From an optimization exercise on the open Yosys and OpenROAD flow, aimed at small area, a short achievable clock period and few clock cycles; shortcuts taken in it are not production practice. In this exercise RTL edits were held to simulation tests only and were not proved equivalent to the original. Some runs may be left out. An edit can pass the tests and still lose a function that they never use.

===== design.v =====
`timescale 1ns / 1ps
module ADD (
    input [31:0] a,
    input [31:0] b,
    output [32:0] sum
);
    assign sum = a + b;
endmodule
module SUB (
    input [31:0] a,
    input [31:0] b,
    output [32:0] diff
);
    assign diff = a - b;
endmodule
module AND (
    input [31:0] a,
    input [31:0] b,
    output [31:0] res
);
    assign res = a & b;
endmodule
module OR (
    input [31:0] a,
    input [31:0] b,
    output [31:0] res
);
    assign res = a | b;
endmodule
module XOR (
    input [31:0] a,
    input [31:0] b,
    output [31:0] res
);
    assign res = a ^ b;
endmodule
module NOT (
    input [31:0] a,
    output [31:0] res
);
    assign res = ~a;
endmodule
module SLA (
    input [31:0] a,
    input  b,
    output [31:0] res
);
    assign res = a << b;
endmodule
module SRA (
    input [31:0] a,
    input  b,
    output [31:0] res
);
    wire [31:0] y,resu;
    assign y = a;
    assign resu = y >> b;
    assign res = {a[31],resu[30:0]};
endmodule
module SRL (
    input [31:0] a,
    input  b,
    output [31:0] res
);
    assign res = a >> b;
endmodule
module ALU (
    input [31:0] a,
    input [31:0] b,
    input [3:0] opcode,
    input en,
    output reg [31:0] res
);
    wire [31:0] ano,oro,xoo,noo,slao,srao,srlo;
    wire [32:0] ado,suo;
    ADD func1(a,b,ado);
    SUB func2(a,b,suo);
    AND func3(a,b,ano);
    OR func4(a,b,oro);
    XOR func5(a,b,xoo);
    NOT func6(a,noo);
    SLA func7(a,b[0],slao);
    SRA func8(a,b[0],srao);
    SRL func9(a,b[0],srlo);
    always @(*) begin
        case(opcode)
            4'b0000: res = ado[31:0];
            4'b0001: res = suo[31:0];
            4'b0010: res = ano;
            4'b0011: res = oro;
            4'b0100: res = xoo;
            4'b0101: res = noo;
            4'b0110: res = slao;
            4'b0111: res = srao;
            4'b1000: res = srlo;
            4'b1001: res = a + 4;
            4'b1010: res = a - 4;
            4'b1011: res = a;
            default: res = 32'd0;
        endcase
    end
endmodule
module regBank (
    input clk,
    input reset,
    input [4:0] rd1,
    input [4:0] rd2,
    input [4:0] wr,
    input [31:0] data_in,
    input we,
    input re1,
    input re2,
    output [31:0] data_out1,
    output [31:0] data_out2,
    input [1:0] incdec
    );
    reg [31:0] regi [1:15];
    reg [31:0] sp;
    wire [31:0] temp = 32'd0;
    always @(posedge clk) begin
        if(we) begin
            if(wr != 5'd0 && wr < 5'd16) regi[wr] <= data_in;
        end
    end
    always @(posedge clk) begin
        if(reset) sp <= 32'd900;
        else if(incdec == 2'b01) begin
            sp <= sp + 32'd4;
        end
        else if(incdec == 2'b10) begin
            sp <= sp - 32'd4;
        end
        else if(we && wr == 5'd16) sp <= data_in;
    end
    function [31:0] rdreg(input [4:0] r);
        if(r == 5'd0 || r > 5'd16) rdreg = 32'd0;
        else if(r == 5'd16) rdreg = sp;
        else rdreg = regi[r[3:0]];
    endfunction
    assign data_out1 = re1 ? rdreg(rd1) : temp;
    assign data_out2 = re2 ? rdreg(rd2) : temp;
endmodule
module CheckReg (
    input clk,
    input re,
    input we,
    input [31:0] data_in,
    output [31:0] data_out
);
    reg [31:0] data;
    wire [31:0] temp = 32'd0;
    always @(posedge clk) begin
        if(we) data <= data_in;
    end
    assign data_out = re ? data : temp;
endmodule
module CheckRegR (
    input clk,
    input reset,
    input re,
    input we,
    input [31:0] data_in,
    output [31:0] data_out
);
    reg [31:0] data;
    wire [31:0] temp = 32'd0;
    always @(posedge clk) begin
        if(reset) data <= 32'd0;
        else if(we) data <= data_in;
    end
    assign data_out = re ? data : temp;
endmodule
module regdecoder (
    input [31:0] ir,
    output [4:0] rd1,
    output [4:0] rd2,
    output [4:0] wr
);
    assign rd1 = (ir[31:28] == 4'b0101 || ir[31:28] == 4'b0111)?5'b10000:ir[27:23];
    assign rd2 = (ir[31:28] == 4'b0110)?5'd16:(ir[31:28] == 4'b0101)?ir[27:23]:ir[22:18];
    assign wr = (ir[31:28] == 0) ? ir[17:13] : (ir[31:28] == 4'b0101)?ir[27:23]:ir[22:18];
endmodule
`timescale 1ns / 1ps
module signextend1 (
    input [13:0] imm1,
    input en,
    output [31:0] extout
);
    assign extout = imm1[13] ? {18'b111111111111111111,imm1} : {18'd0,imm1};
endmodule
module signextend2 (
    input [27:0] imm2,
    input en,
    output [31:0] extout
);
    assign extout = imm2[27] ? {{2'b11,imm2},{2'b00}} : {{2'd0,imm2},2'b00}; 
endmodule
module signextend3 (
    input [8:0] shamt,
    input en,
    output [31:0] extout
);
    assign extout = shamt[8] ? {23'b11111111111111111111111,shamt} : {23'd0,shamt};
endmodule
module signextend4 (
    input [18:0] shamt1,
    input en,
    output [31:0] extout
);
    assign extout = shamt1[18] ? {11'b11111111111,shamt1,2'd0} : {11'd0,shamt1,2'd0};
endmodule
module pcselect (
    input [31:0] lmdo,npco,
    input select,
    output [31:0] pco
);
    assign pco = (select == 1'b1) ? lmdo : npco;
endmodule
module Mux2_1 (
    input [31:0] in1,
    input [31:0] in2,
    input sel,
    output [31:0] out
);
    assign out = sel ? in2 : in1;
endmodule
module Mux4_1 (
    input [31:0] in1,
    input [31:0] in2,
    input [31:0] in3,
    input [31:0] in4,
    input [1:0] sel,
    output [31:0] out
);
    assign out = (sel == 2'b00) ? in1 : (sel == 2'b01) ? in2 : (sel == 2'b10) ? in3 : in4;
endmodule
`timescale 1ns / 1ps
module incr (
    input [31:0] in,
    output [31:0] out
);
    assign out = in + 4;
endmodule
module conditionb (
    input [31:0] val,
    input [2:0] cond,
    output flag
);
    assign flag = (cond == 3'b000) ? 1'b0 : (cond == 3'b001) ? (val[31] ) ? 1'b1 : 1'b0 : (cond == 3'b010) ? (val[31] == 0) ? 1'b1 : 1'b0 : (cond == 3'b011) ? (val == 0 ) ? 1'b1 : 1'b0 : 1'b1;
endmodule
`timescale 1ns / 1ps
module controlunit (
    input clk,
    input en,
    input reset,
    input [31:0] ir,
    output reg pcre,pcwe,npcre,npcwe,regbwe,regbre1,regbre2,sgen,alumux1sel,alumux2sel,aluoutre,aluoutwe,Are,Awe,Bre,Bwe,dmemwe,lmdre,lmdwe,reginmuxsel,irwe,
    output reg [1:0] immmuxsel,
    output reg [3:0] alusel,
    output reg [2:0] cond,
    output reg [1:0] incdec,
    output reg swap,select,
    output halted
);
    reg [3:0] mainstate;
    reg [3:0] substate;
    reg [31:0] irst;
    assign halted = (mainstate == 4'd12);
    always @(posedge clk) begin
        if(reset) begin
            mainstate <= 4'd0;
            substate <= 4'd0;
            {pcre,pcwe,npcre,npcwe,regbwe,regbre1,regbre2,sgen,alumux1sel,alumux2sel,aluoutre,aluoutwe,Are,Awe,Bre,Bwe,dmemwe,lmdre,lmdwe,reginmuxsel,irwe} <= 21'd0;
            immmuxsel <= 2'd0;
            alusel <= 4'd0;
            cond <= 3'd0;
            incdec <= 2'd0;
            swap <= 1'b0;
            select <= 1'b0;
        end
        else begin
        case (mainstate)
            4'd0: begin
                if(en) begin
                pcre <= 1;
                npcwe <= 1;
                irwe <= 1;
                mainstate <= 4'd1;
                end
            end 
            4'd1: begin
                pcre <= 1;
                npcwe <= 0;
                irwe <= 0;
                mainstate <= 4'd2;
                select <= 1'd0;
            end
            4'd2: begin
                irst <= ir;
                if(ir[31:28] == 4'b1000) mainstate <= 4'd4;
                else mainstate <= ir[31:28] + 3;
                pcre <= 0;
            end
            4'd3: begin
                case (substate)
                    4'd0: begin
                        regbwe <= 0;
                        regbre1 <= 1;
                        regbre2 <= 1;
                        substate <= 4'd1;
                        sgen <= 1'b1;
                        Awe <= 1;
                        Bwe <= 1;
                        immmuxsel <= 2'b10;
                    end 
                    4'd1: begin
                        regbre1 <= 0;
                        regbre2 <= 0;
                        substate <= 4'd2;
                        Awe <= 0;
                        Bwe <= 0;
                        Are <= 1;
                        Bre <= 1;
                        alumux1sel <= 0;
                        alumux2sel <= 0;
                        alusel <= irst[3:0];
                    end
                    4'd2: begin
                        substate <= 4'd3;
                        aluoutwe <= 1;
                    end
                    4'd3: begin
                        substate <= 4'd4;
                        aluoutwe <= 0;
                        aluoutre <= 1;
                        reginmuxsel <= 1;
                        cond <= 3'b000;
                        npcre <= 1;
                        pcwe <= 1;
                        regbwe <= 1;
                    end
                    4'd4: begin
                        substate <= 4'd0;
                        mainstate <= 4'd0;
                        aluoutre <= 0;
                        reginmuxsel <= 0;
                        cond <= 3'b000;
                        npcre <= 0;
                        pcwe <= 0;
                        regbwe <= 0;
                    end
                    default: 
                    substate <= 4'd0;
                endcase
            end
            4'd4: begin
                case (substate)
                    4'd0: begin
                        regbwe <= 0;
                        regbre1 <= 1;
                        regbre2 <= 0;
                        substate <= 4'd1;
                        sgen <= 1'b1;
                        Awe <= 1;
                        Bwe <= 0;
                        immmuxsel <= 2'b00;
                    end
                    4'd1: begin
                        regbre1 <= 0;
                        substate <= 4'd2;
                        Awe <= 0;
                        Are <= 1;
                        alumux1sel <= 0;
                        alumux2sel <= 1;
                        alusel <= irst[3:0];
                    end
                    4'd2: begin
                        substate <= 4'd3;
                        aluoutwe <= 1;
                    end
                    4'd3: begin
                        substate <= 4'd4;
                        aluoutwe <= 0;
                        aluoutre <= 1;
                        reginmuxsel <= 1;
                        cond <= 3'b000;
                        npcre <= 1;
                        pcwe <= 1;
                        regbwe <= 1;
                    end
                    4'd4: begin
                        substate <= 4'd0;
                        mainstate <= 4'd0;
                        aluoutre <= 0;
                        reginmuxsel <= 0;
                        cond <= 3'b000;
                        npcre <= 0;
                        pcwe <= 0;
                        regbwe <= 0;
                    end
                    default:
                    substate <= 4'd0;
                endcase
            end 
            4'd5 : begin
                case (substate)
                    4'd0: begin
                        regbwe <= 0;
                        regbre1 <= 1;
                        regbre2 <= 1;
                        substate <= 4'd1;
                        sgen <= 1'b1;
                        Awe <= 1;
                        Bwe <= 1;
                        immmuxsel <= 2'b00;
                    end
                    4'd1: begin
                        regbre1 <= 0;
                        regbre2 <= 0;
                        substate <= 4'd2;
                        Awe <= 0;
                        Are <= 1;
                        Bwe <= 0;
                        Bre <= 1;
                        alumux1sel <= 0;
                        alumux2sel <= 1;
                        alusel <= 4'd0;
                    end
                    4'd2: begin
                        substate <= 4'd3;
                        aluoutwe <= 1;
                    end
                    4'd3: begin
                        aluoutwe <= 0;
                        aluoutre <= 1;
                        cond <= 3'b000;
                        npcre <= 1;
                        pcwe <= 1;
                        if(irst[0]==0) begin
                            substate <= 4'd4;
                            lmdwe <= 1'b1;
                            lmdre <= 1'b1;
                            reginmuxsel <= 1'b0;
                        end
                        else begin
                            substate <= 4'd5;
                            dmemwe <= 1'b1;
                        end
                    end
                    4'd4: begin
                        lmdwe <= 1'b0;
                        regbwe <= 1'b1;
                        substate <= 4'd6;
                    end
                    4'd5: begin
                        dmemwe <= 1'b0;
                        regbwe <= 1'b0;
                        substate <= 4'd6;
                    end
                    4'd6: begin
                        substate <= 4'd0;
                        mainstate <= 4'd0;
                        aluoutre <= 0;
                        cond <= 3'b000;
                        npcre <= 0;
                        pcwe <= 0;
                        regbwe <= 0;
                    end
                    default:
                    substate <= 4'd0;
                endcase
            end
            4'd6 : begin
                case (substate)
                    4'd0: begin
                        sgen <= 1'b1;
                        regbwe <= 0;
                        immmuxsel <= 2'b01;
                        substate <= 4'd1;
                        npcre <= 1'b1;
                        alumux1sel <= 1'b1;
                        alumux2sel <= 1'b1;
                        alusel <= 4'd0;
                        aluoutwe <= 1'b1;
                    end 
                    4'd1: begin
                        substate <= 4'd2;
                        aluoutwe <= 0;
                        aluoutre <= 1'b1;
                        cond <= 3'b100;
                        pcwe <= 1'b1;
                        regbwe <= 1'b0;
                    end
                    4'd2: begin
                        substate <= 4'd0;
                        aluoutre <= 0;
                        cond <= 3'b000;
                        npcre <= 0;
                        pcwe <= 0;
                        regbwe <= 0;
                        mainstate <= 4'd0;
                    end
                    default: 
                    substate <= 4'd0;
                endcase
            end
            4'd7: begin
                case (substate)
                    4'd0: begin
                        regbwe <= 0;
                        regbre1 <= 1;
                        regbre2 <= 0;
                        substate <= 4'd1;
                        sgen <= 1'b1;
                        Awe <= 1;
                        Bwe <= 0;
                        immmuxsel <= 2'b11;
                    end
                    4'd1: begin
                        regbre1 <= 0;
                        substate <= 4'd2;
                        npcre <= 1'b1;
                        Awe <= 0;
                        Are <= 1;
                        alumux1sel <= 1;
                        alumux2sel <= 1;
                        alusel <= 4'd0;
                        aluoutwe <= 1'b1;
                        cond <= irst[2:0] + 1;
                    end
                    4'd2: begin
                        substate <= 4'd3;
                        aluoutwe <= 0;
                        aluoutre <= 1'b1;
                        pcwe <= 1'b1;
                        regbwe <= 1'b0;
                    end
                    4'd3: begin
                        substate <= 4'd0;
                        aluoutre <= 0;
                        cond <= 3'b000;
                        npcre <= 0;
                        pcwe <= 0;
                        regbwe <= 0;
                        mainstate <= 4'd0;
                    end
                    default: 
                    substate <= 4'd0;
                endcase
            end
            4'd8: begin
                case (substate)
                    4'd0: begin
                        regbwe <= 0;
                        regbre1 <= 0;
                        regbre2 <= 1;
                        Awe <= 0;
                        Bwe <= 1;
                        if(irst[0] == 1'b0) begin
                        incdec <= 2'b10;
                        substate <= 4'd1;
                        end
                        else begin
                        incdec <= 2'b01;
                        substate <= 4'd2;
                        end
                    end
                    4'd1: begin
                        regbre2 <= 0;
                        substate <= 4'd3;
                        Are <= 1;
                        aluoutwe <= 1'b0;
                        regbre1 <= 1'b1;
                        Awe <= 1'b1;
                        alumux1sel <= 1'b0;
                        alusel <= 4'b1001;
                        incdec <= 2'b00;
                        Bwe <= 1'b0;
                    end
                    4'd3: begin
                        regbre2 <= 0;
                        substate <= 4'd4;
                        Are <= 1;
                        aluoutwe <= 1'b1;
                        regbre1 <= 1'b0;
                        Awe <= 1'b0;
                    end
                    4'd4: begin
                        substate <= 4'd5;
                        aluoutre <= 1'b1;
                        Bre <= 1;
                        dmemwe <= 1'b1;
                        npcre <= 1'b1;
                        pcwe <= 1'b1;
                        cond <= 3'b000;
                    end
                    4'd5: begin
                        substate <= 4'd0;
                        mainstate <= 4'd0;
                        aluoutre <= 0;
                        dmemwe <= 1'b0;
                        npcre <= 0;
                        pcwe <= 0;
                        cond <= 3'b000;
                    end
                    4'd2: begin
                        regbre2 <= 0;
                        substate <= 4'd6;
                        Are <= 1;
                        aluoutwe <= 1'b0;
                        regbre1 <= 1'b1;
                        Awe <= 1'b1;
                        alumux1sel <= 1'b0;
                        alusel <= 4'b1011;
                        incdec <= 2'b00;
                    end
                    4'd6: begin
                        regbre2 <= 0;
                        substate <= 4'd7;
                        Are <= 1;
                        aluoutwe <= 1'b1;
                        regbre1 <= 1'b0;
                        Awe <= 1'b0;
                    end
                    4'd7: begin
                        substate <= 4'd8;
                        aluoutre <= 1'b1;
                        Bre <= 0;
                        npcre <= 1'b1;
                        pcwe <= 1'b1;
                        cond <= 3'b000;
                        lmdwe <= 1'b1;
                    end
                    4'd8: begin
                        substate <= 4'd9;
                        aluoutre <= 0;
                        npcre <= 0;
                        pcwe <= 0;
                        cond <= 3'b000;
                        lmdwe <= 1'b0;
                        lmdre <= 1'b1;
                        reginmuxsel <= 1'b0;
                        regbwe <= 1'b1;
                    end
                    4'd9: begin
                        substate <= 4'd0;
                        mainstate <= 4'd0;
                        lmdre <= 1'b0;
                        reginmuxsel <= 1'b0;
                        regbwe <= 1'b0;
                        cond <= 3'b000;
                        npcre <= 0;
                        pcwe <= 0;
                        Bwe <= 0;
                    end
                    default: 
                    substate <= 4'd0;
                endcase
            end
            4'd9: begin
                case (substate)
                    4'd0: begin
                        incdec <= 2'b00;
                        regbwe <= 0;
                        substate <= 4'd1;
                        sgen <= 1'b1;
                        npcre <= 1'b1;
                    end 
                    4'd1: begin
                        substate <= 4'd2;
                        regbre2 <= 1'b1;
                        Awe <= 1;
                        Bwe <= 1;
                        alumux1sel <= 1'b1;
                        alusel <= 4'b1011;
                        Are <= 1'b1;
                        Bre <= 1'b1;
                        incdec <= 2'b00;
                    end
                    4'd2: begin
                        substate <= 4'd3;
                        aluoutwe <= 1'b1;
                        aluoutre <= 1'b1;
                        regbre1 <= 1'b0;
                        Awe <= 1'b0;
                        Bwe <= 1'b0;
                    end
                    4'd3: begin
                        substate <= 4'd4;
                        aluoutwe <= 1'b0;
                        aluoutre <= 1'b1;
                        swap <= 1'b1;
                        dmemwe <= 1'b1;
                    end
                    4'd4: begin
                        substate <= 4'd5;
                        aluoutre <= 1;
                        dmemwe <= 1'b1;
                        swap <= 1'b1;
                        npcre <= 1'b1;
                        pcwe <= 1'b0;
                        cond <= 3'b000;
                    end
                    4'd5: begin
                        swap <= 0;
                        dmemwe <= 0;
                        substate <= 4'd6;
                        npcre <= 1'b1;
                        cond <= 3'b000;
                        sgen <= 1'b1;
                        immmuxsel <= 2'b01;
                        alumux1sel <= 1'b1;
                        alumux2sel <= 1'b1;
                        alusel <= 4'b0000;
                        aluoutwe <= 1'b1;
                        aluoutre <= 1'b1;
                        incdec <= 2'b10;
                    end
                    4'd6: begin
                        substate <= 4'd7;
                        aluoutwe <= 1'b0;
                        aluoutre <= 1'b1;
                        Awe <= 1'b0;
                        Bwe <= 1'b0;
                        cond <= 3'b100;
                        regbwe <= 1'b0;
                        pcwe <= 1'b1;
                        incdec <= 2'b00;
                    end
                    4'd7: begin
                        substate <= 4'd0;
                        aluoutre <= 0;
                        cond <= 3'b000;
                        npcre <= 0;
                        pcwe <= 0;
                        regbwe <= 0;
                        mainstate <= 4'd0;
                    end
                    default:
                    substate <= 4'd0; 
                endcase
            end
            4'd10: begin
                case (substate)
                    4'd0: begin
                        substate <= 4'd1;
                        regbre1 <= 1'b1;
                        Awe <= 1'b1;
                        Are <= 1'b1;
                        alumux1sel <= 1'b0;
                        alusel <= 4'b1001;
                        incdec <= 2'b00;
                    end
                    4'd1: begin
                        substate <= 4'd2;
                        aluoutwe <= 1'b1;
                        aluoutre <= 1'b1;
                        regbre1 <= 1'b0;
                        Awe <= 1'b0;
                        incdec <= 2'b01;
                    end
                    4'd2: begin
                        substate <= 4'd3;
                        aluoutwe <= 1'b0;
                        aluoutre <= 1'b1;
                        regbre2 <= 1'b0;
                        Bwe <= 1'b0;
                        Bre <= 1'b0;
                        incdec <= 2'b00;
                        lmdwe <= 1'b1;
                    end
                    4'd3: begin
                        substate <= 4'd4;
                        aluoutre <= 0;
                        lmdwe <= 1'b0;
                        lmdre <= 1'b1;
                        reginmuxsel <= 1'b0;
                        regbwe <= 1'b0;
                        select <= 1'b1;
                        cond <= 3'b000;
                        npcre <= 1'b1;
                        pcwe <= 1'b1;
                    end
                    4'd4: begin
                        substate <= 4'd0;
                        mainstate <= 4'd0;
                        lmdre <= 1'b0;
                        select <= 1'b0;
                        pcwe <= 0;
                    end
                    default: 
                    substate <= 4'd0;
                endcase
            end
            4'd12: begin
                mainstate <= mainstate;
            end
            4'd13: begin
                case (substate)
                    4'd0: begin
                        cond <= 3'b000;
                        npcre <= 1'b1;
                        pcwe <= 1'b1;
                        substate <= 4'd1;
                    end 
                    4'd1: begin
                        substate <= 0;
                        mainstate <= 0;
                        npcre <= 0;
                        pcwe <= 0;
                    end
                    default: 
                    substate <= 4'd0;
                endcase
            end
        endcase
    end
    end
endmodule
`timescale 1ns / 1ps
module topmodule (
    input clk,
    input en,reset,
    output [31:0] imem_addr,
    input  [31:0] imem_rdata,
    output [31:0] dmem_addr,
    output [31:0] dmem_wdata,
    output dmem_we,
    input  [31:0] dmem_rdata,
    output halted
);
    wire pcre,pcwe,npcre,npcwe,regbwe,regbre1,regbre2,sgen,alumux1sel,alumux2sel,aluoutre,aluoutwe,Are,Awe,Bre,Bwe,dmemwe,lmdre,lmdwe,reginmuxsel,irwe,swap,select;
    wire [1:0] immmuxsel,incdec;
    wire [3:0] alusel;
    wire [2:0] cond;
    wire [31:0] ir;
    controlunit cu(clk,en,reset,ir,pcre,pcwe,npcre,npcwe,regbwe,regbre1,regbre2,sgen,alumux1sel,alumux2sel,aluoutre,aluoutwe,Are,Awe,Bre,Bwe,dmemwe,lmdre,lmdwe,reginmuxsel,irwe,immmuxsel,alusel,cond,incdec,swap,select,halted);
    datapath dp(clk,reset,pcre,pcwe,npcre,npcwe,regbwe,regbre1,regbre2,sgen,alumux1sel,alumux2sel,aluoutre,aluoutwe,Are,Awe,Bre,Bwe,dmemwe,lmdre,lmdwe,reginmuxsel,irwe,immmuxsel,cond,alusel,ir,incdec,swap,select,
                imem_addr,imem_rdata,dmem_addr,dmem_wdata,dmem_we,dmem_rdata);
endmodule
`timescale 1ns / 1ps
module datapath (
    input clk,
    input reset,
    input pcre,pcwe,npcre,npcwe,regbwe,regbre1,regbre2,sgen,alumux1sel,alumux2sel,aluoutre,aluoutwe,Are,Awe,Bre,Bwe,dmemwe,lmdre,lmdwe,reginmuxsel,irwe,
    input [1:0] immmuxsel,
    input[2:0] cond,
    input [3:0] alusel,
    output [31:0] dpout,
    input [1:0] incdec,
    input swap,select,
    output [31:0] imem_addr,
    input  [31:0] imem_rdata,
    output [31:0] dmem_addr,
    output [31:0] dmem_wdata,
    output dmem_we,
    input  [31:0] dmem_rdata
);
    wire [4:0] rd1,rd2,wr;
    wire flag;
    wire [31:0] pcdatout,npcout,pcplus4,irout,inst,regbdata_out1,regbdata_out2,sg1out,sg2out,sg3out,sg4out,siexval,alumux1out,alumux2out,aluresult,aluoutout,Aout,Bout,dmemout,pcdatin,lmdout,regbdata_in,pcin;
    CheckRegR pc(clk,reset,pcre,pcwe,pcdatin,pcdatout);
    incr pcp4(pcdatout,pcplus4);
    CheckReg npc(clk,npcre,npcwe,pcplus4,npcout);
    assign imem_addr = pcdatout;
    assign inst = imem_rdata;
    assign dpout = inst;
    CheckReg ir(clk,1'b1,irwe,inst,irout);
    regdecoder rd(irout,rd1,rd2,wr);
    regBank regb(clk,reset,rd1,rd2,wr,regbdata_in,regbwe,regbre1,regbre2,regbdata_out1,regbdata_out2,incdec);
    CheckReg A(clk,Are,Awe,regbdata_out1,Aout);
    CheckReg B(clk,Bre,Bwe,regbdata_out2,Bout);
    signextend1 sg1(irout[17:4],sgen,sg1out);
    signextend2 sg2(irout[27:0],sgen,sg2out);
    signextend3 sg3(irout[12:4],sgen,sg3out);
    signextend4 sg4(irout[22:4],sgen,sg4out);
    Mux4_1 immmux(sg1out,sg2out,sg3out,sg4out,immmuxsel,siexval);
    Mux2_1 alumux1(Aout,npcout,alumux1sel,alumux1out);
    Mux2_1 alumux2(Bout,siexval,alumux2sel,alumux2out);
    ALU alu(alumux1out,alumux2out,alusel,1'b1,aluresult);
    CheckReg aluout(clk,aluoutre,aluoutwe,aluresult,aluoutout);
    assign dmem_addr = swap ? Bout : aluoutout;
    assign dmem_wdata = swap ? aluoutout : Bout;
    assign dmem_we = dmemwe;
    assign dmemout = dmem_rdata;
    CheckReg LMD(clk,lmdre,lmdwe,dmemout,lmdout);
    conditionb cdb(Aout,cond,flag);
    Mux2_1 pcmux(npcout,aluoutout,flag,pcin);
    pcselect selector(lmdout,pcin,select,pcdatin);
    Mux2_1 reginmux(lmdout,aluoutout,reginmuxsel,regbdata_in);
endmodule

===== run.sh =====
#!/bin/bash
# synth_recipe.tcl (not shown) runs the flow's synth.tcl, then flattens the netlist and writes it again
# the make line also repeats each setting of config.mk as NAME=value (left out here)
make -C /OpenROAD-flow-scripts/flow DESIGN_CONFIG=/design/flow/config.mk WORK_HOME=/design/flow/orfs CLKGATE_MAP_FILE= SYNTH_SCRIPT=/design/flow/synth_recipe.tcl finish

===== config.mk =====
export PLATFORM = sky130hd
export DESIGN_NAME = topmodule
export DESIGN_NICKNAME = topmodule
export VERILOG_FILES = /design/flow/design.v
export SDC_FILE = /design/flow/constraint.sdc
export NUM_CORES = 4
export LEC_CHECK = 0
export CAP_MARGIN = 20
export CORE_MARGIN = 2
export CORE_UTILIZATION = 40
export PLACE_DENSITY = 0.6
export SLEW_MARGIN = 20

===== constraint.sdc =====
create_clock -name core_clock -period 5.5 [get_ports {clk}]
set_input_delay 1.1000 -clock core_clock [delete_from_list [all_inputs] [get_ports {clk}]]
set_output_delay 1.1000 -clock core_clock [all_outputs]
set_load 0.01 [all_outputs]

==> run_1/m1.png <==
(1.5 px per um) Supply wires on this layer in grey.
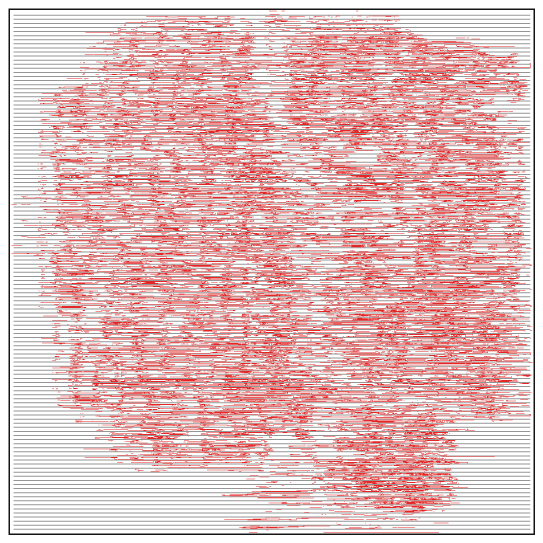
nets with wire on the layer = 4,761
share of all routed wire = 40%
longest straight run = 86.9 um
main direction = horizontal
wire length on this layer = 75.3 mm
met1 Usage GRT: 40.35%
wire length reported by the detailed router: 186,900 um

==> run_1/m2.png <==
(2 px per um)
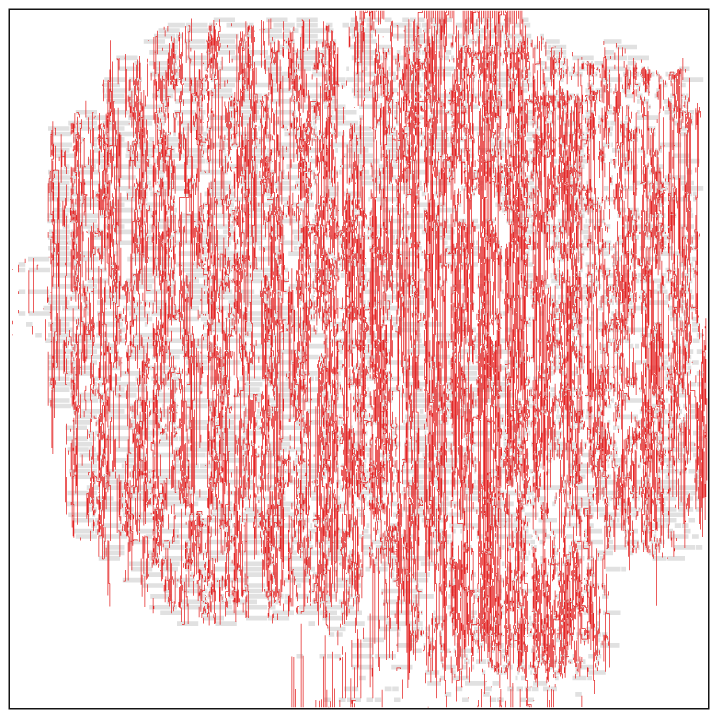
main direction = vertical
wire length on this layer = 85.1 mm
share of all routed wire = 46%
nets with wire on the layer = 4,098
longest straight run = 106 um
GR Util met2: 47.39%
total number of vias: 41,844

==> key figures, run 1 <==
Min path
  • Start point of the worst min-delay path: cu.lmdre$_SDFFE_PP0P_
  • Hold Crit Class: reg2reg
  • Hold-critical path endpoint: cu.lmdre$_SDFFE_PP0P_

Detailed routing
  • Highest routed metal layer: met4
  • Met3 wire len: approximately 18,000 um
  • Antenna violation net count after detailed routing: 0
  • DRC violation count after routing: 0
  • Iteration-0 DRC Markers: about 5,500

Clock network
  • Clk buf depth: 3
  • Number of H-tree levels: 3
  • TritonCTS Buffers: between 80 and 90
  • Latest clock arrival within the worst-skew pair: around 0.71 ns
  • CTS Sinks: 780
  • TritonCTS clock tree: yes
  • Post-CTS Setup Repair Bufs: 0
  • Root buffer cell: sky130_fd_sc_hd__clkbuf_16

Worst setup path
  • Highest net fanout along the worst path: 13
  • Delay of the slowest cell on the worst path: 0.69 ns
  • Standard cell with the maximum stage delay on the critical path: sky130_fd_sc_hd__dfxtp_1
  • WP depth: 18
  • FF-to-FF setup slack: roughly 0.24 ns
  • Timing endpoint of the critical path: dp.aluout.data[24]$_DFFE_PP_
  • Data arrival, critical path: 5.75 ns
  • Critical path start-end classification: reg2reg
  • RR Endpoint: dp.aluout.data[24]$_DFFE_PP_
  • Ordered cell list for the critical path: nor2b_1, a21oi_1, buf_4, ha_1, nand4_1, or2_2, o31ai_1, xnor2_1, ha_1, nand2_1, nor2_1, or4b_2, nand4_1, a21oi_1, a2111oi_0, buf_4, a221oi_1, o31ai_1
  • Endpoint kind of the worst setup timing path: register
  • Worst path required time: around 6 ns

Outcome
  • Run status: finished clean

Layout
  • Most area-hungry cell class in the final design: multi-input combinational cells
  • Layout area overhead: 13.69%
  • Fraction of layout cells with a size suffix above 1: under 10%
  • Buffering overhead: approximately 5.7%
  • Sequential share of cell area: approximately 41%
  • Clock buffer and inverter area fraction after layout: under 10%
  • Fraction of area in multi-input gates: a little over two fifths
  • Net count, final: 5,043
  • Flip-flop count of the largest register, all copies and words added: 480
  • Clock buffer count in the final layout: ~110
  • Number of non-clock inverters in the layout: around 130
  • Area of all sequential standard cells: between 20,000 and 25,000 sq um
  • Number of fillers in the final layout: roughly 11,000

Timing
  • Setup TNS: 0 ns
  • Transition time of the tightest slew-check pin: about 1.1 ns
  • Setup repair after global routing missed its margin: no
  • Post-layout worst setup margin: 0.2383 ns
  • Count of final hold-check violations: 0

Yosys
  • Fraction of registers with async set or reset after synthesis: 0%
  • Post-synth net total: 5,028
  • Multiplexer share of the synthesized area: about 6.5%
  • Synth warnings: 5
  • Largest family of logic cells by synthesized area: compound AO/OA/AOI/OAI gates
  • Top FF cell, synth: sky130_fd_sc_hd__edfxtp_1
  • Number of enable-type register cells in the synthesized netlist: 676
  • Register bit total from synthesis: 780
  • Post-synth design cell area: 47,600 sq um
  • Area fraction in and, or, nand and nor cells after synthesis: around 12%
  • Area contributors post-synth: sky130_fd_sc_hd__edfxtp_1 (43%), sky130_fd_sc_hd__mux2i_1 (6.2%), sky130_fd_sc_hd__o21ai_0 (4.8%), sky130_fd_sc_hd__o221ai_1 (4.4%), sky130_fd_sc_hd__dfxtp_1 (4.4%)
  • Cell type with the highest aggregate area in the netlist: sky130_fd_sc_hd__edfxtp_1
  • Proportion of netlist area held by the largest area contributor: ~43%

GRT
  • Maximum number of pins on one net before global-route repair: roughly 190
  • First-pass GRT wire length: about 270,000 um
  • Via count of the first global-routing pass: around 40,000

Floorplanning
  • Starting Density: approximately two fifths
  • Overall die area: ~120,000 sq um
  • Placeable core area: 118,100 sq um
  • Die width: 349.0 um

Placed design
  • DP HPWL: 128,400 um
  • Placement-stage worst setup slack: 0.3510 ns
  • # port buffers: 164
Testbench counts for the RTL of run 1, summed over its fixed seeds: cycles 585,216.
==> run_1/top_view.png <==
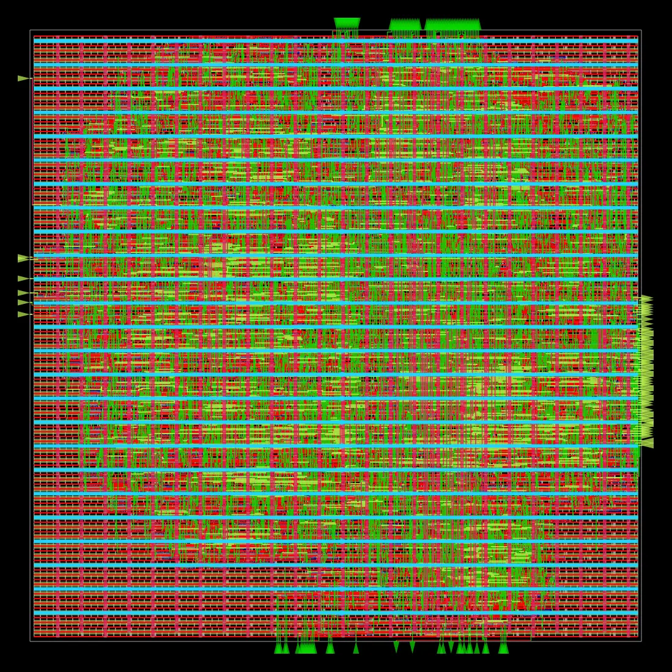
Finished Cell Area: 54,120 sq um
top-level I/O count: 165
final standard cell utilization of the core: 45.83%

## run 1: per-stage QoR
stage / utilization [%] / cell area (sq um) / hold WS, ns / instances
global placement: 43.34 / 51170 / 0.4414 / 6284
global route: 45.83 / 54110 / 0.4731 / 6444
detailed placement: 43.34 / 51180 / 0.4459 / 6284
floorplan: - / 47600 / 0.4318 / 4824
CTS: 45.82 / 54100 / 0.4558 / 6444
finish: 45.83 / 54120 / 0.4543 / 6445
## run 1: cells in the mapped netlist (18+ instances only)
library cell / n
sky130_fd_sc_hd__a211oi_1: 140
sky130_fd_sc_hd__mux2i_1: 296
sky130_fd_sc_hd__a21o_1: 30
sky130_fd_sc_hd__ha_1: 135
sky130_fd_sc_hd__buf_2: 50
sky130_fd_sc_hd__edfxtp_1: 676
sky130_fd_sc_hd__nand2_1: 390
sky130_fd_sc_hd__clkbuf_1: 316
sky130_fd_sc_hd__o22ai_1: 45
sky130_fd_sc_hd__and2_1: 61
sky130_fd_sc_hd__nor2b_1: 32
sky130_fd_sc_hd__o221ai_1: 240
sky130_fd_sc_hd__a31oi_1: 52
sky130_fd_sc_hd__or3_1: 20
sky130_fd_sc_hd__xor2_1: 37
sky130_fd_sc_hd__nor2_1: 294
sky130_fd_sc_hd__and3_1: 18
sky130_fd_sc_hd__nand3_1: 147
sky130_fd_sc_hd__o21ai_0: 461
sky130_fd_sc_hd__a22oi_1: 33
sky130_fd_sc_hd__nand4_1: 28
sky130_fd_sc_hd__a21oi_1: 342
sky130_fd_sc_hd__xnor2_1: 87
sky130_fd_sc_hd__nor3_1: 71
sky130_fd_sc_hd__inv_1: 128
sky130_fd_sc_hd__buf_1: 33
sky130_fd_sc_hd__dfxtp_1: 104
sky130_fd_sc_hd__a221oi_1: 47
sky130_fd_sc_hd__o211ai_1: 144
sky130_fd_sc_hd__nor4_1: 21
sky130_fd_sc_hd__a32oi_1: 26
sky130_fd_sc_hd__nand2b_1: 65
==> run 2: a larger rewrite; changed files in full <==
==> design.v <==
`timescale 1ns / 1ps
module topmodule (
    input clk,
    input en,reset,
    output [31:0] imem_addr,
    input  [31:0] imem_rdata,
    output [31:0] dmem_addr,
    output [31:0] dmem_wdata,
    output dmem_we,
    input  [31:0] dmem_rdata,
    output halted
);
    reg [31:0] pc;
    reg [31:0] sp;
    reg        halt_r;
    reg [31:0] regi [1:15];
    wire [31:0] ir = imem_rdata;
    wire [3:0]  op = ir[31:28];
    wire is_alur = (op == 4'd0);
    wire is_alui = (op == 4'd1) || (op == 4'd8);
    wire is_mem  = (op == 4'd2);
    wire is_ld   = is_mem & ~ir[0];
    wire is_st   = is_mem &  ir[0];
    wire is_jmp  = (op == 4'd3);
    wire is_br   = (op == 4'd4);
    wire is_push = (op == 4'd5) & ~ir[0];
    wire is_pop  = (op == 4'd5) &  ir[0];
    wire is_call = (op == 4'd6);
    wire is_ret  = (op == 4'd7);
    wire is_halt = (op == 4'd9);
    function [31:0] rdreg(input [4:0] r);
        if (r[4]) rdreg = sp;
        else if (r[3:0] == 4'd0) rdreg = 32'd0;
        else rdreg = regi[r[3:0]];
    endfunction
    wire [31:0] a = rdreg(ir[27:23]);
    wire [31:0] b = rdreg(ir[22:18]);
    wire [31:0] imm = {{18{ir[17]}}, ir[17:4]};
    wire [31:0] bop = is_alur ? b : imm;
    wire [3:0]  f = ir[3:0];
    wire        use4 = ~is_mem & ((f == 4'd9) | (f == 4'd10));
    wire        sub  = ~is_mem & ((f == 4'd1) | (f == 4'd10));
    wire [31:0] addb = use4 ? 32'd4 : bop;
    wire [31:0] sum  = a + (addb ^ {32{sub}}) + {31'd0, sub};
    reg [31:0] res;
    always @(*) begin
        case (f)
            4'd0, 4'd1, 4'd9, 4'd10: res = sum;
            4'd2: res = a & bop;
            4'd3: res = a | bop;
            4'd4: res = a ^ bop;
            4'd5: res = ~a;
            4'd6: res = bop[0] ? {a[30:0], 1'b0} : a;
            4'd7: res = bop[0] ? {a[31], a[31:1]} : a;
            4'd8: res = bop[0] ? {1'b0, a[31:1]} : a;
            4'd11: res = a;
            default: res = 32'd0;
        endcase
    end
    wire [31:0] spp4 = {sp[31:2] + 30'd1, sp[1:0]};
    wire [31:0] spm4 = {sp[31:2] - 30'd1, sp[1:0]};
    wire [31:0] npc = {pc[31:2] + 30'd1, pc[1:0]};
    wire [29:0] off = (is_jmp | is_call) ? {{2{ir[27]}}, ir[27:0]} : {{11{ir[22]}}, ir[22:4]};
    wire [31:0] target = {npc[31:2] + off, pc[1:0]};
    reg taken;
    always @(*) begin
        case (ir[2:0])
            3'd7: taken = 1'b0;
            3'd0: taken = a[31];
            3'd1: taken = ~a[31];
            3'd2: taken = (a == 32'd0);
            default: taken = 1'b1;
        endcase
    end
    assign imem_addr  = pc;
    assign dmem_addr  = is_mem ? sum : (is_pop | is_ret) ? spp4 : sp;
    assign dmem_wdata = is_call ? npc : is_push ? a : b;
    assign dmem_we    = en & (is_st | is_push | is_call);
    assign halted     = halt_r;
    wire [4:0]  widx  = is_alur ? ir[17:13] : is_pop ? ir[27:23] : ir[22:18];
    wire        wen   = en & (is_alur | is_alui | is_ld | is_pop);
    wire [31:0] wdata = (is_ld | is_pop) ? dmem_rdata : res;
    always @(posedge clk) begin
        if (wen && widx[4] == 1'b0 && widx[3:0] != 4'd0) regi[widx[3:0]] <= wdata;
    end
    always @(posedge clk) begin
        if (reset) sp <= 32'd900;
        else if (en) begin
            if (wen && widx == 5'd16) sp <= wdata;
            else if (is_push | is_call) sp <= spm4;
            else if (is_pop | is_ret) sp <= spp4;
        end
    end
    always @(posedge clk) begin
        if (reset) pc <= 32'd0;
        else if (en && !is_halt) begin
            if (is_ret) pc <= dmem_rdata;
            else if (is_jmp | is_call | (is_br & taken)) pc <= target;
            else pc <= npc;
        end
    end
    always @(posedge clk) begin
        if (reset) halt_r <= 1'b0;
        else if (en && is_halt) halt_r <= 1'b1;
    end
endmodule
==> run_2/m3.png <==
(1 px per um)
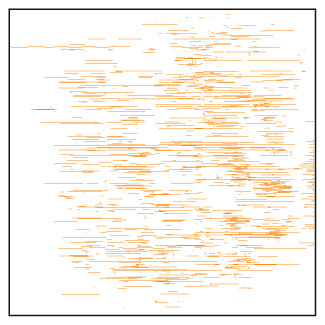
wire length on this layer = 14,300 um
longest straight run = 128 um
met3 Use GR: 4.916%
total number of vias: 32,294
wire length reported by the detailed router: 153,300 um

==> key figures, run 2 <==
Yosys
  • Multiplexer share of the synthesized area: 18.16% (+12 points)
  • Area contributors post-synth: sky130_fd_sc_hd__edfxtp_1 (40%), sky130_fd_sc_hd__mux4_2 (14%), sky130_fd_sc_hd__ha_1 (4.4%), sky130_fd_sc_hd__dfxtp_1 (3.6%), sky130_fd_sc_hd__mux2i_1 (3.3%)
  • Fraction of registers with async set or reset after synthesis: 0% (unchanged)
  • Proportion of netlist area held by the largest area contributor: 39.82% (-2.8 points)
  • Most common cell in the synthesized netlist: sky130_fd_sc_hd__edfxtp_1
  • Most instantiated cells after synthesis: sky130_fd_sc_hd__edfxtp_1 (480), sky130_fd_sc_hd__nor2_1 (311), sky130_fd_sc_hd__mux4_2 (223)
  • Compound-gate portion of the synthesized area: 15.76%
  • Synth Area in XOR/XNOR: 3.774%
  • Synth warnings: 1 (-4)
  • Register bit total from synthesis: 545 (-30%)
  • Largest family of logic cells by synthesized area: multiplexers
  • Post-synth net total: 3,411 (-32%)
  • Post-synth design cell area: 36,200 sq um (-24%)
  • Area fraction in and, or, nand and nor cells after synthesis: 10.34% (-1.9 points)
  • Cell type with the highest aggregate area in the netlist: sky130_fd_sc_hd__edfxtp_1
  • Top FF cell, synth: sky130_fd_sc_hd__edfxtp_1
  • Number of enable-type register cells in the synthesized netlist: 480 (-29%)
  • Count of cell types in the netlist: 84

Worst setup path
  • Critical path start-end classification: in2out
  • Endpoint kind of the worst setup timing path: output pin
  • Kind of cell with the highest combined delay on the critical path: compound AO/OA/AOI/OAI gates
  • Standard cell with the maximum stage delay on the critical path: sky130_fd_sc_hd__mux4_2
  • Worst path required time: 4.40 ns (-1.59 ns)
  • Data arrival, critical path: 5.81 ns (+0.06 ns)
  • Delay of the slowest cell on the worst path: 0.49 ns (-0.20 ns)
  • Highest net fanout along the worst path: 8 (-5)
  • Ordered cell list for the critical path: buf_16, buf_6, mux4_2, mux4_2, a22oi_2, nor2_1, a21oi_2, nand2_1, xor2_1, ha_1, nor2b_4, o21ai_2, a21oi_2, o41a_1, o21ai_4, buf_6, a21oi_4, o311a_4, o41ai_4, xnor2_1, nor2_1, a21oi_2, buf_2

GRT
  • Maximum number of pins on one net before global-route repair: 57 (-70%)
  • Total routing usage reported by global routing: 31.95%
  • First-pass GRT wire length: 216,600 um (-20%)
  • GR Util met2: 48.65% (+1.3 points)
  • Most crowded layer after global routing: met2
  • Via count of the first global-routing pass: 30,404 (-23%)
  • Met1 Usage GRT: 43.31% (+3.0 points)

Layout
  • Flip-flop count of the largest register, all copies and words added: 480 (unchanged)
  • Non-filler cells, final: 5,226 (-19%)
  • Fraction of layout cells with a size suffix above 1: 35.33% (+27 points)
  • Area of all sequential standard cells: 15,720 sq um (-30%)
  • Area of combinational cells with multiple inputs: about 20,000 sq um
  • Layout area overhead: 34.56%
  • Number of fillers in the final layout: 7,671 (-30%)
  • Antenna diode count: 0
  • Net count, final: 4,200 (-17%)

Floorplanning
  • Top-level I/O count: 165 (unchanged)
  • Overall die area: 92,920 sq um (-24%)
  • Die width: 304.8 um (-13%)
  • Placeable core area: 89,870 sq um (-24%)
  • Starting Density: 40.28% (about the same)
  • Vertical die dimension: 304.8 um

Detailed routing
  • Metal1 wirelength: ~60,000 um
  • DRC violation count after routing: 0 (unchanged)
  • Antenna violation net count after detailed routing: 0 (unchanged)
  • Wire length per cell: between 20 and 30 um
  • Highest routed metal layer: met4
  • Met3 wire len: 14,310 um (-20%)
  • Number of search-and-repair iterations in the first detailed-routing pass: 8
  • Met2 routed wirelength: between 60,000 and 70,000 um
  • Iteration-0 DRC Markers: 4,286 (-23%)

Placed design
  • Placed Cells incl. Taps: 5,007 (-20%)
  • DP HPWL: 111,700 um (-13%)
  • # port buffers: 164 (unchanged)

Outcome
  • Layout Check Failures: negative setup slack
  • Run status: complete, but fails checks

Timing
  • Post-layout worst setup margin: -1.411 ns (-1.649 ns)
  • Fin. max-slew vios: 0
  • Setup repair after global routing missed its margin: yes
  • Transition time of the tightest slew-check pin: 1.011 ns (-0.1078 ns)
  • # setup viols final: between 150 and 200
  • Shortest clock period the worst path allows after layout: around 6.9 ns
  • Max-slew headroom at the worst pin: roughly 32%
  • Count of final hold-check violations: 0 (unchanged)

Clock network
  • Clk buf depth: 3 (unchanged)
  • Root buffer cell: sky130_fd_sc_hd__clkbuf_16
  • TritonCTS Buffers: 57 (-36%)
  • Latest clock arrival within the worst-skew pair: 0.65 ns (-0.06 ns)
  • CTS Sinks: 545 (-30%)
  • TritonCTS clock tree: yes
  • Number of H-tree levels: 2 (-1)

Min path
  • Hold Crit Class: reg2reg
Testbench counts for the RTL of run 2, summed over its fixed seeds: cycles 71,172.
==> run_2/m4.png <==
(1 px per um) Supply wires on this layer in grey.
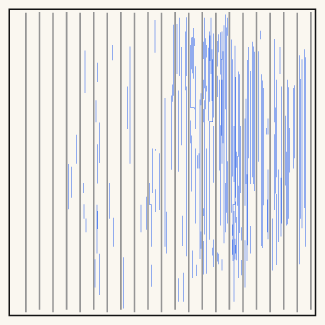
wire length on this layer = 10,500 um
longest straight run = 218 um
main direction = vertical
nets with wire on the layer = 129
share of all routed wire = 6.9%

[run 2: per-stage QoR]
step / cell area, sq um / hold WS [ns] / setup TNS (ns) / setup slack, ns / utilization (%)
after floorplan: 36600 / 0.4929 / -62.66 / -1.263 / -
after global placement: 44730 / 0.4521 / -388.04 / -2.237 / 49.77
after detailed placement: 44730 / 0.4718 / -401.28 / -2.313 / 49.77
after CTS: 47760 / 0.4853 / -33.95 / -1.391 / 53.14
after global routing: 48710 / 0.5129 / -79.09 / -1.555 / 54.20
final: 48710 / 0.4729 / -48.72 / -1.411 / 54.20
[run 2: what timing repair did]
item,4_1_cts,5_1_grt
buffers inserted,69,50
gates cloned,4,6
setup endpoints to repair,354,320
pin swaps,72,86
resized for setup,239,135
[run 2: cells by family (layout without fill, tap and decap cells)]
| kind of cell | Yosys count | in the layout |
|---|---|---|
| AO/OA/AOI/OAI | 830 | 830 |
| XOR/XNOR | 156 | 156 |
| adder cells (fa/ha/maj) | 129 | 129 |
| buffers and inverters | 366 | 1199 |
| flip-flops | 545 | 545 |
| multiplexers | 374 | 374 |
| AND/OR/NAND/NOR | 815 | 817 |
[run 2: tightest hold or removal path: stages, from the launching register on]
cell	delay, ns
sky130_fd_sc_hd__dfxtp_1	0.32
sky130_fd_sc_hd__a21oi_1	0.04
sky130_fd_sc_hd__nor2_1	0.07
[run 2: final cells by class]
cell class	instances	share of cell area (%)
multi-input combinational	2306	41.87
sequential	545	32.26
timing repair buffer	984	18.10
clock buffer	65	3.034
tap	1176	3.021
clock inverter	40	0.8630
inverter	110	0.8476
[run 2: worst paths after layout]
kind	from	to	slack, ns	cells past startpoint
max	imem_rdata[18]	dmem_addr[24]	-1.41	23
min	halt_r$_SDFFE_PP0P_	halt_r$_SDFFE_PP0P_	0.47	2
max reg2reg	regi[12][11]$_DFFE_PP_	regi[7][26]$_DFFE_PP_	-0.15	28
min reg2reg	halt_r$_SDFFE_PP0P_	halt_r$_SDFFE_PP0P_	0.47	2
==> run_2/m2.png <==
(2 px per um)
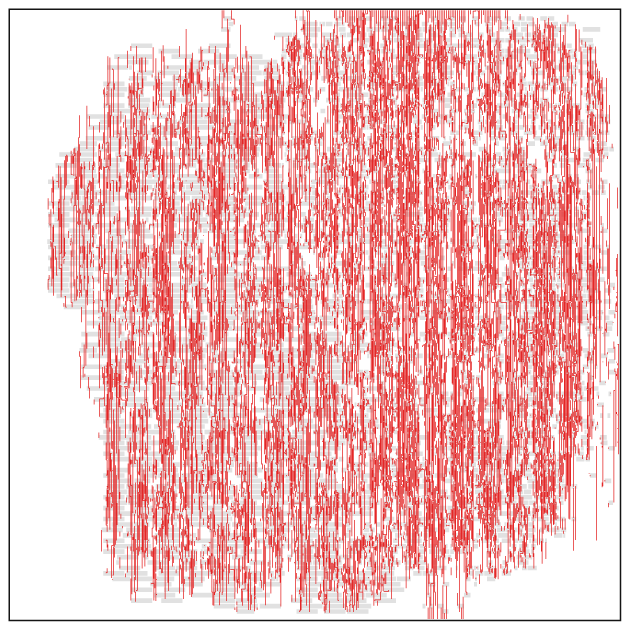

## Run 3: files that changed since run 2, shown whole
==> design.v <==
`timescale 1ns / 1ps
module topmodule (
    input clk,
    input en,reset,
    output [31:0] imem_addr,
    input  [31:0] imem_rdata,
    output [31:0] dmem_addr,
    output [31:0] dmem_wdata,
    output dmem_we,
    input  [31:0] dmem_rdata,
    output halted
);
    reg [31:0] pc;
    reg [31:0] sp;
    reg        halt_r;
    reg [31:0] regi [1:15];
    reg        v2;           
    reg [31:0] a2;           
    reg [31:0] b2;           
    reg        cin2;         
    reg [31:0] d2;           
    reg [31:0] t2;           
    reg [3:0]  f2;           
    reg [2:0]  c2;           
    reg [4:0]  w2;           
    reg        wen2;         
    reg        ld2, st2, br2, push2, pop2, call2, ret2;
    reg        pred2;        
    reg        retd2;        
    wire [32:0] sum33 = {a2, 1'b1} + {b2, cin2};
    wire [31:0] sum = sum33[32:1];
    reg [31:0] res;
    always @(*) begin
        case (f2)
            4'd0, 4'd1, 4'd9, 4'd10: res = sum;
            4'd2: res = a2 & b2;
            4'd3: res = a2 | b2;
            4'd4: res = a2 ^ b2;
            4'd5: res = ~a2;
            4'd6: res = b2[0] ? {a2[30:0], 1'b0} : a2;
            4'd7: res = b2[0] ? {a2[31], a2[31:1]} : a2;
            4'd8: res = b2[0] ? {1'b0, a2[31:1]} : a2;
            4'd11: res = a2;
            default: res = 32'd0;
        endcase
    end
    reg taken2;
    always @(*) begin
        case (c2)
            3'd7: taken2 = 1'b0;
            3'd0: taken2 = a2[31];
            3'd1: taken2 = ~a2[31];
            3'd2: taken2 = (a2 == 32'd0);
            default: taken2 = 1'b1;
        endcase
    end
    wire        spdec = push2 | call2;
    wire [31:0] spn   = {sp[31:2] + {{29{spdec}}, 1'b1}, sp[1:0]};    
    wire        ldw   = ld2 | pop2;
    wire [31:0] wd2   = ldw ? dmem_rdata : res;
    wire        wr2   = v2 & wen2;
    wire        redirect = v2 & ((br2 & (taken2 ^ pred2)) | (ret2 & ~retd2));
    reg [31:0] sp_d;
    always @(*) begin
        if (wr2 && w2 == 5'd16) sp_d = wd2;
        else if (v2 & (push2 | call2 | pop2 | ret2)) sp_d = spn;
        else sp_d = sp;
    end
    assign dmem_addr  = (ld2 | st2) ? sum : (push2 | call2) ? sp : spn;
    assign dmem_wdata = call2 ? t2 : push2 ? a2 : d2;
    assign dmem_we    = en & v2 & (st2 | push2 | call2);
    assign imem_addr  = pc;
    assign halted     = halt_r;
    wire [31:0] ir = imem_rdata;
    wire [3:0]  op = ir[31:28];
    wire is_alur = (op == 4'd0);
    wire is_alui = (op == 4'd1) || (op == 4'd8);
    wire is_mem  = (op == 4'd2);
    wire is_jmp  = (op == 4'd3);
    wire is_br   = (op == 4'd4);
    wire is_stk  = (op == 4'd5);
    wire is_call = (op == 4'd6);
    wire is_ret  = (op == 4'd7);
    wire is_halt = (op == 4'd9);
    function [31:0] rdreg(input [4:0] r);
        if (r[4]) rdreg = sp_d;
        else if (r[3:0] == 4'd0) rdreg = 32'd0;
        else if (wr2 && w2 == r) rdreg = wd2;
        else rdreg = regi[r[3:0]];
    endfunction
    wire [31:0] ra = rdreg(ir[27:23]);
    wire [31:0] rb = rdreg(ir[22:18]);
    wire [3:0]  f1    = (is_alur | is_alui) ? ir[3:0] : 4'd0;
    wire        use4  = (f1 == 4'd9) | (f1 == 4'd10);
    wire        sub1  = (f1 == 4'd1) | (f1 == 4'd10);
    wire [31:0] imm   = {{18{ir[17]}}, ir[17:4]};
    wire [31:0] bsel  = use4 ? 32'd4 : is_alur ? rb : imm;
    wire [31:0] npc    = {pc[31:2] + 30'd1, pc[1:0]};
    wire [29:0] off    = (is_jmp | is_call) ? {{2{ir[27]}}, ir[27:0]} : {{11{ir[22]}}, ir[22:4]};
    wire [30:0] tgt31  = {pc[31:2], 1'b1} + {off, 1'b1};
    wire [31:0] target = {tgt31[30:1], pc[1:0]};
    wire [4:0]  w1   = is_alur ? ir[17:13] : is_stk ? ir[27:23] : ir[22:18];
    wire        wen1 = is_alur | is_alui | (is_mem & ~ir[0]) | (is_stk & ir[0]);
    wire        stop1 = is_halt & ~redirect;
    wire        bdyn = (ir[2:0] == 3'd0) | (ir[2:0] == 3'd1) | (ir[2:0] == 3'd2);
    wire        pt1  = is_br & (bdyn ? ir[22] : (ir[2:0] != 3'd7));
    wire        rfast = is_ret & ~(ld2 | st2 | push2 | pop2 | call2 | ret2) & ~(wr2 & w2 == 5'd16);    
    always @(posedge clk) begin
        if (reset) begin
            pc <= 32'd0;
            v2 <= 1'b0;
            halt_r <= 1'b0;
        end else if (en && !halt_r) begin
            if (redirect) pc <= ret2 ? dmem_rdata : t2;
            else if (rfast) pc <= dmem_rdata;
            else if (is_jmp | is_call | pt1) pc <= target;
            else if (!is_halt) pc <= npc;
            v2 <= ~redirect & ~is_halt;
            if (stop1) halt_r <= 1'b1;
        end
    end
    always @(posedge clk) begin
        if (en) begin
            a2    <= ra;
            b2    <= sub1 ? ~bsel : bsel;
            cin2  <= sub1;
            d2    <= rb;
            t2    <= (is_call | pt1) ? npc : target;
            pred2 <= pt1;
            retd2 <= rfast;
            f2    <= f1;
            c2    <= ir[2:0];
            w2    <= w1;
            wen2  <= wen1;
            ld2   <= is_mem & ~ir[0];
            st2   <= is_mem & ir[0];
            br2   <= is_br;
            push2 <= is_stk & ~ir[0];
            pop2  <= is_stk & ir[0];
            call2 <= is_call;
            ret2  <= is_ret;
        end
    end
    always @(posedge clk) begin
        if (en && wr2 && w2[4] == 1'b0 && w2[3:0] != 4'd0) regi[w2[3:0]] <= wd2;
    end
    always @(posedge clk) begin
        if (reset) sp <= 32'd900;
        else if (en) sp <= sp_d;
    end
endmodule
==> run_3/m2.png <==
(2 px per um)
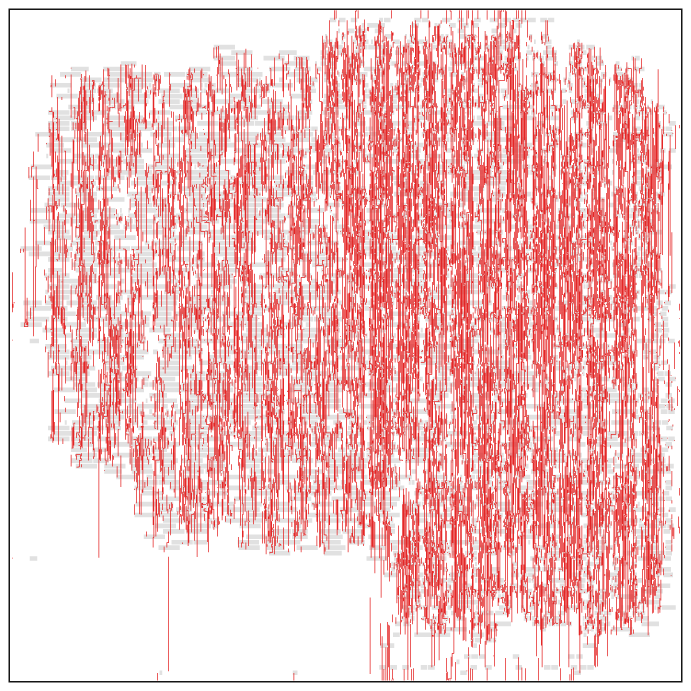
share of all routed wire = 44%
nets with wire on the layer = 3,605
longest straight run = 92.1 um
main direction = vertical
wire length on this layer = 76.9 mm
wire length reported by the detailed router: 174,000 um
total number of vias: 36,279
GR Util met2: 46.21%

==> key figures, run 3 <==
Outcome
  • Run status: finished clean

Worst setup path
  • Reg2Reg Launch Point: a2[2]$_DFFE_PP_
  • Delay of the slowest cell on the worst path: 0.57 ns (+0.08 ns)
  • Worst path required time: 4.40 ns (about the same)
  • Kind of cell with the highest combined delay on the critical path: compound AO/OA/AOI/OAI gates
  • Timing endpoint of the critical path: dmem_addr[13]
  • Setup crit start: push2$_DFFE_PP_
  • Ordered cell list for the critical path: or2_4, buf_12, ha_2, a21o_1, a21oi_2, a211oi_4, buf_4, a211o_1, a21oi_1, xnor2_2, mux2i_1, mux2i_1, clkdlybuf4s50_1
  • Cell count of the worst reg-to-reg path: 10 (-64%)
  • FF-to-FF setup slack: 0.79 ns (+0.94 ns)
  • Data arrival, critical path: 4.27 ns (-1.54 ns)
  • Standard cell with the maximum stage delay on the critical path: sky130_fd_sc_hd__clkdlybuf4s50_1
  • Highest net fanout along the worst path: 15 (+7)
  • RR Endpoint: pc[27]$_SDFFE_PP0P_
  • Critical path start-end classification: reg2out
  • WP depth: 13 (-43%)

Yosys
  • Post-synth design cell area: 43,950 sq um (+21%)
  • Top FF cell, synth: sky130_fd_sc_hd__edfxtp_1
  • Count of cell types in the netlist: 109 (+30%)
  • Number of enable-type register cells in the synthesized netlist: 631 (+31%)
  • Most instantiated cells after synthesis: sky130_fd_sc_hd__edfxtp_1 (631), sky130_fd_sc_hd__nand2_1 (394), sky130_fd_sc_hd__nor2_1 (325)
  • Proportion of netlist area held by the largest area contributor: 43.11% (+3.3 points)
  • Area contributors post-synth: sky130_fd_sc_hd__edfxtp_1 (43%), sky130_fd_sc_hd__mux4_2 (12%), sky130_fd_sc_hd__mux2i_1 (4.3%), sky130_fd_sc_hd__ha_1 (3.5%), sky130_fd_sc_hd__nand2_1 (3.4%)
  • Mean instance size in the synthesized netlist: 11.20 sq um
  • Cell type with the highest aggregate area in the netlist: sky130_fd_sc_hd__edfxtp_1
  • Post-synth net total: 4,118 (+21%)
  • Most common cell in the synthesized netlist: sky130_fd_sc_hd__edfxtp_1
  • Synth warnings: 1 (unchanged)
  • Register bit total from synthesis: 697 (+28%)
  • Fraction of registers with async set or reset after synthesis: 0% (unchanged)

Detailed routing
  • Antenna violation net count after detailed routing: 0 (unchanged)
  • DRC violation count after routing: 0 (unchanged)
  • Wire length per cell: 31.03 um (+5.8%)
  • Iteration-0 DRC Markers: 5,420 (+26%)
  • Number of search-and-repair iterations in the first detailed-routing pass: 6 (-2)

Layout
  • Flip-flop count of the largest register, all copies and words added: 480 (unchanged)
  • Net count, final: 4,320 (+2.9%)
  • Number of fillers in the final layout: 9,843 (+28%)
  • Finished Cell Area: 51,060 sq um (+4.8%)
  • Antenna diode count: 0 (unchanged)
  • Fraction of layout cells with a size suffix above 1: 17.39% (-18 points)

Timing
  • Worst hold slack after final layout: 0.4953 ns (+0.02246 ns)
  • # setup viols final: 0 (-100%)
  • Shortest clock period the worst path allows after layout: 5.374 ns (-1.536 ns)
  • Max-slew headroom at the worst pin: 21.09% (-11 points)
  • Transition time of the tightest slew-check pin: 1.178 ns (+0.1679 ns)
  • Count of final hold-check violations: 0 (unchanged)
  • Post-layout worst setup margin: 0.1255 ns (+1.536 ns)
  • Setup repair after global routing missed its margin: yes
  • Fin. max-slew vios: 0 (unchanged)

Floorplanning
  • Top-level I/O count: 165 (unchanged)
  • Placement Rows: roughly 120
  • Starting Density: 40.38% (+0.098 points)
  • Placeable core area: 108,900 sq um (+21%)
  • Die width: 335.5 um (+10%)

Clock network
  • Clk buf depth: 3 (unchanged)
  • Root buffer cell: sky130_fd_sc_hd__clkbuf_16
  • Latest clock arrival within the worst-skew pair: 0.67 ns (+0.02 ns)
  • CTS Sinks: 697 (+28%)
  • TritonCTS Buffers: 78 (+37%)
  • Number of H-tree levels: 3 (+1)
  • TritonCTS clock tree: yes

Placed design
  • Placed Area: 48,070 sq um (+7.5%)
  • Placement-stage worst setup slack: -0.01418 ns (+2.299 ns)
  • # port buffers: 164 (unchanged)
  • Routability Congestion: a little over 1
  • DP HPWL: 124,200 um (+11%)

GRT
  • Total routing usage reported by global routing: 30.07% (-1.9 points)
  • Maximum number of pins on one net before global-route repair: 75 (+32%)
  • Via count of the first global-routing pass: 34,005 (+12%)
  • First-pass GRT wire length: 245,800 um (+13%)

Min path
  • Hold Crit Class: reg2reg
Testbench counts for the RTL of run 3, summed over its fixed seeds: cycles 73,723.
==> run_3/m3.png <==
(1 px per um)
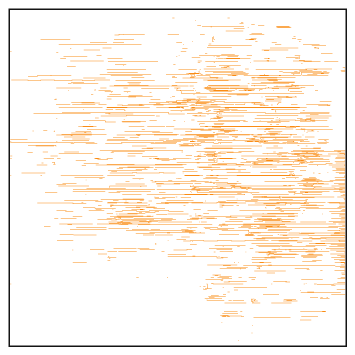
share of all routed wire = 11%
main direction = horizontal
wire length on this layer = 18,800 um
nets with wire on the layer = 744
longest straight run = 122 um
met3 Use GR: 5.977%

[run 3: cell families (layout without fill, tap and decap cells)]
kind of cell	Yosys count	after routing	synth area share [%]
AO/OA/AOI/OAI	1056	1056	15.95
XOR/XNOR	150	150	2.989
adder cells (fa/ha/maj)	126	126	3.638
buffers and inverters	397	664	3.712
flip-flops	697	697	46.12
multiplexers	440	440	16.51
AND/OR/NAND/NOR	1059	1059	11.09
[run 3: per-layer routing]
layer	global-route usage (%)	vias up	share of wire, %
met5	0	-	0.020
met4	14.42	6	5.8
met3	5.977	455	11
met2	46.21	2261	44
met1	40.77	18005	39
li1	-	15552	-
[run 3: per-stage QoR]
stage / setup TNS, ns / util, % / std cells
global placement: -0.04747 / 44.16 / 5449
global route: -0.05074 / 46.91 / 5606
CTS: -0.2261 / 46.65 / 5598
finish: 0 / 46.91 / 5606
floorplan: 0 / - / 3925
detailed placement: -0.01418 / 44.16 / 5449
[run 3: area by class of cell]
class / count / area [sq um] / area share, %
Multi-Input combinational cell: 2831 / 22430 / 43.93
Sequential cell: 697 / 20270 / 39.70
Timing Repair Buffer: 390 / 3485 / 6.824
Clock buffer: 93 / 2059 / 4.033
Tap cell: 1414 / 1769 / 3.465
Clock inverter: 52 / 564.3 / 1.105
Inverter: 129 / 484.2 / 0.9483
[run 3: timing repair]
item                                    CTS  global route
pin swaps                                 3             7
buffers inserted                          4             6
gates cloned                              0             2
resized for setup                        11            49
endpoints found under the setup margin   11            19
[run 3: how the worst min path moves through the flow]
stage                             start             endpoint  cells after the start
finish               pc[1]$_SDFFE_PP0P_      t2[1]$_DFFE_PP_                      0
global route         pc[1]$_SDFFE_PP0P_      t2[1]$_DFFE_PP_                      0
CTS                  pc[1]$_SDFFE_PP0P_      t2[1]$_DFFE_PP_                      0
detailed placement   pc[1]$_SDFFE_PP0P_      t2[1]$_DFFE_PP_                      0
global placement     pc[1]$_SDFFE_PP0P_      t2[1]$_DFFE_PP_                      0
floorplan           sp[26]$_SDFFE_PP0P_  sp[26]$_SDFFE_PP0P_                      2
==> run 3 -> run 4 <==
--- a/design.v
+++ b/design.v
@@ -56,4 +56,4 @@
     end
-    wire        spdec = push2 | call2;
-    wire [31:0] spn   = {sp[31:2] + {{29{spdec}}, 1'b1}, sp[1:0]};    
+    wire [31:0] spp4 = {sp[31:2] + 30'd1, sp[1:0]};
+    wire [31:0] spm4 = {sp[31:2] - 30'd1, sp[1:0]};
     wire        ldw   = ld2 | pop2;
@@ -62,9 +62,5 @@
     wire        redirect = v2 & ((br2 & (taken2 ^ pred2)) | (ret2 & ~retd2));
-    reg [31:0] sp_d;
-    always @(*) begin
-        if (wr2 && w2 == 5'd16) sp_d = wd2;
-        else if (v2 & (push2 | call2 | pop2 | ret2)) sp_d = spn;
-        else sp_d = sp;
-    end
-    assign dmem_addr  = (ld2 | st2) ? sum : (push2 | call2) ? sp : spn;
+    wire [31:0] sp_s = ~v2 ? sp : (push2 | call2) ? spm4 : (pop2 | ret2) ? spp4 : sp;
+    wire [31:0] sp_d = (wr2 && w2 == 5'd16) ? wd2 : sp_s;
+    assign dmem_addr  = (ld2 | st2) ? b2 : (push2 | call2) ? sp : spp4;
     assign dmem_wdata = call2 ? t2 : push2 ? a2 : d2;
@@ -92,2 +88,7 @@
     wire [31:0] rb = rdreg(ir[22:18]);
+    wire [4:0]  rbase = ir[27:23];
+    wire [31:0] base  = rbase[4] ? sp_s : (rbase[3:0] == 4'd0) ? 32'd0 : regi[rbase[3:0]];
+    wire        hazard = is_mem & wr2 & (w2 == rbase);
+    wire [31:0] imm   = {{18{ir[17]}}, ir[17:4]};
+    wire [31:0] addr1 = base + imm;
     wire [3:0]  f1    = (is_alur | is_alui) ? ir[3:0] : 4'd0;
@@ -95,14 +96,13 @@
     wire        sub1  = (f1 == 4'd1) | (f1 == 4'd10);
-    wire [31:0] imm   = {{18{ir[17]}}, ir[17:4]};
     wire [31:0] bsel  = use4 ? 32'd4 : is_alur ? rb : imm;
     wire [31:0] npc    = {pc[31:2] + 30'd1, pc[1:0]};
-    wire [29:0] off    = (is_jmp | is_call) ? {{2{ir[27]}}, ir[27:0]} : {{11{ir[22]}}, ir[22:4]};
-    wire [30:0] tgt31  = {pc[31:2], 1'b1} + {off, 1'b1};
-    wire [31:0] target = {tgt31[30:1], pc[1:0]};
+    wire [30:0] tj31   = {pc[31:2], 1'b1} + {{2{ir[27]}}, ir[27:0], 1'b1};
+    wire [30:0] tb31   = {pc[31:2], 1'b1} + {{11{ir[22]}}, ir[22:4], 1'b1};
+    wire [31:0] tgt_j  = {tj31[30:1], pc[1:0]};
+    wire [31:0] tgt_b  = {tb31[30:1], pc[1:0]};
     wire [4:0]  w1   = is_alur ? ir[17:13] : is_stk ? ir[27:23] : ir[22:18];
     wire        wen1 = is_alur | is_alui | (is_mem & ~ir[0]) | (is_stk & ir[0]);
-    wire        stop1 = is_halt & ~redirect;
     wire        bdyn = (ir[2:0] == 3'd0) | (ir[2:0] == 3'd1) | (ir[2:0] == 3'd2);
     wire        pt1  = is_br & (bdyn ? ir[22] : (ir[2:0] != 3'd7));
-    wire        rfast = is_ret & ~(ld2 | st2 | push2 | pop2 | call2 | ret2) & ~(wr2 & w2 == 5'd16);    
+    wire        rfast = is_ret & ~(ld2 | st2 | push2 | pop2 | call2 | ret2) & ~(wr2 & w2 == 5'd16);
     always @(posedge clk) begin
@@ -114,7 +114,9 @@
             if (redirect) pc <= ret2 ? dmem_rdata : t2;
+            else if (hazard | is_halt) pc <= pc;
             else if (rfast) pc <= dmem_rdata;
-            else if (is_jmp | is_call | pt1) pc <= target;
-            else if (!is_halt) pc <= npc;
-            v2 <= ~redirect & ~is_halt;
-            if (stop1) halt_r <= 1'b1;
+            else if (is_jmp | is_call) pc <= tgt_j;
+            else if (pt1) pc <= tgt_b;
+            else pc <= npc;
+            v2 <= ~redirect & ~is_halt & ~hazard;
+            if (is_halt & ~redirect) halt_r <= 1'b1;
         end
@@ -124,8 +126,6 @@
             a2    <= ra;
-            b2    <= sub1 ? ~bsel : bsel;
+            b2    <= is_mem ? addr1 : sub1 ? ~bsel : bsel;
             cin2  <= sub1;
             d2    <= rb;
-            t2    <= (is_call | pt1) ? npc : target;
-            pred2 <= pt1;
-            retd2 <= rfast;
+            t2    <= (is_call | pt1) ? npc : tgt_b;
             f2    <= f1;
@@ -141,2 +141,4 @@
             ret2  <= is_ret;
+            pred2 <= pt1;
+            retd2 <= rfast;
         end
==> key figures, run 4 <==
Detailed routing
  • Metal1 wirelength: 74,740 um (+9.9%)
  • Wire length per cell: 30.77 um (-0.84%)
  • Number of search-and-repair iterations in the first detailed-routing pass: 6 (unchanged)
  • Iteration-0 DRC Markers: 5,882 (+8.5%)
  • Highest routed metal layer: met4
  • Met2 routed wirelength: 83,040 um (+7.9%)
  • Antenna violation net count after detailed routing: 0 (unchanged)
  • Met3 wire len: 19,360 um (+2.8%)
  • DRC violation count after routing: 0 (unchanged)

Clock network
  • CTS Sinks: 697 (unchanged)
  • Clk buf depth: 3 (unchanged)
  • Root buffer cell: sky130_fd_sc_hd__clkbuf_16
  • TritonCTS Buffers: 78 (unchanged)
  • TritonCTS clock tree: yes
  • Number of H-tree levels: 3 (unchanged)
  • Latest clock arrival within the worst-skew pair: 0.69 ns (+0.02 ns)

Yosys
  • Area contributors post-synth: sky130_fd_sc_hd__edfxtp_1 (41%), sky130_fd_sc_hd__mux4_2 (12%), sky130_fd_sc_hd__ha_1 (4.3%), sky130_fd_sc_hd__mux2i_1 (3.6%), sky130_fd_sc_hd__o21ai_0 (3.5%)
  • Most common cell in the synthesized netlist: sky130_fd_sc_hd__edfxtp_1
  • Post-synth design cell area: 46,550 sq um (+5.9%)
  • Top FF cell, synth: sky130_fd_sc_hd__edfxtp_1
  • Cell type with the highest aggregate area in the netlist: sky130_fd_sc_hd__edfxtp_1
  • Synth warnings: 1 (unchanged)
  • Proportion of netlist area held by the largest area contributor: 40.70% (-2.4 points)
  • Number of enable-type register cells in the synthesized netlist: 631 (unchanged)
  • Register bit total from synthesis: 697 (unchanged)
  • Mean instance size in the synthesized netlist: 10.76 sq um (-3.9%)

Flow run
  • Reported max-cap violation count: 0

GRT
  • Met1 Usage GRT: 41.84% (+1.1 points)
  • Via count of the first global-routing pass: 37,593 (+11%)
  • Most crowded layer after global routing: met2
  • Total routing usage reported by global routing: 31.11% (+1.0 points)
  • First-pass GRT wire length: 271,000 um (+10%)

Floorplanning
  • Top-level I/O count: 165 (unchanged)
  • Starting Density: 40.22% (-0.15 points)
  • Placeable core area: 115,700 sq um (+6.3%)
  • Die width: 345.1 um (+2.9%)

Placed design
  • DP HPWL: 140,000 um (+13%)
  • Placed Cells incl. Taps: 6,036 (+11%)
  • # port buffers: 164 (unchanged)
  • Routability Congestion: 1.050 (+1.5%)

Timing
  • Fin. max-slew vios: 0 (unchanged)
  • Count of final hold-check violations: 0 (unchanged)
  • Setup repair after global routing missed its margin: no
  • # setup viols final: 0 (unchanged)
  • Transition time of the tightest slew-check pin: 1.215 ns (+0.03701 ns)
  • Max-slew headroom at the worst pin: 18.97% (-2.1 points)
  • Shortest clock period the worst path allows after layout: 5.243 ns (-0.1310 ns)

Worst setup path
  • Worst path required time: 5.92 ns (+1.52 ns)
  • Kind of cell with the highest combined delay on the critical path: compound AO/OA/AOI/OAI gates
  • Delay of the slowest cell on the worst path: 0.53 ns (-0.04 ns)
  • Highest net fanout along the worst path: 7 (-8)
  • Critical path start-end classification: in2reg
  • Standard cell with the maximum stage delay on the critical path: sky130_fd_sc_hd__mux4_2
  • Ordered cell list for the critical path: clkbuf_8, buf_4, mux4_2, mux4_2, a22o_1, ha_1, fa_1, a211o_1, a21oi_1, o31ai_1, buf_4, a221o_1, nand2_1, a211oi_2, o21ai_0, a21o_1, a21oi_1, a2111oi_1

Layout
  • Area of combinational cells with multiple inputs: 24,650 sq um (+9.9%)
  • Number of fillers in the final layout: 10,573 (+7.4%)
  • Area of all sequential standard cells: 20,270 sq um (unchanged)
  • Non-filler cells, final: 6,186 (+10%)
  • Fraction of layout cells with a size suffix above 1: 17.56% (+0.17 points)
  • Net count, final: 4,822 (+12%)
  • Flip-flop count of the largest register, all copies and words added: 480 (unchanged)

Outcome
  • Run status: finished clean
Testbench counts for the RTL of run 4, summed over its fixed seeds: cycles 73,737.
## run 4: worst register-to-register path: cells and delay by family (launching register included)
family / cells / cell delay [ns]
AOI/OAI and AO/OA: 8 / 1.98
xor gates and xnor gates: 2 / 0.26
adders and majority gates: 2 / 0.51
buffers and inverters: 2 / 0.34
DFF: 1 / 0.46
and+or+nand+nor: 7 / 1.41
## run 4: cells by family (layout without fill, tap and decap cells)
| group | count (synthesis) | in the layout | share of synthesized area (%) |
|---|---|---|---|
| muxes | 432 | 432 | 16.18 |
| DFF | 697 | 697 | 43.54 |
| buffers and inverters | 463 | 795 | 3.916 |
| adders and majority gates | 163 | 163 | 4.446 |
| AOI/OAI and AO/OA | 1198 | 1198 | 16.59 |
| xor gates and xnor gates | 173 | 173 | 3.255 |
| other | 0 | 4 | 0 |
| and+or+nand+nor | 1200 | 1200 | 12.07 |
## run 4: worst paths after layout
| path | startpoint | to | slack, ns | cells past startpoint |
|---|---|---|---|---|
| setup / recovery | imem_rdata[23] | b2[30]$_DFFE_PP_ | 0.26 | 18 |
| hold / removal | pc[0]$_SDFFE_PP0P_ | t2[0]$_DFFE_PP_ | 0.48 | 0 |
| setup reg to reg | sp[2]$_SDFFE_PP1P_ | b2[31]$_DFFE_PP_ | 0.31 | 21 |
| hold reg to reg | pc[0]$_SDFFE_PP0P_ | t2[0]$_DFFE_PP_ | 0.48 | 0 |
## run 4: stage by stage
| stage | util [%] | setup WS [ns] | hold slack [ns] | instance area [sq um] | setup TNS [ns] |
|---|---|---|---|---|---|
| floorplan | - | -0.01250 | 0.4827 | 46620 | -0.01250 |
| global placement | 44.60 | -0.3579 | 0.4659 | 51610 | -2.376 |
| detailed placement | 44.62 | -0.3853 | 0.4642 | 51640 | -2.498 |
| CTS | 47.00 | 0.2742 | 0.4848 | 54390 | 0 |
| global route | 47.02 | 0.01760 | 0.5108 | 54420 | 0 |
| finish | 47.02 | 0.2565 | 0.4769 | 54420 | 0 |
## run 4: repair_timing
item                                    in CTS  in global routing
endpoints found under the setup margin       0                  3
hold endpoints to repair                     0                  0
buffers inserted                             0                  0
resized for setup                            0                  3
## run 4: cell type report
cell class	count	share of cell area, %
clock inverters	54	1.313
inverters	161	1.110
multi-input cells	3166	45.29
flip-flops and latches	697	37.24
well taps	1524	3.504
repair buffers	488	7.780
diodes	4	0.01839
clock buffers	92	3.741
==> run_4/m4.png <==
(1 px per um) Supply wires on this layer in grey.
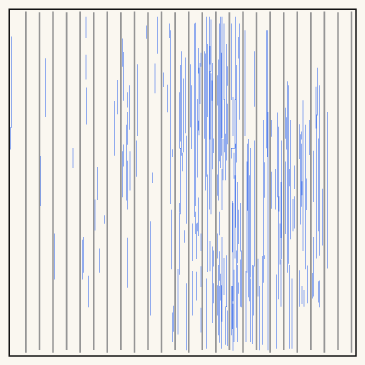
wire length on this layer = 13,200 um
nets with wire on the layer = 166
main direction = vertical
share of all routed wire = 7.0%
longest straight run = 238 um
wire length reported by the detailed router: 190,400 um
total number of vias: 39,918

==> run_4/m2.png <==
(2 px per um)
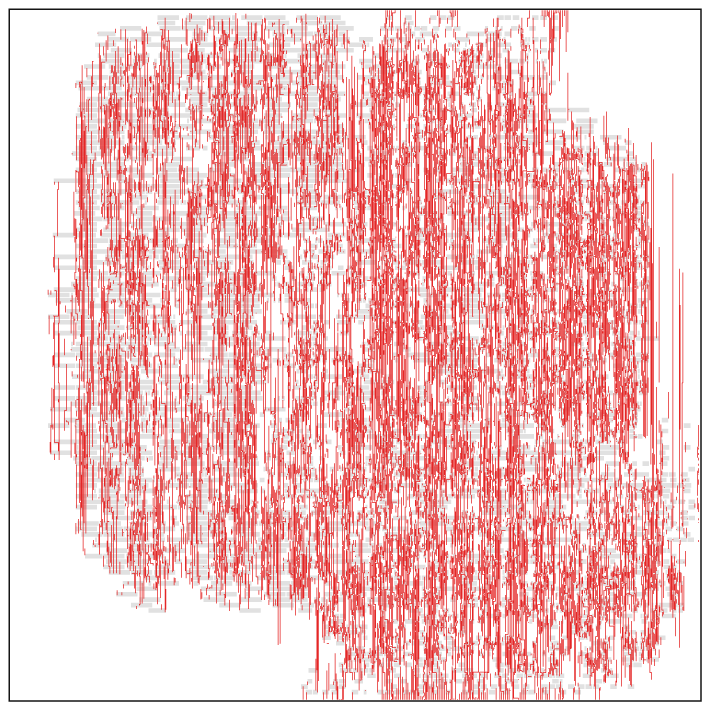
nets with wire on the layer = 4,039
wire length on this layer = 83.0 mm
GR Util met2: 46.98%

==> run_4/top_view.png <==
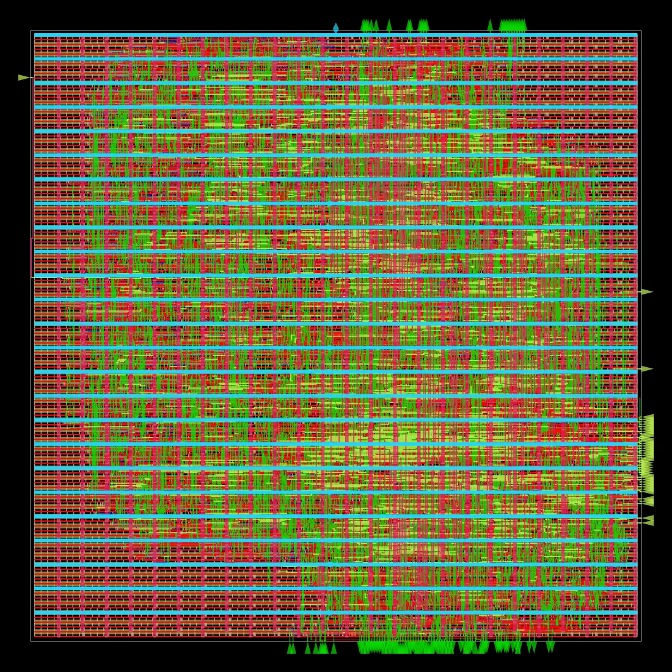

==> run 4 -> run 5 <==
==> flow/run.sh (new file) <==
#!/bin/bash
# Standard layout (standard.sh, unchanged synthesis) with extra ORFS
# settings from flow/extra.mk appended to the config: the port buffers are
# plain buffers instead of the default delay-cell buffers.
set -euo pipefail
cat flow/extra.mk >> config.mk
bash standard.sh > standard.log 2>&1
==> flow/extra.mk (new file) <==
export BUFFER_PORTS_ARGS = -buffer_cell sky130_fd_sc_hd__buf_2
==> standard.sh (new file) <==
#!/bin/bash
# synth_recipe.tcl (not shown) runs the flow's synth.tcl, then flattens the netlist and writes it again
# the make line also repeats each setting of config.mk as NAME=value (left out here)
make -C /OpenROAD-flow-scripts/flow DESIGN_CONFIG=/design/flow/config.mk WORK_HOME=/design/flow/orfs CLKGATE_MAP_FILE= SYNTH_SCRIPT=/design/flow/synth_recipe.tcl "${@:-finish}"
--- a/config.mk
+++ b/config.mk
@@ -12 +12,2 @@
 export SLEW_MARGIN = 20
+export BUFFER_PORTS_ARGS = -buffer_cell sky130_fd_sc_hd__buf_2
removed: run.sh
==> run_5/top_view.png <==
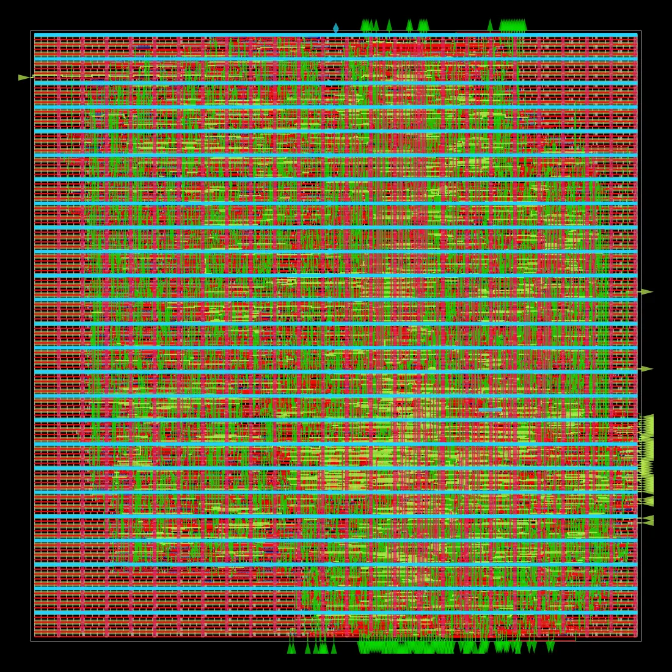
overall die area: 119,100 sq um
non-filler cells, final: 6,140

==> key figures, run 5 <==
Outcome
  • Run status: finished clean

Worst setup path
  • WP buf/inv: 3
  • Ordered cell list for the critical path: buf_8, buf_4, mux4_2, mux4_2, a22o_1, ha_1, fa_1, a211o_1, a21oi_1, o31ai_1, a221o_1, nand2_1, a211oi_1, buf_4, o21ai_0, a21o_1, a21oi_1, a2111oi_1
  • Kind of cell with the highest combined delay on the critical path: compound AO/OA/AOI/OAI gates
  • Data arrival, critical path: roughly 5.7 ns
  • Endpoint kind of the worst setup timing path: register
  • Standard cell with the maximum stage delay on the critical path: sky130_fd_sc_hd__mux4_2
  • Critical path start-end classification: in2reg
  • Startpoint type of the worst setup path: primary input
  • Delay of the slowest cell on the worst path: 0.51 ns (-0.02 ns)
  • Highest net fanout along the worst path: 7 (unchanged)
  • Worst path required time: 5.94 ns (+0.02 ns)

Timing
  • Max-slew headroom at the worst pin: 13.72% (-5.3 points)
  • Fin. max-slew vios: 0 (unchanged)
  • # setup viols final: 0 (unchanged)
  • Transition time of the tightest slew-check pin: 1.281 ns (+0.06522 ns)
  • Fin crit share: roughly 95%
  • Achievable clock frequency: 191.8 MHz
  • Clock skew after layout: ~0.043 ns
  • Shortest clock period the worst path allows after layout: 5.214 ns (-0.02986 ns)
  • Setup repair after global routing missed its margin: no
  • Count of final hold-check violations: 0 (unchanged)

Placed design
  • # port buffers: 164 (unchanged)
  • DP HPWL: 140,100 um (about the same)
  • Placed Area: 50,640 sq um (-1.9%)
  • Routability Congestion: 1.013 (-3.5%)

GRT
  • Maximum number of pins on one net before global-route repair: about 120
  • Most crowded layer after global routing: met2
  • Met1 Usage GRT: 41.42% (-0.42 points)
  • First-pass GRT wire length: 268,900 um (-0.76%)
  • GR Util met2: 47.02% (about the same)
  • Number of antenna violations at the first check in global routing: 4
  • Total routing usage reported by global routing: 30.86% (-0.25 points)
  • Total grt overflow: 0
  • Met3 Use GR: under 10%
  • Via count of the first global-routing pass: 37,414 (-0.48%)

Yosys
  • Count of mapped cells out of synthesis: 4,326
  • Number of enable-type register cells in the synthesized netlist: 631 (unchanged)
  • Synth Area in XOR/XNOR: 3.255% (unchanged)
  • Top FF cell, synth: sky130_fd_sc_hd__edfxtp_1
  • Compound-gate portion of the synthesized area: 16.59% (unchanged)
  • Area fraction in and, or, nand and nor cells after synthesis: 12.07% (unchanged)
  • Proportion of netlist area held by the largest area contributor: 40.70% (unchanged)
  • Fraction of registers with async set or reset after synthesis: 0%
  • Register bit total from synthesis: 697 (unchanged)
  • Mean instance size in the synthesized netlist: 10.76 sq um (unchanged)
  • Largest family of logic cells by synthesized area: compound AO/OA/AOI/OAI gates
  • Sequential cell area fraction in the yosys report: 43.54%
  • Area contributors post-synth: sky130_fd_sc_hd__edfxtp_1 (41%), sky130_fd_sc_hd__mux4_2 (12%), sky130_fd_sc_hd__ha_1 (4.3%), sky130_fd_sc_hd__mux2i_1 (3.6%), sky130_fd_sc_hd__o21ai_0 (3.5%)
  • Cell type with the highest aggregate area in the netlist: sky130_fd_sc_hd__edfxtp_1
  • Synth warnings: 1 (unchanged)
  • Most instantiated cells after synthesis: sky130_fd_sc_hd__edfxtp_1 (631), sky130_fd_sc_hd__nand2_1 (388), sky130_fd_sc_hd__nor2_1 (371)
  • Most common cell in the synthesized netlist: sky130_fd_sc_hd__edfxtp_1
  • Count of cell types in the netlist: 100
  • Multiplexer share of the synthesized area: 16.18% (unchanged)
  • Adder and majority cell fraction of the synthesized area: 4.446% (unchanged)
  • Post-synth design cell area: 46,550 sq um (unchanged)
  • Post-synth net total: 4,556

Clock network
  • Number of H-tree levels: 3 (unchanged)
  • Latest clock arrival within the worst-skew pair: 0.68 ns (about the same)
  • Count of hold-fix buffers inserted at cts: 0
  • TritonCTS clock tree: yes
  • Clk buf depth: 3 (unchanged)
  • TritonCTS Buffers: 79 (+1.3%)
  • Root buffer cell: sky130_fd_sc_hd__clkbuf_16
  • CTS Sinks: 697 (unchanged)
  • Post-CTS Setup Repair Bufs: 0 (unchanged)
  • PostCTS Resize Cnt: 0 (unchanged)
  • Clock slew at the register clock pins of the worst setup and hold paths: around 0.06 ns

Floorplanning
  • Placement Rows: roughly 130
  • Top-level I/O count: 165 (unchanged)
  • Starting Density: 40.22% (unchanged)
  • Die width: 345.1 um (unchanged)
  • Placeable core area: 115,700 sq um (unchanged)
  • Vertical die dimension: around 350 um

Detailed routing
  • DRC violation count after routing: 0 (unchanged)
  • Number of search-and-repair iterations in the first detailed-routing pass: 6 (unchanged)
  • Wire length per cell: 30.68 um (-0.32%)
  • Met3 wire len: 17,480 um (-9.7%)
  • Antenna violation net count after detailed routing: 0 (unchanged)
  • Met2 routed wirelength: 83,250 um (+0.26%)
  • Via density per instance: 6.397
  • Highest routed metal layer: met5
  • Metal1 wirelength: 75,260 um (+0.69%)
  • Iteration-0 DRC Markers: 5,215 (-11%)

Layout
  • Most common library cell in the layout ignoring fill and taps: sky130_fd_sc_hd__edfxtp_1
  • Layout area overhead: 14.61%
  • Net count, final: 4,781 (-0.85%)
  • Flip-flop count of the largest register, all copies and words added: 480 (unchanged)
  • Fraction of layout cells with a size suffix above 1: 20.11% (+2.5 points)
  • Commonest cells after routing, fill and taps aside: sky130_fd_sc_hd__edfxtp_1 (631), sky130_fd_sc_hd__nand2_1 (388), sky130_fd_sc_hd__nor2_1 (356)
  • Finished Cell Area: 53,350 sq um (-2.0%)

Flow run
  • Reported max-cap violation count: 0 (unchanged)

Min path
  • Hold Crit Class: reg2reg
==> run_5/m4.png <==
(1 px per um) Supply wires on this layer in grey.
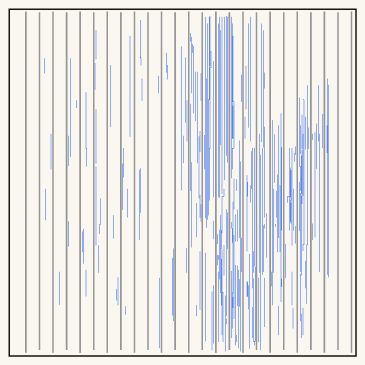
wire length on this layer = 12,300 um
longest straight run = 201 um
main direction = vertical
wire length reported by the detailed router: 188,300 um
total number of vias: 39,278

## run 5: area by class of cell
cell class	instances	area, sq um
inverters	161	604.3
clock buffers	95	2108
clock inverters	50	579.3
diodes	1	2.502
well taps	1524	1907
fillers	10656	62380
flip-flops and latches	697	20270
multi-input cells	3166	24630
repair buffers	446	3251
## run 5: stage by stage
step                hold WS [ns]  setup TNS, ns  util (%)  std cells  setup WS [ns]
detailed placement        0.4592         -2.337     43.76       5994        -0.3442
floorplan                 0.4827       -0.01250         -       4326       -0.01250
finish                    0.4785              0     46.10       6140         0.2864
global route              0.4909              0     46.10       6139        0.06014
global placement          0.4636         -1.825     43.76       5994        -0.2919
CTS                       0.4791              0     46.08       6139         0.3046
## run 5: worst paths after layout
path                       from          endpoint  slack (ns)  cells past startpoint
min reg2reg  pc[0]$_SDFFE_PP0P_   t2[0]$_DFFE_PP_        0.48                      0
max reg2reg  sp[2]$_SDFFE_PP1P_  b2[29]$_DFFE_PP_        0.36                     20
max              imem_rdata[23]  b2[30]$_DFFE_PP_        0.29                     18
min          pc[0]$_SDFFE_PP0P_   t2[0]$_DFFE_PP_        0.48                      0
## run 5: worst reg2reg max path, cell delays in order, from the launching register on
cell,delay [ns]
sky130_fd_sc_hd__dfxtp_1,0.46
sky130_fd_sc_hd__ha_1,0.21
sky130_fd_sc_hd__and4_1,0.30
sky130_fd_sc_hd__buf_4,0.18
sky130_fd_sc_hd__nand4_1,0.14
sky130_fd_sc_hd__a21o_1,0.24
sky130_fd_sc_hd__xnor2_2,0.19
sky130_fd_sc_hd__a22o_1,0.26
sky130_fd_sc_hd__ha_1,0.31
sky130_fd_sc_hd__buf_4,0.15
sky130_fd_sc_hd__o211ai_1,0.11
sky130_fd_sc_hd__o21ai_0,0.17
sky130_fd_sc_hd__a22oi_1,0.26
sky130_fd_sc_hd__buf_4,0.16
sky130_fd_sc_hd__o21ai_0,0.18
sky130_fd_sc_hd__a221oi_1,0.42
sky130_fd_sc_hd__o21ai_0,0.17
sky130_fd_sc_hd__buf_4,0.17
sky130_fd_sc_hd__a21oi_1,0.28
sky130_fd_sc_hd__o21ai_0,0.13
sky130_fd_sc_hd__a2111oi_0,0.41
==> run_5/m3.png <==
(1 px per um)
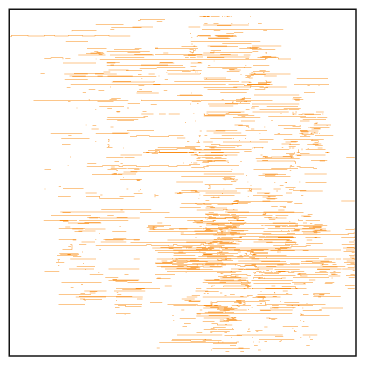

==> run 5 -> run 6 <==
--- a/design.v
+++ b/design.v
@@ -20,10 +20,6 @@
     reg        cin2;         
-    reg [31:0] d2;           
-    reg [31:0] t2;           
     reg [3:0]  f2;           
-    reg [2:0]  c2;           
     reg [4:0]  w2;           
     reg        wen2;         
-    reg        ld2, st2, br2, push2, pop2, call2, ret2;
-    reg        pred2;        
+    reg        ld2, st2, push2, pop2, call2, ret2;
     reg        retd2;        
@@ -46,12 +42,2 @@
     end
-    reg taken2;
-    always @(*) begin
-        case (c2)
-            3'd7: taken2 = 1'b0;
-            3'd0: taken2 = a2[31];
-            3'd1: taken2 = ~a2[31];
-            3'd2: taken2 = (a2 == 32'd0);
-            default: taken2 = 1'b1;
-        endcase
-    end
     wire [31:0] spp4 = {sp[31:2] + 30'd1, sp[1:0]};
@@ -61,3 +47,3 @@
     wire        wr2   = v2 & wen2;
-    wire        redirect = v2 & ((br2 & (taken2 ^ pred2)) | (ret2 & ~retd2));
+    wire        redirect = v2 & ret2 & ~retd2;
     wire [31:0] sp_s = ~v2 ? sp : (push2 | call2) ? spm4 : (pop2 | ret2) ? spp4 : sp;
@@ -65,3 +51,3 @@
     assign dmem_addr  = (ld2 | st2) ? b2 : (push2 | call2) ? sp : spp4;
-    assign dmem_wdata = call2 ? t2 : push2 ? a2 : d2;
+    assign dmem_wdata = call2 ? b2 : a2;
     assign dmem_we    = en & v2 & (st2 | push2 | call2);
@@ -104,4 +90,13 @@
     wire        wen1 = is_alur | is_alui | (is_mem & ~ir[0]) | (is_stk & ir[0]);
-    wire        bdyn = (ir[2:0] == 3'd0) | (ir[2:0] == 3'd1) | (ir[2:0] == 3'd2);
-    wire        pt1  = is_br & (bdyn ? ir[22] : (ir[2:0] != 3'd7));
+    reg taken1;
+    always @(*) begin
+        case (ir[2:0])
+            3'd7: taken1 = 1'b0;
+            3'd0: taken1 = ra[31];
+            3'd1: taken1 = ~ra[31];
+            3'd2: taken1 = (ra == 32'd0);
+            default: taken1 = 1'b1;
+        endcase
+    end
+    wire        pt1  = is_br & taken1;
     wire        rfast = is_ret & ~(ld2 | st2 | push2 | pop2 | call2 | ret2) & ~(wr2 & w2 == 5'd16);
@@ -113,3 +108,3 @@
         end else if (en && !halt_r) begin
-            if (redirect) pc <= ret2 ? dmem_rdata : t2;
+            if (redirect) pc <= dmem_rdata;
             else if (hazard | is_halt) pc <= pc;
@@ -125,9 +120,6 @@
         if (en) begin
-            a2    <= ra;
-            b2    <= is_mem ? addr1 : sub1 ? ~bsel : bsel;
+            a2    <= (is_mem & ir[0]) ? rb : ra;
+            b2    <= is_mem ? addr1 : is_call ? npc : sub1 ? ~bsel : bsel;
             cin2  <= sub1;
-            d2    <= rb;
-            t2    <= (is_call | pt1) ? npc : tgt_b;
             f2    <= f1;
-            c2    <= ir[2:0];
             w2    <= w1;
@@ -136,3 +128,2 @@
             st2   <= is_mem & ir[0];
-            br2   <= is_br;
             push2 <= is_stk & ~ir[0];
@@ -141,3 +132,2 @@
             ret2  <= is_ret;
-            pred2 <= pt1;
             retd2 <= rfast;
==> run.sh (new file) <==
#!/bin/bash
# synth_recipe.tcl (not shown) runs the flow's synth.tcl, then flattens the netlist and writes it again
# the make line also repeats each setting of config.mk as NAME=value (left out here)
make -C /OpenROAD-flow-scripts/flow DESIGN_CONFIG=/design/flow/config.mk WORK_HOME=/design/flow/orfs CLKGATE_MAP_FILE= SYNTH_SCRIPT=/design/flow/synth_recipe.tcl finish
--- a/config.mk
+++ b/config.mk
@@ -12,2 +12 @@
 export SLEW_MARGIN = 20
-export BUFFER_PORTS_ARGS = -buffer_cell sky130_fd_sc_hd__buf_2
removed: flow/run.sh
removed: flow/extra.mk
removed: standard.sh
==> run_6/m3.png <==
(1 px per um)
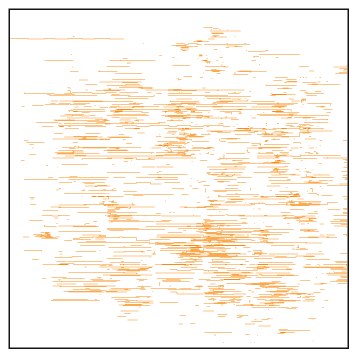
share of all routed wire = 9.2%
main direction = horizontal
longest straight run = 104 um
wire length reported by the detailed router: 200,200 um
total number of vias: 41,250
met3 Use GR: 5.656%

==> key figures, run 6 <==
Outcome
  • Run status: complete, but fails checks
  • Layout Check Failures: negative setup slack

Detailed routing
  • DRC violation count after routing: 0 (unchanged)
  • Number of search-and-repair iterations in the first detailed-routing pass: 7 (+1)
  • Antenna violation net count after detailed routing: 0 (unchanged)
  • Via density per instance: 6.384 (-0.20%)
  • Iteration-0 DRC Markers: 5,480 (+5.1%)
  • Wire length per cell: 30.98 um (+0.99%)

Layout
  • Non-filler cells, final: 6,461 (+5.2%)
  • Fraction of layout cells with a size suffix above 1: 22.92% (+2.8 points)
  • Commonest cells after routing, fill and taps aside: sky130_fd_sc_hd__buf_4 (641), sky130_fd_sc_hd__edfxtp_1 (562), sky130_fd_sc_hd__nand2_1 (390)
  • Final standard cell utilization of the core: 49.62% (+3.5 points)
  • Layout area overhead: 23.25%
  • Flip-flop count of the largest register, all copies and words added: 480 (unchanged)
  • Finished Cell Area: 54,830 sq um (+2.8%)
  • Net count, final: 5,146 (+7.6%)
  • Most common library cell in the layout ignoring fill and taps: sky130_fd_sc_hd__buf_4
  • Antenna diode count: 0 (-1)

Worst setup path
  • Data arrival, critical path: 6.12 ns (+0.47 ns)
  • WP buf/inv: 5 (+2)
  • Delay of the slowest cell on the worst path: 0.59 ns (+0.08 ns)
  • Most numerous cell on the critical path: sky130_fd_sc_hd__buf_4
  • Worst path required time: 6.08 ns (+0.14 ns)
  • Critical path start-end classification: reg2reg
  • Startpoint type of the worst setup path: register
  • Highest net fanout along the worst path: 14 (+7)
  • Ordered cell list for the critical path: buf_4, nor2_1, a22oi_1, nor2_1, o41ai_2, buf_4, a31oi_1, a222oi_1, nand4b_1, nor4_1, buf_4, nand4b_1, or4_4, o21ai_4, clkbuf_16, buf_4, mux2i_1, a211o_1, a311oi_2
  • Endpoint kind of the worst setup timing path: register
  • Kind of cell with the highest combined delay on the critical path: compound AO/OA/AOI/OAI gates
  • Standard cell with the maximum stage delay on the critical path: sky130_fd_sc_hd__or4_4

Yosys
  • Count of mapped cells out of synthesis: 4,326 (unchanged)
  • Register bit total from synthesis: 628 (-9.9%)
  • Number of enable-type register cells in the synthesized netlist: 562 (-11%)
  • Mean instance size in the synthesized netlist: 10.28 sq um (-4.4%)
  • Sequential cell area fraction in the yosys report: 40.90% (-2.6 points)
  • Most instantiated cells after synthesis: sky130_fd_sc_hd__edfxtp_1 (562), sky130_fd_sc_hd__nand2_1 (390), sky130_fd_sc_hd__nor2_1 (382)
  • Fraction of registers with async set or reset after synthesis: 0% (unchanged)
  • Proportion of netlist area held by the largest area contributor: 37.93% (-2.8 points)
  • Cell type with the highest aggregate area in the netlist: sky130_fd_sc_hd__edfxtp_1
  • Most common cell in the synthesized netlist: sky130_fd_sc_hd__edfxtp_1
  • Post-synth net total: 4,553 (-0.066%)
  • Top FF cell, synth: sky130_fd_sc_hd__edfxtp_1
  • Post-synth design cell area: 44,490 sq um (-4.4%)
  • Area contributors post-synth: sky130_fd_sc_hd__edfxtp_1 (38%), sky130_fd_sc_hd__mux4_2 (10%), sky130_fd_sc_hd__ha_1 (4.4%), sky130_fd_sc_hd__mux2i_1 (4.3%), sky130_fd_sc_hd__a21oi_1 (3.4%)
  • Count of cell types in the netlist: 104 (+4.0%)
  • Synth warnings: 1 (unchanged)

Timing
  • Max-slew headroom at the worst pin: 26.59% (+13 points)
  • Post-layout worst setup margin: -0.04141 ns (-0.3278 ns)
  • Fin crit share: 100.8% (+6.0 points)
  • Shortest clock period the worst path allows after layout: 5.541 ns (+0.3278 ns)
  • Count of final hold-check violations: 0 (unchanged)
  • Fin. max-slew vios: 0 (unchanged)
  • # setup viols final: 3 (+3)
  • Transition time of the tightest slew-check pin: 1.101 ns (-0.1795 ns)
  • Achievable clock frequency: 180.5 MHz (-5.9%)
  • Clock skew after layout: 0.03792 ns (-0.005291 ns)
  • Setup repair after global routing missed its margin: yes

Placed design
  • Placed Area: 52,090 sq um (+2.8%)
  • Routability Congestion: 1.069 (+5.5%)
  • Placed Cells incl. Taps: 6,301 (+5.1%)
  • DP HPWL: 151,600 um (+8.2%)
  • # port buffers: 164 (unchanged)
  • Placement-stage worst setup slack: -0.7179 ns (-0.3736 ns)

Clock network
  • Number of H-tree levels: 3 (unchanged)
  • TritonCTS Buffers: 70 (-11%)
  • Clk buf depth: 3 (unchanged)
  • CTS Sinks: 628 (-9.9%)
  • Latest clock arrival within the worst-skew pair: 0.67 ns (about the same)
  • Root buffer cell: sky130_fd_sc_hd__clkbuf_16
  • TritonCTS clock tree: yes
  • Clock slew at the register clock pins of the worst setup and hold paths: 0.06 ns (about the same)

Floorplanning
  • Top-level I/O count: 165 (unchanged)
  • Die width: 337.5 um (-2.2%)
  • Placement Rows: 122 (-2.4%)
  • Placeable core area: 110,500 sq um (-4.5%)
  • Starting Density: 40.25% (about the same)

GRT
  • First-pass GRT wire length: 280,100 um (+4.2%)
  • Maximum number of pins on one net before global-route repair: 68 (-43%)
  • Total routing usage reported by global routing: 34.25% (+3.4 points)
  • Via count of the first global-routing pass: 38,232 (+2.2%)
  • Number of antenna violations at the first check in global routing: 4 (unchanged)
  • Total grt overflow: 0 (unchanged)

Min path
  • Hold Crit Class: reg2reg

Flow run
  • Reported max-cap violation count: 0 (unchanged)
Testbench counts for the RTL of run 6, summed over its fixed seeds: cycles 72,631.
==> run_6/top_view.png <==
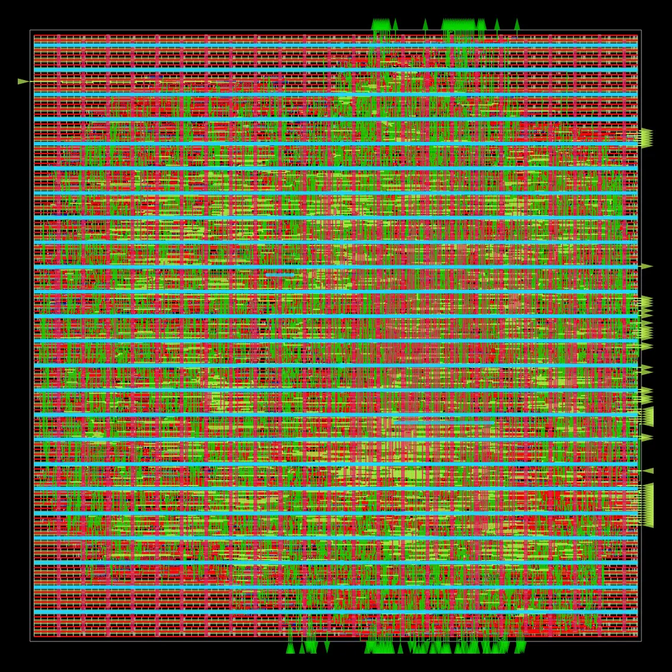
vertical die dimension: 337.5 um
overall die area: 113,900 sq um

==> run 6: timing repair <==
action,CTS,global route
setup endpoints to repair,29,29
gates cloned,0,3
hold buffers,0,0
resized for setup,6,53
pin swaps,2,31
setup buffers,1,30
==> run 6: per-stage QoR <==
step	hold WS, ns	TNS [ns]
after floorplan	0.4727	0
after global placement	0.5413	-15.26
after detailed placement	0.5338	-16.83
after CTS	0.5411	0
after global routing	0.5611	-0.007756
final	0.5491	-0.04896
==> run 6: kinds of logic after synthesis <==
logic type | count (synthesis) | synth area share (%)
mux | 405 | 14.72
compound gates | 1227 | 18.21
fa+ha+maj | 160 | 4.567
flops | 628 | 40.90
xor+xnor | 190 | 3.741
simple gates | 1268 | 13.59
buf+inv | 448 | 4.272
==> run 6: per-layer routing <==
| layer | share of wire [%] | track usage (%) | vias up |
|---|---|---|---|
| met5 | 0.033 | 0 | - |
| met4 | 7.7 | 21.47 | 4 |
| met3 | 9.2 | 5.656 | 557 |
| met2 | 44 | 52.96 | 2545 |
| met1 | 39 | 44.81 | 20306 |
| li1 | - | - | 17838 |
==> run 6: final timing paths <==
| check | cells after the start | slack, ns | from | end |
|---|---|---|---|---|
| max | 19 | -0.04 | f2[3]$_DFFE_PP_ | pc[3]$_SDFFE_PP0P_ |
| min | 2 | 0.55 | sp[3]$_SDFFE_PP0P_ | sp[3]$_SDFFE_PP0P_ |
| max reg2reg | 19 | -0.04 | f2[3]$_DFFE_PP_ | pc[3]$_SDFFE_PP0P_ |
| min reg2reg | 2 | 0.55 | sp[3]$_SDFFE_PP0P_ | sp[3]$_SDFFE_PP0P_ |
==> run 6: layout make-up <==
class / instances / area (sq um)
timing repair buffer: 840 / 7144
fill: 10248 / 55680
clock buffer: 85 / 1872
sequential: 628 / 18200
multi-input combinational: 3250 / 24930
tap: 1488 / 1862
clock inverter: 41 / 341.6
inverter: 129 / 484.2
==> run_6/m1.png <==
(1.5 px per um) Supply wires on this layer in grey.
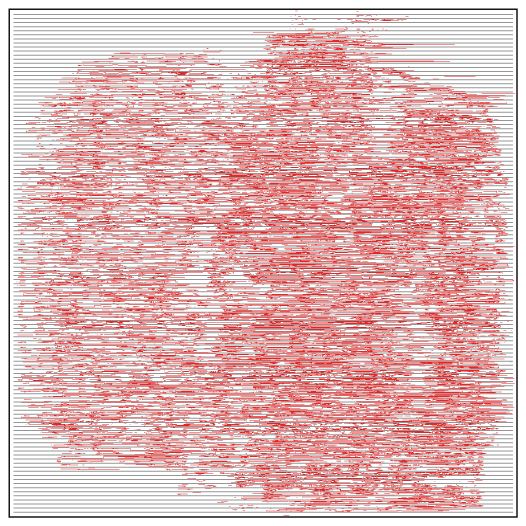

==> run 6 -> run 7 <==
--- a/config.mk
+++ b/config.mk
@@ -11,2 +11,3 @@
 export PLACE_DENSITY = 0.6
+export SETUP_SLACK_MARGIN = 0.8
 export SLEW_MARGIN = 20
==> run_7/m1.png <==
(1.5 px per um) Supply wires on this layer in grey.
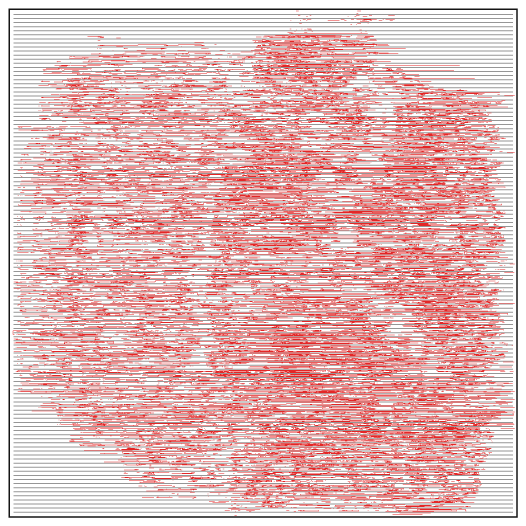
wire length on this layer = 78.0 mm
share of all routed wire = 39%
main direction = horizontal
total number of vias: 41,251
met1 Usage GRT: 44.46%
wire length reported by the detailed router: 202,000 um

==> key figures, run 7 <==
Yosys
  • Multiplexer share of the synthesized area: 14.72% (unchanged)
  • Post-synth design cell area: 44,490 sq um (unchanged)
  • Post-synth net total: 4,553 (unchanged)
  • Cell type with the highest aggregate area in the netlist: sky130_fd_sc_hd__edfxtp_1
  • Number of enable-type register cells in the synthesized netlist: 562 (unchanged)
  • Most common cell in the synthesized netlist: sky130_fd_sc_hd__edfxtp_1
  • Synth Area in XOR/XNOR: 3.741% (unchanged)
  • Fraction of registers with async set or reset after synthesis: 0% (unchanged)
  • Register bit total from synthesis: 628 (unchanged)
  • Area fraction in and, or, nand and nor cells after synthesis: 13.59% (unchanged)
  • Adder and majority cell fraction of the synthesized area: 4.567% (unchanged)
  • Count of cell types in the netlist: 104 (unchanged)
  • Synth warnings: 1 (unchanged)
  • Count of mapped cells out of synthesis: 4,326 (unchanged)
  • Proportion of netlist area held by the largest area contributor: 37.93% (unchanged)
  • Area contributors post-synth: sky130_fd_sc_hd__edfxtp_1 (38%), sky130_fd_sc_hd__mux4_2 (10%), sky130_fd_sc_hd__ha_1 (4.4%), sky130_fd_sc_hd__mux2i_1 (4.3%), sky130_fd_sc_hd__a21oi_1 (3.4%)
  • Top FF cell, synth: sky130_fd_sc_hd__edfxtp_1
  • Largest family of logic cells by synthesized area: compound AO/OA/AOI/OAI gates
  • Sequential cell area fraction in the yosys report: 40.90% (unchanged)
  • Most instantiated cells after synthesis: sky130_fd_sc_hd__edfxtp_1 (562), sky130_fd_sc_hd__nand2_1 (390), sky130_fd_sc_hd__nor2_1 (382)
  • Mean instance size in the synthesized netlist: 10.28 sq um (unchanged)
  • Compound-gate portion of the synthesized area: 18.21% (unchanged)

GRT
  • Total grt overflow: 0 (unchanged)
  • Via count of the first global-routing pass: 39,104 (+2.3%)
  • Number of antenna violations at the first check in global routing: 6 (+2)
  • Total routing usage reported by global routing: 34.62% (+0.37 points)
  • First-pass GRT wire length: 283,700 um (+1.3%)
  • Maximum number of pins on one net before global-route repair: 120 (+76%)

Clock network
  • TritonCTS clock tree: yes
  • CTS Sinks: 628 (unchanged)
  • Latest clock arrival within the worst-skew pair: 0.67 ns (about the same)
  • Count of hold-fix buffers inserted at cts: 0 (unchanged)
  • TritonCTS Buffers: 71 (+1.4%)
  • Root buffer cell: sky130_fd_sc_hd__clkbuf_16
  • Number of H-tree levels: 3 (unchanged)
  • Clk buf depth: 3 (unchanged)
  • Clock slew at the register clock pins of the worst setup and hold paths: 0.06 ns (about the same)

Detailed routing
  • Antenna violation net count after detailed routing: 0 (unchanged)
  • Wire length per cell: 31.08 um (+0.33%)
  • Iteration-0 DRC Markers: 5,380 (-1.8%)
  • DRC violation count after routing: 0 (unchanged)
  • Number of search-and-repair iterations in the first detailed-routing pass: 6 (-1)
  • Via density per instance: 6.348 (-0.57%)

Timing
  • Clock skew after layout: 0.03554 ns (-0.002376 ns)
  • Achievable clock frequency: 193.2 MHz (+7.1%)
  • Count of final hold-check violations: 0 (unchanged)
  • Setup repair after global routing missed its margin: yes
  • Shortest clock period the worst path allows after layout: 5.175 ns (-0.3663 ns)
  • Transition time of the tightest slew-check pin: 1.090 ns (-0.01123 ns)
  • Fin crit share: 94.09% (-6.7 points)
  • Max-slew headroom at the worst pin: 27.34% (+0.75 points)
  • Fin. max-slew vios: 0 (unchanged)
  • # setup viols final: 0 (-3)

Floorplanning
  • Starting Density: 40.25% (unchanged)
  • Die width: 337.5 um (unchanged)
  • Placement Rows: 122 (unchanged)
  • Overall die area: 113,900 sq um (unchanged)
  • Vertical die dimension: 337.5 um (unchanged)
  • Top-level I/O count: 165 (unchanged)
  • Placeable core area: 110,500 sq um (unchanged)

Placed design
  • Placed Area: 51,830 sq um (-0.48%)
  • Routability Congestion: 1.056 (-1.2%)
  • DP HPWL: 150,500 um (-0.71%)
  • # port buffers: 164 (unchanged)

Min path
  • Hold Crit Class: reg2reg

Worst setup path
  • Startpoint type of the worst setup path: register
  • Standard cell with the maximum stage delay on the critical path: sky130_fd_sc_hd__or4_4
  • Ordered cell list for the critical path: inv_1, ha_4, and3_1, o21a_1, a211o_1, a2111o_1, nand2_2, buf_4, o21a_1, nor3_1, o32ai_1, buf_4, o221ai_4, or4_4, buf_6, o21ai_4, buf_6, buf_12, mux2_2, o31ai_2, a31o_2
  • FF-to-FF setup slack: 0.32 ns (+0.37 ns)
  • Data arrival, critical path: 5.76 ns (-0.36 ns)
  • Endpoint kind of the worst setup timing path: register
  • Critical path start-end classification: reg2reg
  • WP buf/inv: 6 (+1)
  • Worst path required time: 6.08 ns (about the same)
  • Highest net fanout along the worst path: 5 (-9)
  • Delay of the slowest cell on the worst path: 0.57 ns (-0.02 ns)
  • Kind of cell with the highest combined delay on the critical path: compound AO/OA/AOI/OAI gates

Flow run
  • Reported max-cap violation count: 0 (unchanged)

Layout
  • Net count, final: 5,178 (+0.62%)
  • Commonest cells after routing, fill and taps aside: sky130_fd_sc_hd__buf_4 (625), sky130_fd_sc_hd__edfxtp_1 (562), sky130_fd_sc_hd__nand2_1 (381)
  • Finished Cell Area: 56,670 sq um (+3.3%)
  • Most common library cell in the layout ignoring fill and taps: sky130_fd_sc_hd__buf_4
  • Layout area overhead: 27.37%
  • Fraction of layout cells with a size suffix above 1: 26.69% (+3.8 points)
  • Flip-flop count of the largest register, all copies and words added: 480 (unchanged)

Outcome
  • Run status: finished clean
==> run_7/m4.png <==
(1 px per um) Supply wires on this layer in grey.
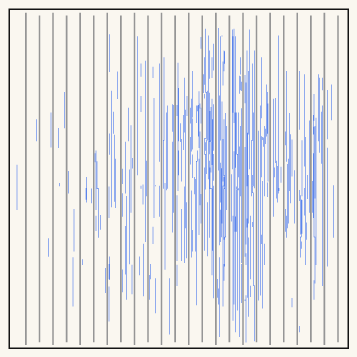
main direction = vertical
longest straight run = 190 um
nets with wire on the layer = 203
share of all routed wire = 7.2%

run 7: cell counts after synthesis:
No cell type changed its count.
run 7: worst register-to-register path: cells and delay by family (launching register included):
kind | cells | cell delay [ns]
buffers and inverters | 6 | 0.92
multiplexers | 1 | 0.34
adder cells (fa/ha/maj) | 1 | 0.24
AO/OA/AOI/OAI | 9 | 2.09
flip-flops | 1 | 0.56
AND/OR/NAND/NOR | 4 | 0.93
run 7: cells by family after synthesis:
| family | count (synthesis) |
|---|---|
| simple gates | 1268 |
| compound gates | 1227 |
| flops | 628 |
| buf+inv | 448 |
| mux | 405 |
| xor+xnor | 190 |
| fa+ha+maj | 160 |
run 7: stage by stage:
stage	hold slack (ns)	TNS (ns)	instances	setup slack [ns]	utilization, %
2_1_floorplan	0.4727	0	4326	0.05361	-
4_1_cts	0.5152	0	6458	0.3656	50.27
3_3_place_gp	0.5000	-3.725	6260	-0.2614	46.90
5_1_grt	0.5543	0	6494	0.2589	51.26
3_5_place_dp	0.5035	-6.228	6260	-0.3391	46.90
6_report	0.5265	0	6498	0.3249	51.27
run 7: path summary, 6_finish.rpt:
path	from	end	cells past startpoint
hold / removal	v2$_SDFFE_PP0P_	v2$_SDFFE_PP0P_	2
hold reg to reg	v2$_SDFFE_PP0P_	v2$_SDFFE_PP0P_	2
setup / recovery	b2[19]$_DFFE_PP_	pc[21]$_SDFFE_PP0P_	21
setup reg to reg	b2[19]$_DFFE_PP_	pc[21]$_SDFFE_PP0P_	21
run 7: final cells by class:
type | instances | area (sq um)
multi-input combinational | 3250 | 25890
sequential | 628 | 18210
tap | 1488 | 1862
fill | 10053 | 53850
inverter | 129 | 484.2
antenna | 4 | 10.01
clock inverter | 47 | 558.0
timing repair buffer | 871 | 7752
clock buffer | 81 | 1898
run 7: repair_timing:
item                       CTS  global route
gates cloned                 6             2
resized for setup          156           171
setup buffers               64            34
pin swaps                   71            83
setup endpoints to repair   49            51
run 7: routing by layer:
layer	GRT usage, %	share of wire (%)	vias up
met5	0	0.028	-
li1	-	-	17913
met3	6.992	9.6	555
met2	53.64	45	2451
met1	44.46	39	20324
met4	21.54	7.2	8
==> run_7/top_view.png <==
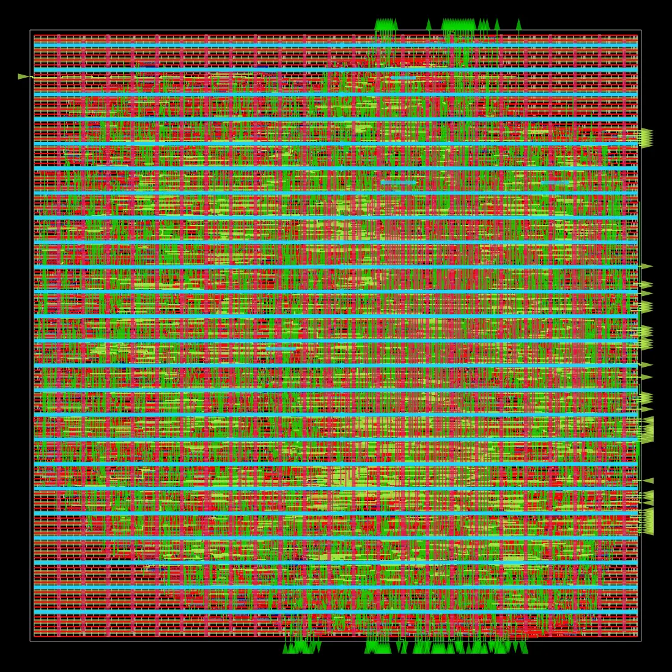

==> run 7 -> run 8 <==
--- a/design.v
+++ b/design.v
@@ -24,2 +24,5 @@
     reg        ld2, st2, push2, pop2, call2, ret2;
+    reg        br2;          
+    reg        pred2;        
+    reg [2:0]  c2;           
     reg        retd2;        
@@ -47,3 +50,11 @@
     wire        wr2   = v2 & wen2;
-    wire        redirect = v2 & ret2 & ~retd2;
+    reg taken2;
+    always @(*) begin
+        case (c2)
+            3'd0: taken2 = a2[31];
+            3'd1: taken2 = ~a2[31];
+            default: taken2 = (a2 == 32'd0);
+        endcase
+    end
+    wire        redirect = v2 & ((ret2 & ~retd2) | (br2 & (taken2 ^ pred2)));
     wire [31:0] sp_s = ~v2 ? sp : (push2 | call2) ? spm4 : (pop2 | ret2) ? spp4 : sp;
@@ -75,4 +86,5 @@
     wire [4:0]  rbase = ir[27:23];
-    wire [31:0] base  = rbase[4] ? sp_s : (rbase[3:0] == 4'd0) ? 32'd0 : regi[rbase[3:0]];
-    wire        hazard = is_mem & wr2 & (w2 == rbase);
+    wire [31:0] base  = rbase[4] ? sp : (rbase[3:0] == 4'd0) ? 32'd0 : regi[rbase[3:0]];
+    wire        fwd_a = (wr2 & (w2 == rbase)) | (rbase[4] & v2 & (push2 | pop2 | call2 | ret2));
+    wire        hazard = is_mem & fwd_a;
     wire [31:0] imm   = {{18{ir[17]}}, ir[17:4]};
@@ -90,2 +102,3 @@
     wire        wen1 = is_alur | is_alui | (is_mem & ~ir[0]) | (is_stk & ir[0]);
+    wire        bdyn = (ir[2:0] == 3'd0) | (ir[2:0] == 3'd1) | (ir[2:0] == 3'd2);
     reg taken1;
@@ -94,5 +107,5 @@
             3'd7: taken1 = 1'b0;
-            3'd0: taken1 = ra[31];
-            3'd1: taken1 = ~ra[31];
-            3'd2: taken1 = (ra == 32'd0);
+            3'd0: taken1 = base[31];
+            3'd1: taken1 = ~base[31];
+            3'd2: taken1 = (base == 32'd0);
             default: taken1 = 1'b1;
@@ -100,3 +113,4 @@
     end
-    wire        pt1  = is_br & taken1;
+    wire        bpred = is_br & bdyn & fwd_a;
+    wire        pt1  = is_br & (bpred ? ir[22] : taken1);
     wire        rfast = is_ret & ~(ld2 | st2 | push2 | pop2 | call2 | ret2) & ~(wr2 & w2 == 5'd16);
@@ -108,3 +122,3 @@
         end else if (en && !halt_r) begin
-            if (redirect) pc <= dmem_rdata;
+            if (redirect) pc <= ret2 ? dmem_rdata : b2;
             else if (hazard | is_halt) pc <= pc;
@@ -121,3 +135,7 @@
             a2    <= (is_mem & ir[0]) ? rb : ra;
-            b2    <= is_mem ? addr1 : is_call ? npc : sub1 ? ~bsel : bsel;
+            b2    <= is_mem ? addr1 : (is_call | (bpred & ir[22])) ? npc : bpred ? tgt_b :
+                     sub1 ? ~bsel : bsel;
+            br2   <= bpred;
+            pred2 <= ir[22];
+            c2    <= ir[2:0];
             cin2  <= sub1;
==> flow/run.sh (new file) <==
#!/bin/bash
# Standard layout (standard.sh, unchanged synthesis) with extra ORFS
# settings from flow/extra.mk appended to the config: the port buffers are
# plain buffers instead of the default delay-cell buffers.
set -euo pipefail
cat flow/extra.mk >> config.mk
bash standard.sh > standard.log 2>&1
==> flow/extra.mk (new file) <==
export BUFFER_PORTS_ARGS = -buffer_cell sky130_fd_sc_hd__buf_2
==> standard.sh (new file) <==
#!/bin/bash
# synth_recipe.tcl (not shown) runs the flow's synth.tcl, then flattens the netlist and writes it again
# the make line also repeats each setting of config.mk as NAME=value (left out here)
make -C /OpenROAD-flow-scripts/flow DESIGN_CONFIG=/design/flow/config.mk WORK_HOME=/design/flow/orfs CLKGATE_MAP_FILE= SYNTH_SCRIPT=/design/flow/synth_recipe.tcl "${@:-finish}"
--- a/config.mk
+++ b/config.mk
@@ -11,3 +11,4 @@
 export PLACE_DENSITY = 0.6
-export SETUP_SLACK_MARGIN = 0.8
+export SETUP_SLACK_MARGIN = 0.3
 export SLEW_MARGIN = 20
+export BUFFER_PORTS_ARGS = -buffer_cell sky130_fd_sc_hd__buf_2
removed: run.sh
==> run_8/top_view.png <==
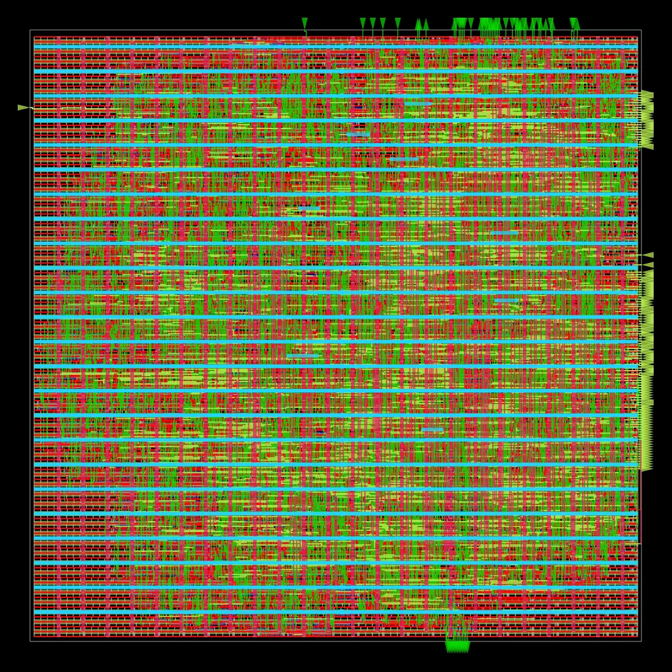
die width: 338.4 um
overall die area: 114,500 sq um
vertical die dimension: 338.4 um
non-filler cells, final: 6,172
final standard cell utilization of the core: 46.38%

==> run_8/m3.png <==
(1 px per um)
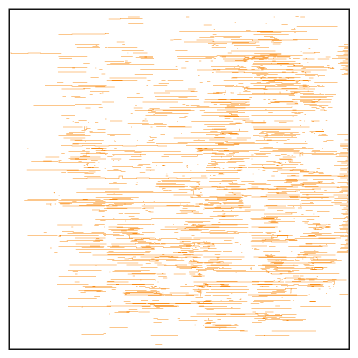
nets with wire on the layer = 896
main direction = horizontal
share of all routed wire = 9.9%
longest straight run = 132 um
wire length on this layer = 21.2 mm
total number of vias: 41,221
met3 Use GR: 6.317%
wire length reported by the detailed router: 213,900 um

==> key figures, run 8 <==
Outcome
  • Run status: finished clean

Yosys
  • Post-synth design cell area: 44,730 sq um (+0.54%)
  • Synth warnings: 1 (unchanged)
  • Area contributors post-synth: sky130_fd_sc_hd__edfxtp_1 (38%), sky130_fd_sc_hd__mux4_2 (9.3%), sky130_fd_sc_hd__mux2i_1 (5.1%), sky130_fd_sc_hd__ha_1 (4.4%), sky130_fd_sc_hd__o21ai_0 (3.6%)
  • Proportion of netlist area held by the largest area contributor: 38.07% (+0.13 points)
  • Register bit total from synthesis: 633 (+0.80%)
  • Sequential cell area fraction in the yosys report: 41.02% (+0.12 points)
  • Post-synth net total: 4,600 (+1.0%)
  • Most instantiated cells after synthesis: sky130_fd_sc_hd__edfxtp_1 (567), sky130_fd_sc_hd__nand2_1 (412), sky130_fd_sc_hd__nor2_1 (348)
  • Most common cell in the synthesized netlist: sky130_fd_sc_hd__edfxtp_1
  • Count of cell types in the netlist: 84 (-19%)
  • Top FF cell, synth: sky130_fd_sc_hd__edfxtp_1
  • Number of enable-type register cells in the synthesized netlist: 567 (+0.89%)
  • Count of mapped cells out of synthesis: 4,373 (+1.1%)

Clock network
  • Number of H-tree levels: 3 (unchanged)
  • Clk buf depth: 3 (unchanged)
  • Post-CTS Setup Repair Bufs: 0 (-100%)
  • PostCTS Resize Cnt: 0 (-100%)
  • TritonCTS Buffers: 73 (+2.8%)
  • Root buffer cell: sky130_fd_sc_hd__clkbuf_16
  • Latest clock arrival within the worst-skew pair: 0.67 ns (about the same)
  • TritonCTS clock tree: yes
  • Clock slew at the register clock pins of the worst setup and hold paths: 0.06 ns (about the same)

Layout
  • Layout area overhead: 14.91%
  • Net count, final: 4,854 (-6.3%)
  • Finished Cell Area: 51,400 sq um (-9.3%)
  • Number of fillers in the final layout: 10,357 (+3.0%)

Detailed routing
  • Via density per instance: 6.679 (+5.2%)
  • DRC violation count after routing: 0 (unchanged)
  • Iteration-0 DRC Markers: 6,136 (+14%)
  • Number of search-and-repair iterations in the first detailed-routing pass: 8 (+2)
  • Wire length per cell: 34.66 um (+12%)
  • Antenna violation net count after detailed routing: 0 (unchanged)

Floorplanning
  • Top-level I/O count: 165 (unchanged)
  • Placement Rows: 122 (unchanged)
  • Starting Density: 40.36% (+0.10 points)
  • Placeable core area: 110,800 sq um (+0.28%)

Worst setup path
  • Reg2Reg Launch Point: a2[0]$_DFFE_PP_
  • Delay of the slowest cell on the worst path: 0.78 ns (+0.21 ns)
  • Setup crit start: a2[0]$_DFFE_PP_
  • Critical path start-end classification: reg2reg
  • Ordered cell list for the critical path: inv_1, fa_1, nand2b_1, a21oi_1, o21ai_0, o21ai_1, xor2_1, a21oi_1, o21ai_1, mux2_2, a22oi_1, buf_4, mux2i_1, o21ai_0
  • Highest net fanout along the worst path: 5 (unchanged)
  • Data arrival, critical path: 5.46 ns (-0.30 ns)
  • Worst path required time: 5.87 ns (-0.21 ns)
  • Endpoint kind of the worst setup timing path: register
  • Startpoint type of the worst setup path: register

Timing
  • Max-slew headroom at the worst pin: 21.60% (-5.7 points)
  • Achievable clock frequency: 196.3 MHz (+1.6%)
  • Setup repair after global routing missed its margin: no
  • Transition time of the tightest slew-check pin: 1.164 ns (+0.07366 ns)
  • Count of final hold-check violations: 0 (unchanged)
  • Post-layout worst setup margin: 0.4060 ns (+0.08115 ns)
  • Setup TNS: 0 ns (unchanged)
  • Worst hold slack after final layout: 0.5970 ns (+0.07054 ns)
  • Clock skew after layout: 0.02910 ns (-0.006438 ns)
  • # setup viols final: 0 (unchanged)

GRT
  • Via count of the first global-routing pass: 39,003 (-0.26%)
  • GR Util met2: 56.09% (+2.5 points)
  • Total grt overflow: 0 (unchanged)
  • Number of antenna violations at the first check in global routing: 12 (+6)
  • Total routing usage reported by global routing: 36.26% (+1.6 points)
  • First-pass GRT wire length: 299,600 um (+5.6%)
  • Most crowded layer after global routing: met2
  • Maximum number of pins on one net before global-route repair: 78 (-35%)

Placed design
  • # port buffers: 164 (unchanged)
  • DP HPWL: 162,100 um (+7.7%)
  • Routability Congestion: 1.040 (-1.5%)
  • Placed Area: 49,110 sq um (-5.3%)

Flow run
  • Reported max-cap violation count: 0 (unchanged)

Min path
  • Start point of the worst min-delay path: halt_r$_SDFFE_PP0P_
  • Hold Crit Class: reg2reg
Testbench counts for the RTL of run 8, summed over its fixed seeds: cycles 73,073.
## run 8: area by class of cell
| cell class | instances | area, sq um | share of cell area [%] |
|---|---|---|---|
| antenna | 1 | 2.502 | 0.004869 |
| multi-input combinational | 3313 | 24870 | 48.39 |
| sequential | 633 | 18350 | 35.70 |
| inverter | 125 | 469.2 | 0.9129 |
| tap | 1488 | 1862 | 3.622 |
| clock buffer | 96 | 1954 | 3.803 |
| timing repair buffer | 481 | 3566 | 6.938 |
| clock inverter | 35 | 321.6 | 0.6257 |
## run 8: path summary, 6_finish.rpt
check             cells past startpoint  slack [ns]                  end
setup / recovery                     14        0.41      b2[9]$_DFFE_PP_
hold / removal                        2        0.60  halt_r$_SDFFE_PP0P_
setup reg to reg                     14        0.41      b2[9]$_DFFE_PP_
hold reg to reg                       2        0.60  halt_r$_SDFFE_PP0P_
## run 8: critical path, delay by kind of cell, from the launching register on
family	cells	cell delay [ns]
AO/OA/AOI/OAI	7	2.38
XOR/XNOR	1	0.18
adder cells (fa/ha/maj)	1	0.51
buffers and inverters	2	0.37
flip-flops	1	0.48
multiplexers	2	0.68
AND/OR/NAND/NOR	1	0.21
## run 8: routing by layer
layer  share of wire, %  wire length [um]
met1                 39             82410
met2                 44             94810
met3                9.9             21170
met4                7.2             15430
met5              0.045                97
## run 8: through the flow
| stage | util [%] | std cells |
|---|---|---|
| after floorplan | - | 4373 |
| after global placement | 44.32 | 6039 |
| after detailed placement | 44.32 | 6039 |
| after CTS | 46.37 | 6170 |
| after global routing | 46.37 | 6171 |
| final | 46.38 | 6172 |
## run 8: logic make-up after synthesis
logic type,count (synthesis),synth area share [%]
multiplexers,461,15.60
AND/OR/NAND/NOR,1199,12.30
XOR/XNOR,192,3.760
buffers and inverters,427,3.802
AO/OA/AOI/OAI,1301,18.97
adder cells (fa/ha/maj),160,4.543
flip-flops,633,41.02

## port drivers added, routing unchanged
How much do the figures lean on ideal ports? The routed layouts below were timed once more, with nothing changed but the port constraints.
Step 1, drivers: a clkbuf_16 drives clk and a buf_2 each remaining input, both assumed.
Step 2 also shifts input and output timing later by t, the mid clock arrival at the registers, as if the neighbouring blocks saw the same clock.
Slacks: ideal ports / drivers / drivers and shift; pairs: ideal ports / drivers.
run	t (ns)	setup WS [ns]	latest minus earliest clock arrival (ns)	worst slew at a driven data input, ns	pins driven straight from the clock port
run 1	0.760	0.238 / 0.238 / 0.238	0.044 / 0.043	0.09	1
run 2	0.706	-1.411 / -1.743 / -1.743	0.034 / 0.035	0.37	1
run 3	0.710	0.126 / 0.055 / -0.136	0.057 / 0.056	0.09	1
run 4	0.726	0.257 / 0.238 / -0.489	0.061 / 0.061	0.11	1
run 5	0.734	0.286 / 0.261 / -0.472	0.044 / 0.043	0.09	1
run 6	0.722	-0.041 / -0.041 / -0.511	0.039 / 0.039	0.08	1
run 7	0.724	0.325 / 0.325 / -0.253	0.036 / 0.036	0.13	1
run 8	0.728	0.406 / 0.406 / 0.010	0.029 / 0.029	0.10	1
With both steps, setup timing fails in run 3, run 4, run 5 and run 7, where it was met with ideal ports. For run 5, which loses most, drivers alone change the setup slack by -0.025 ns; drivers and shift together by -0.758 ns.
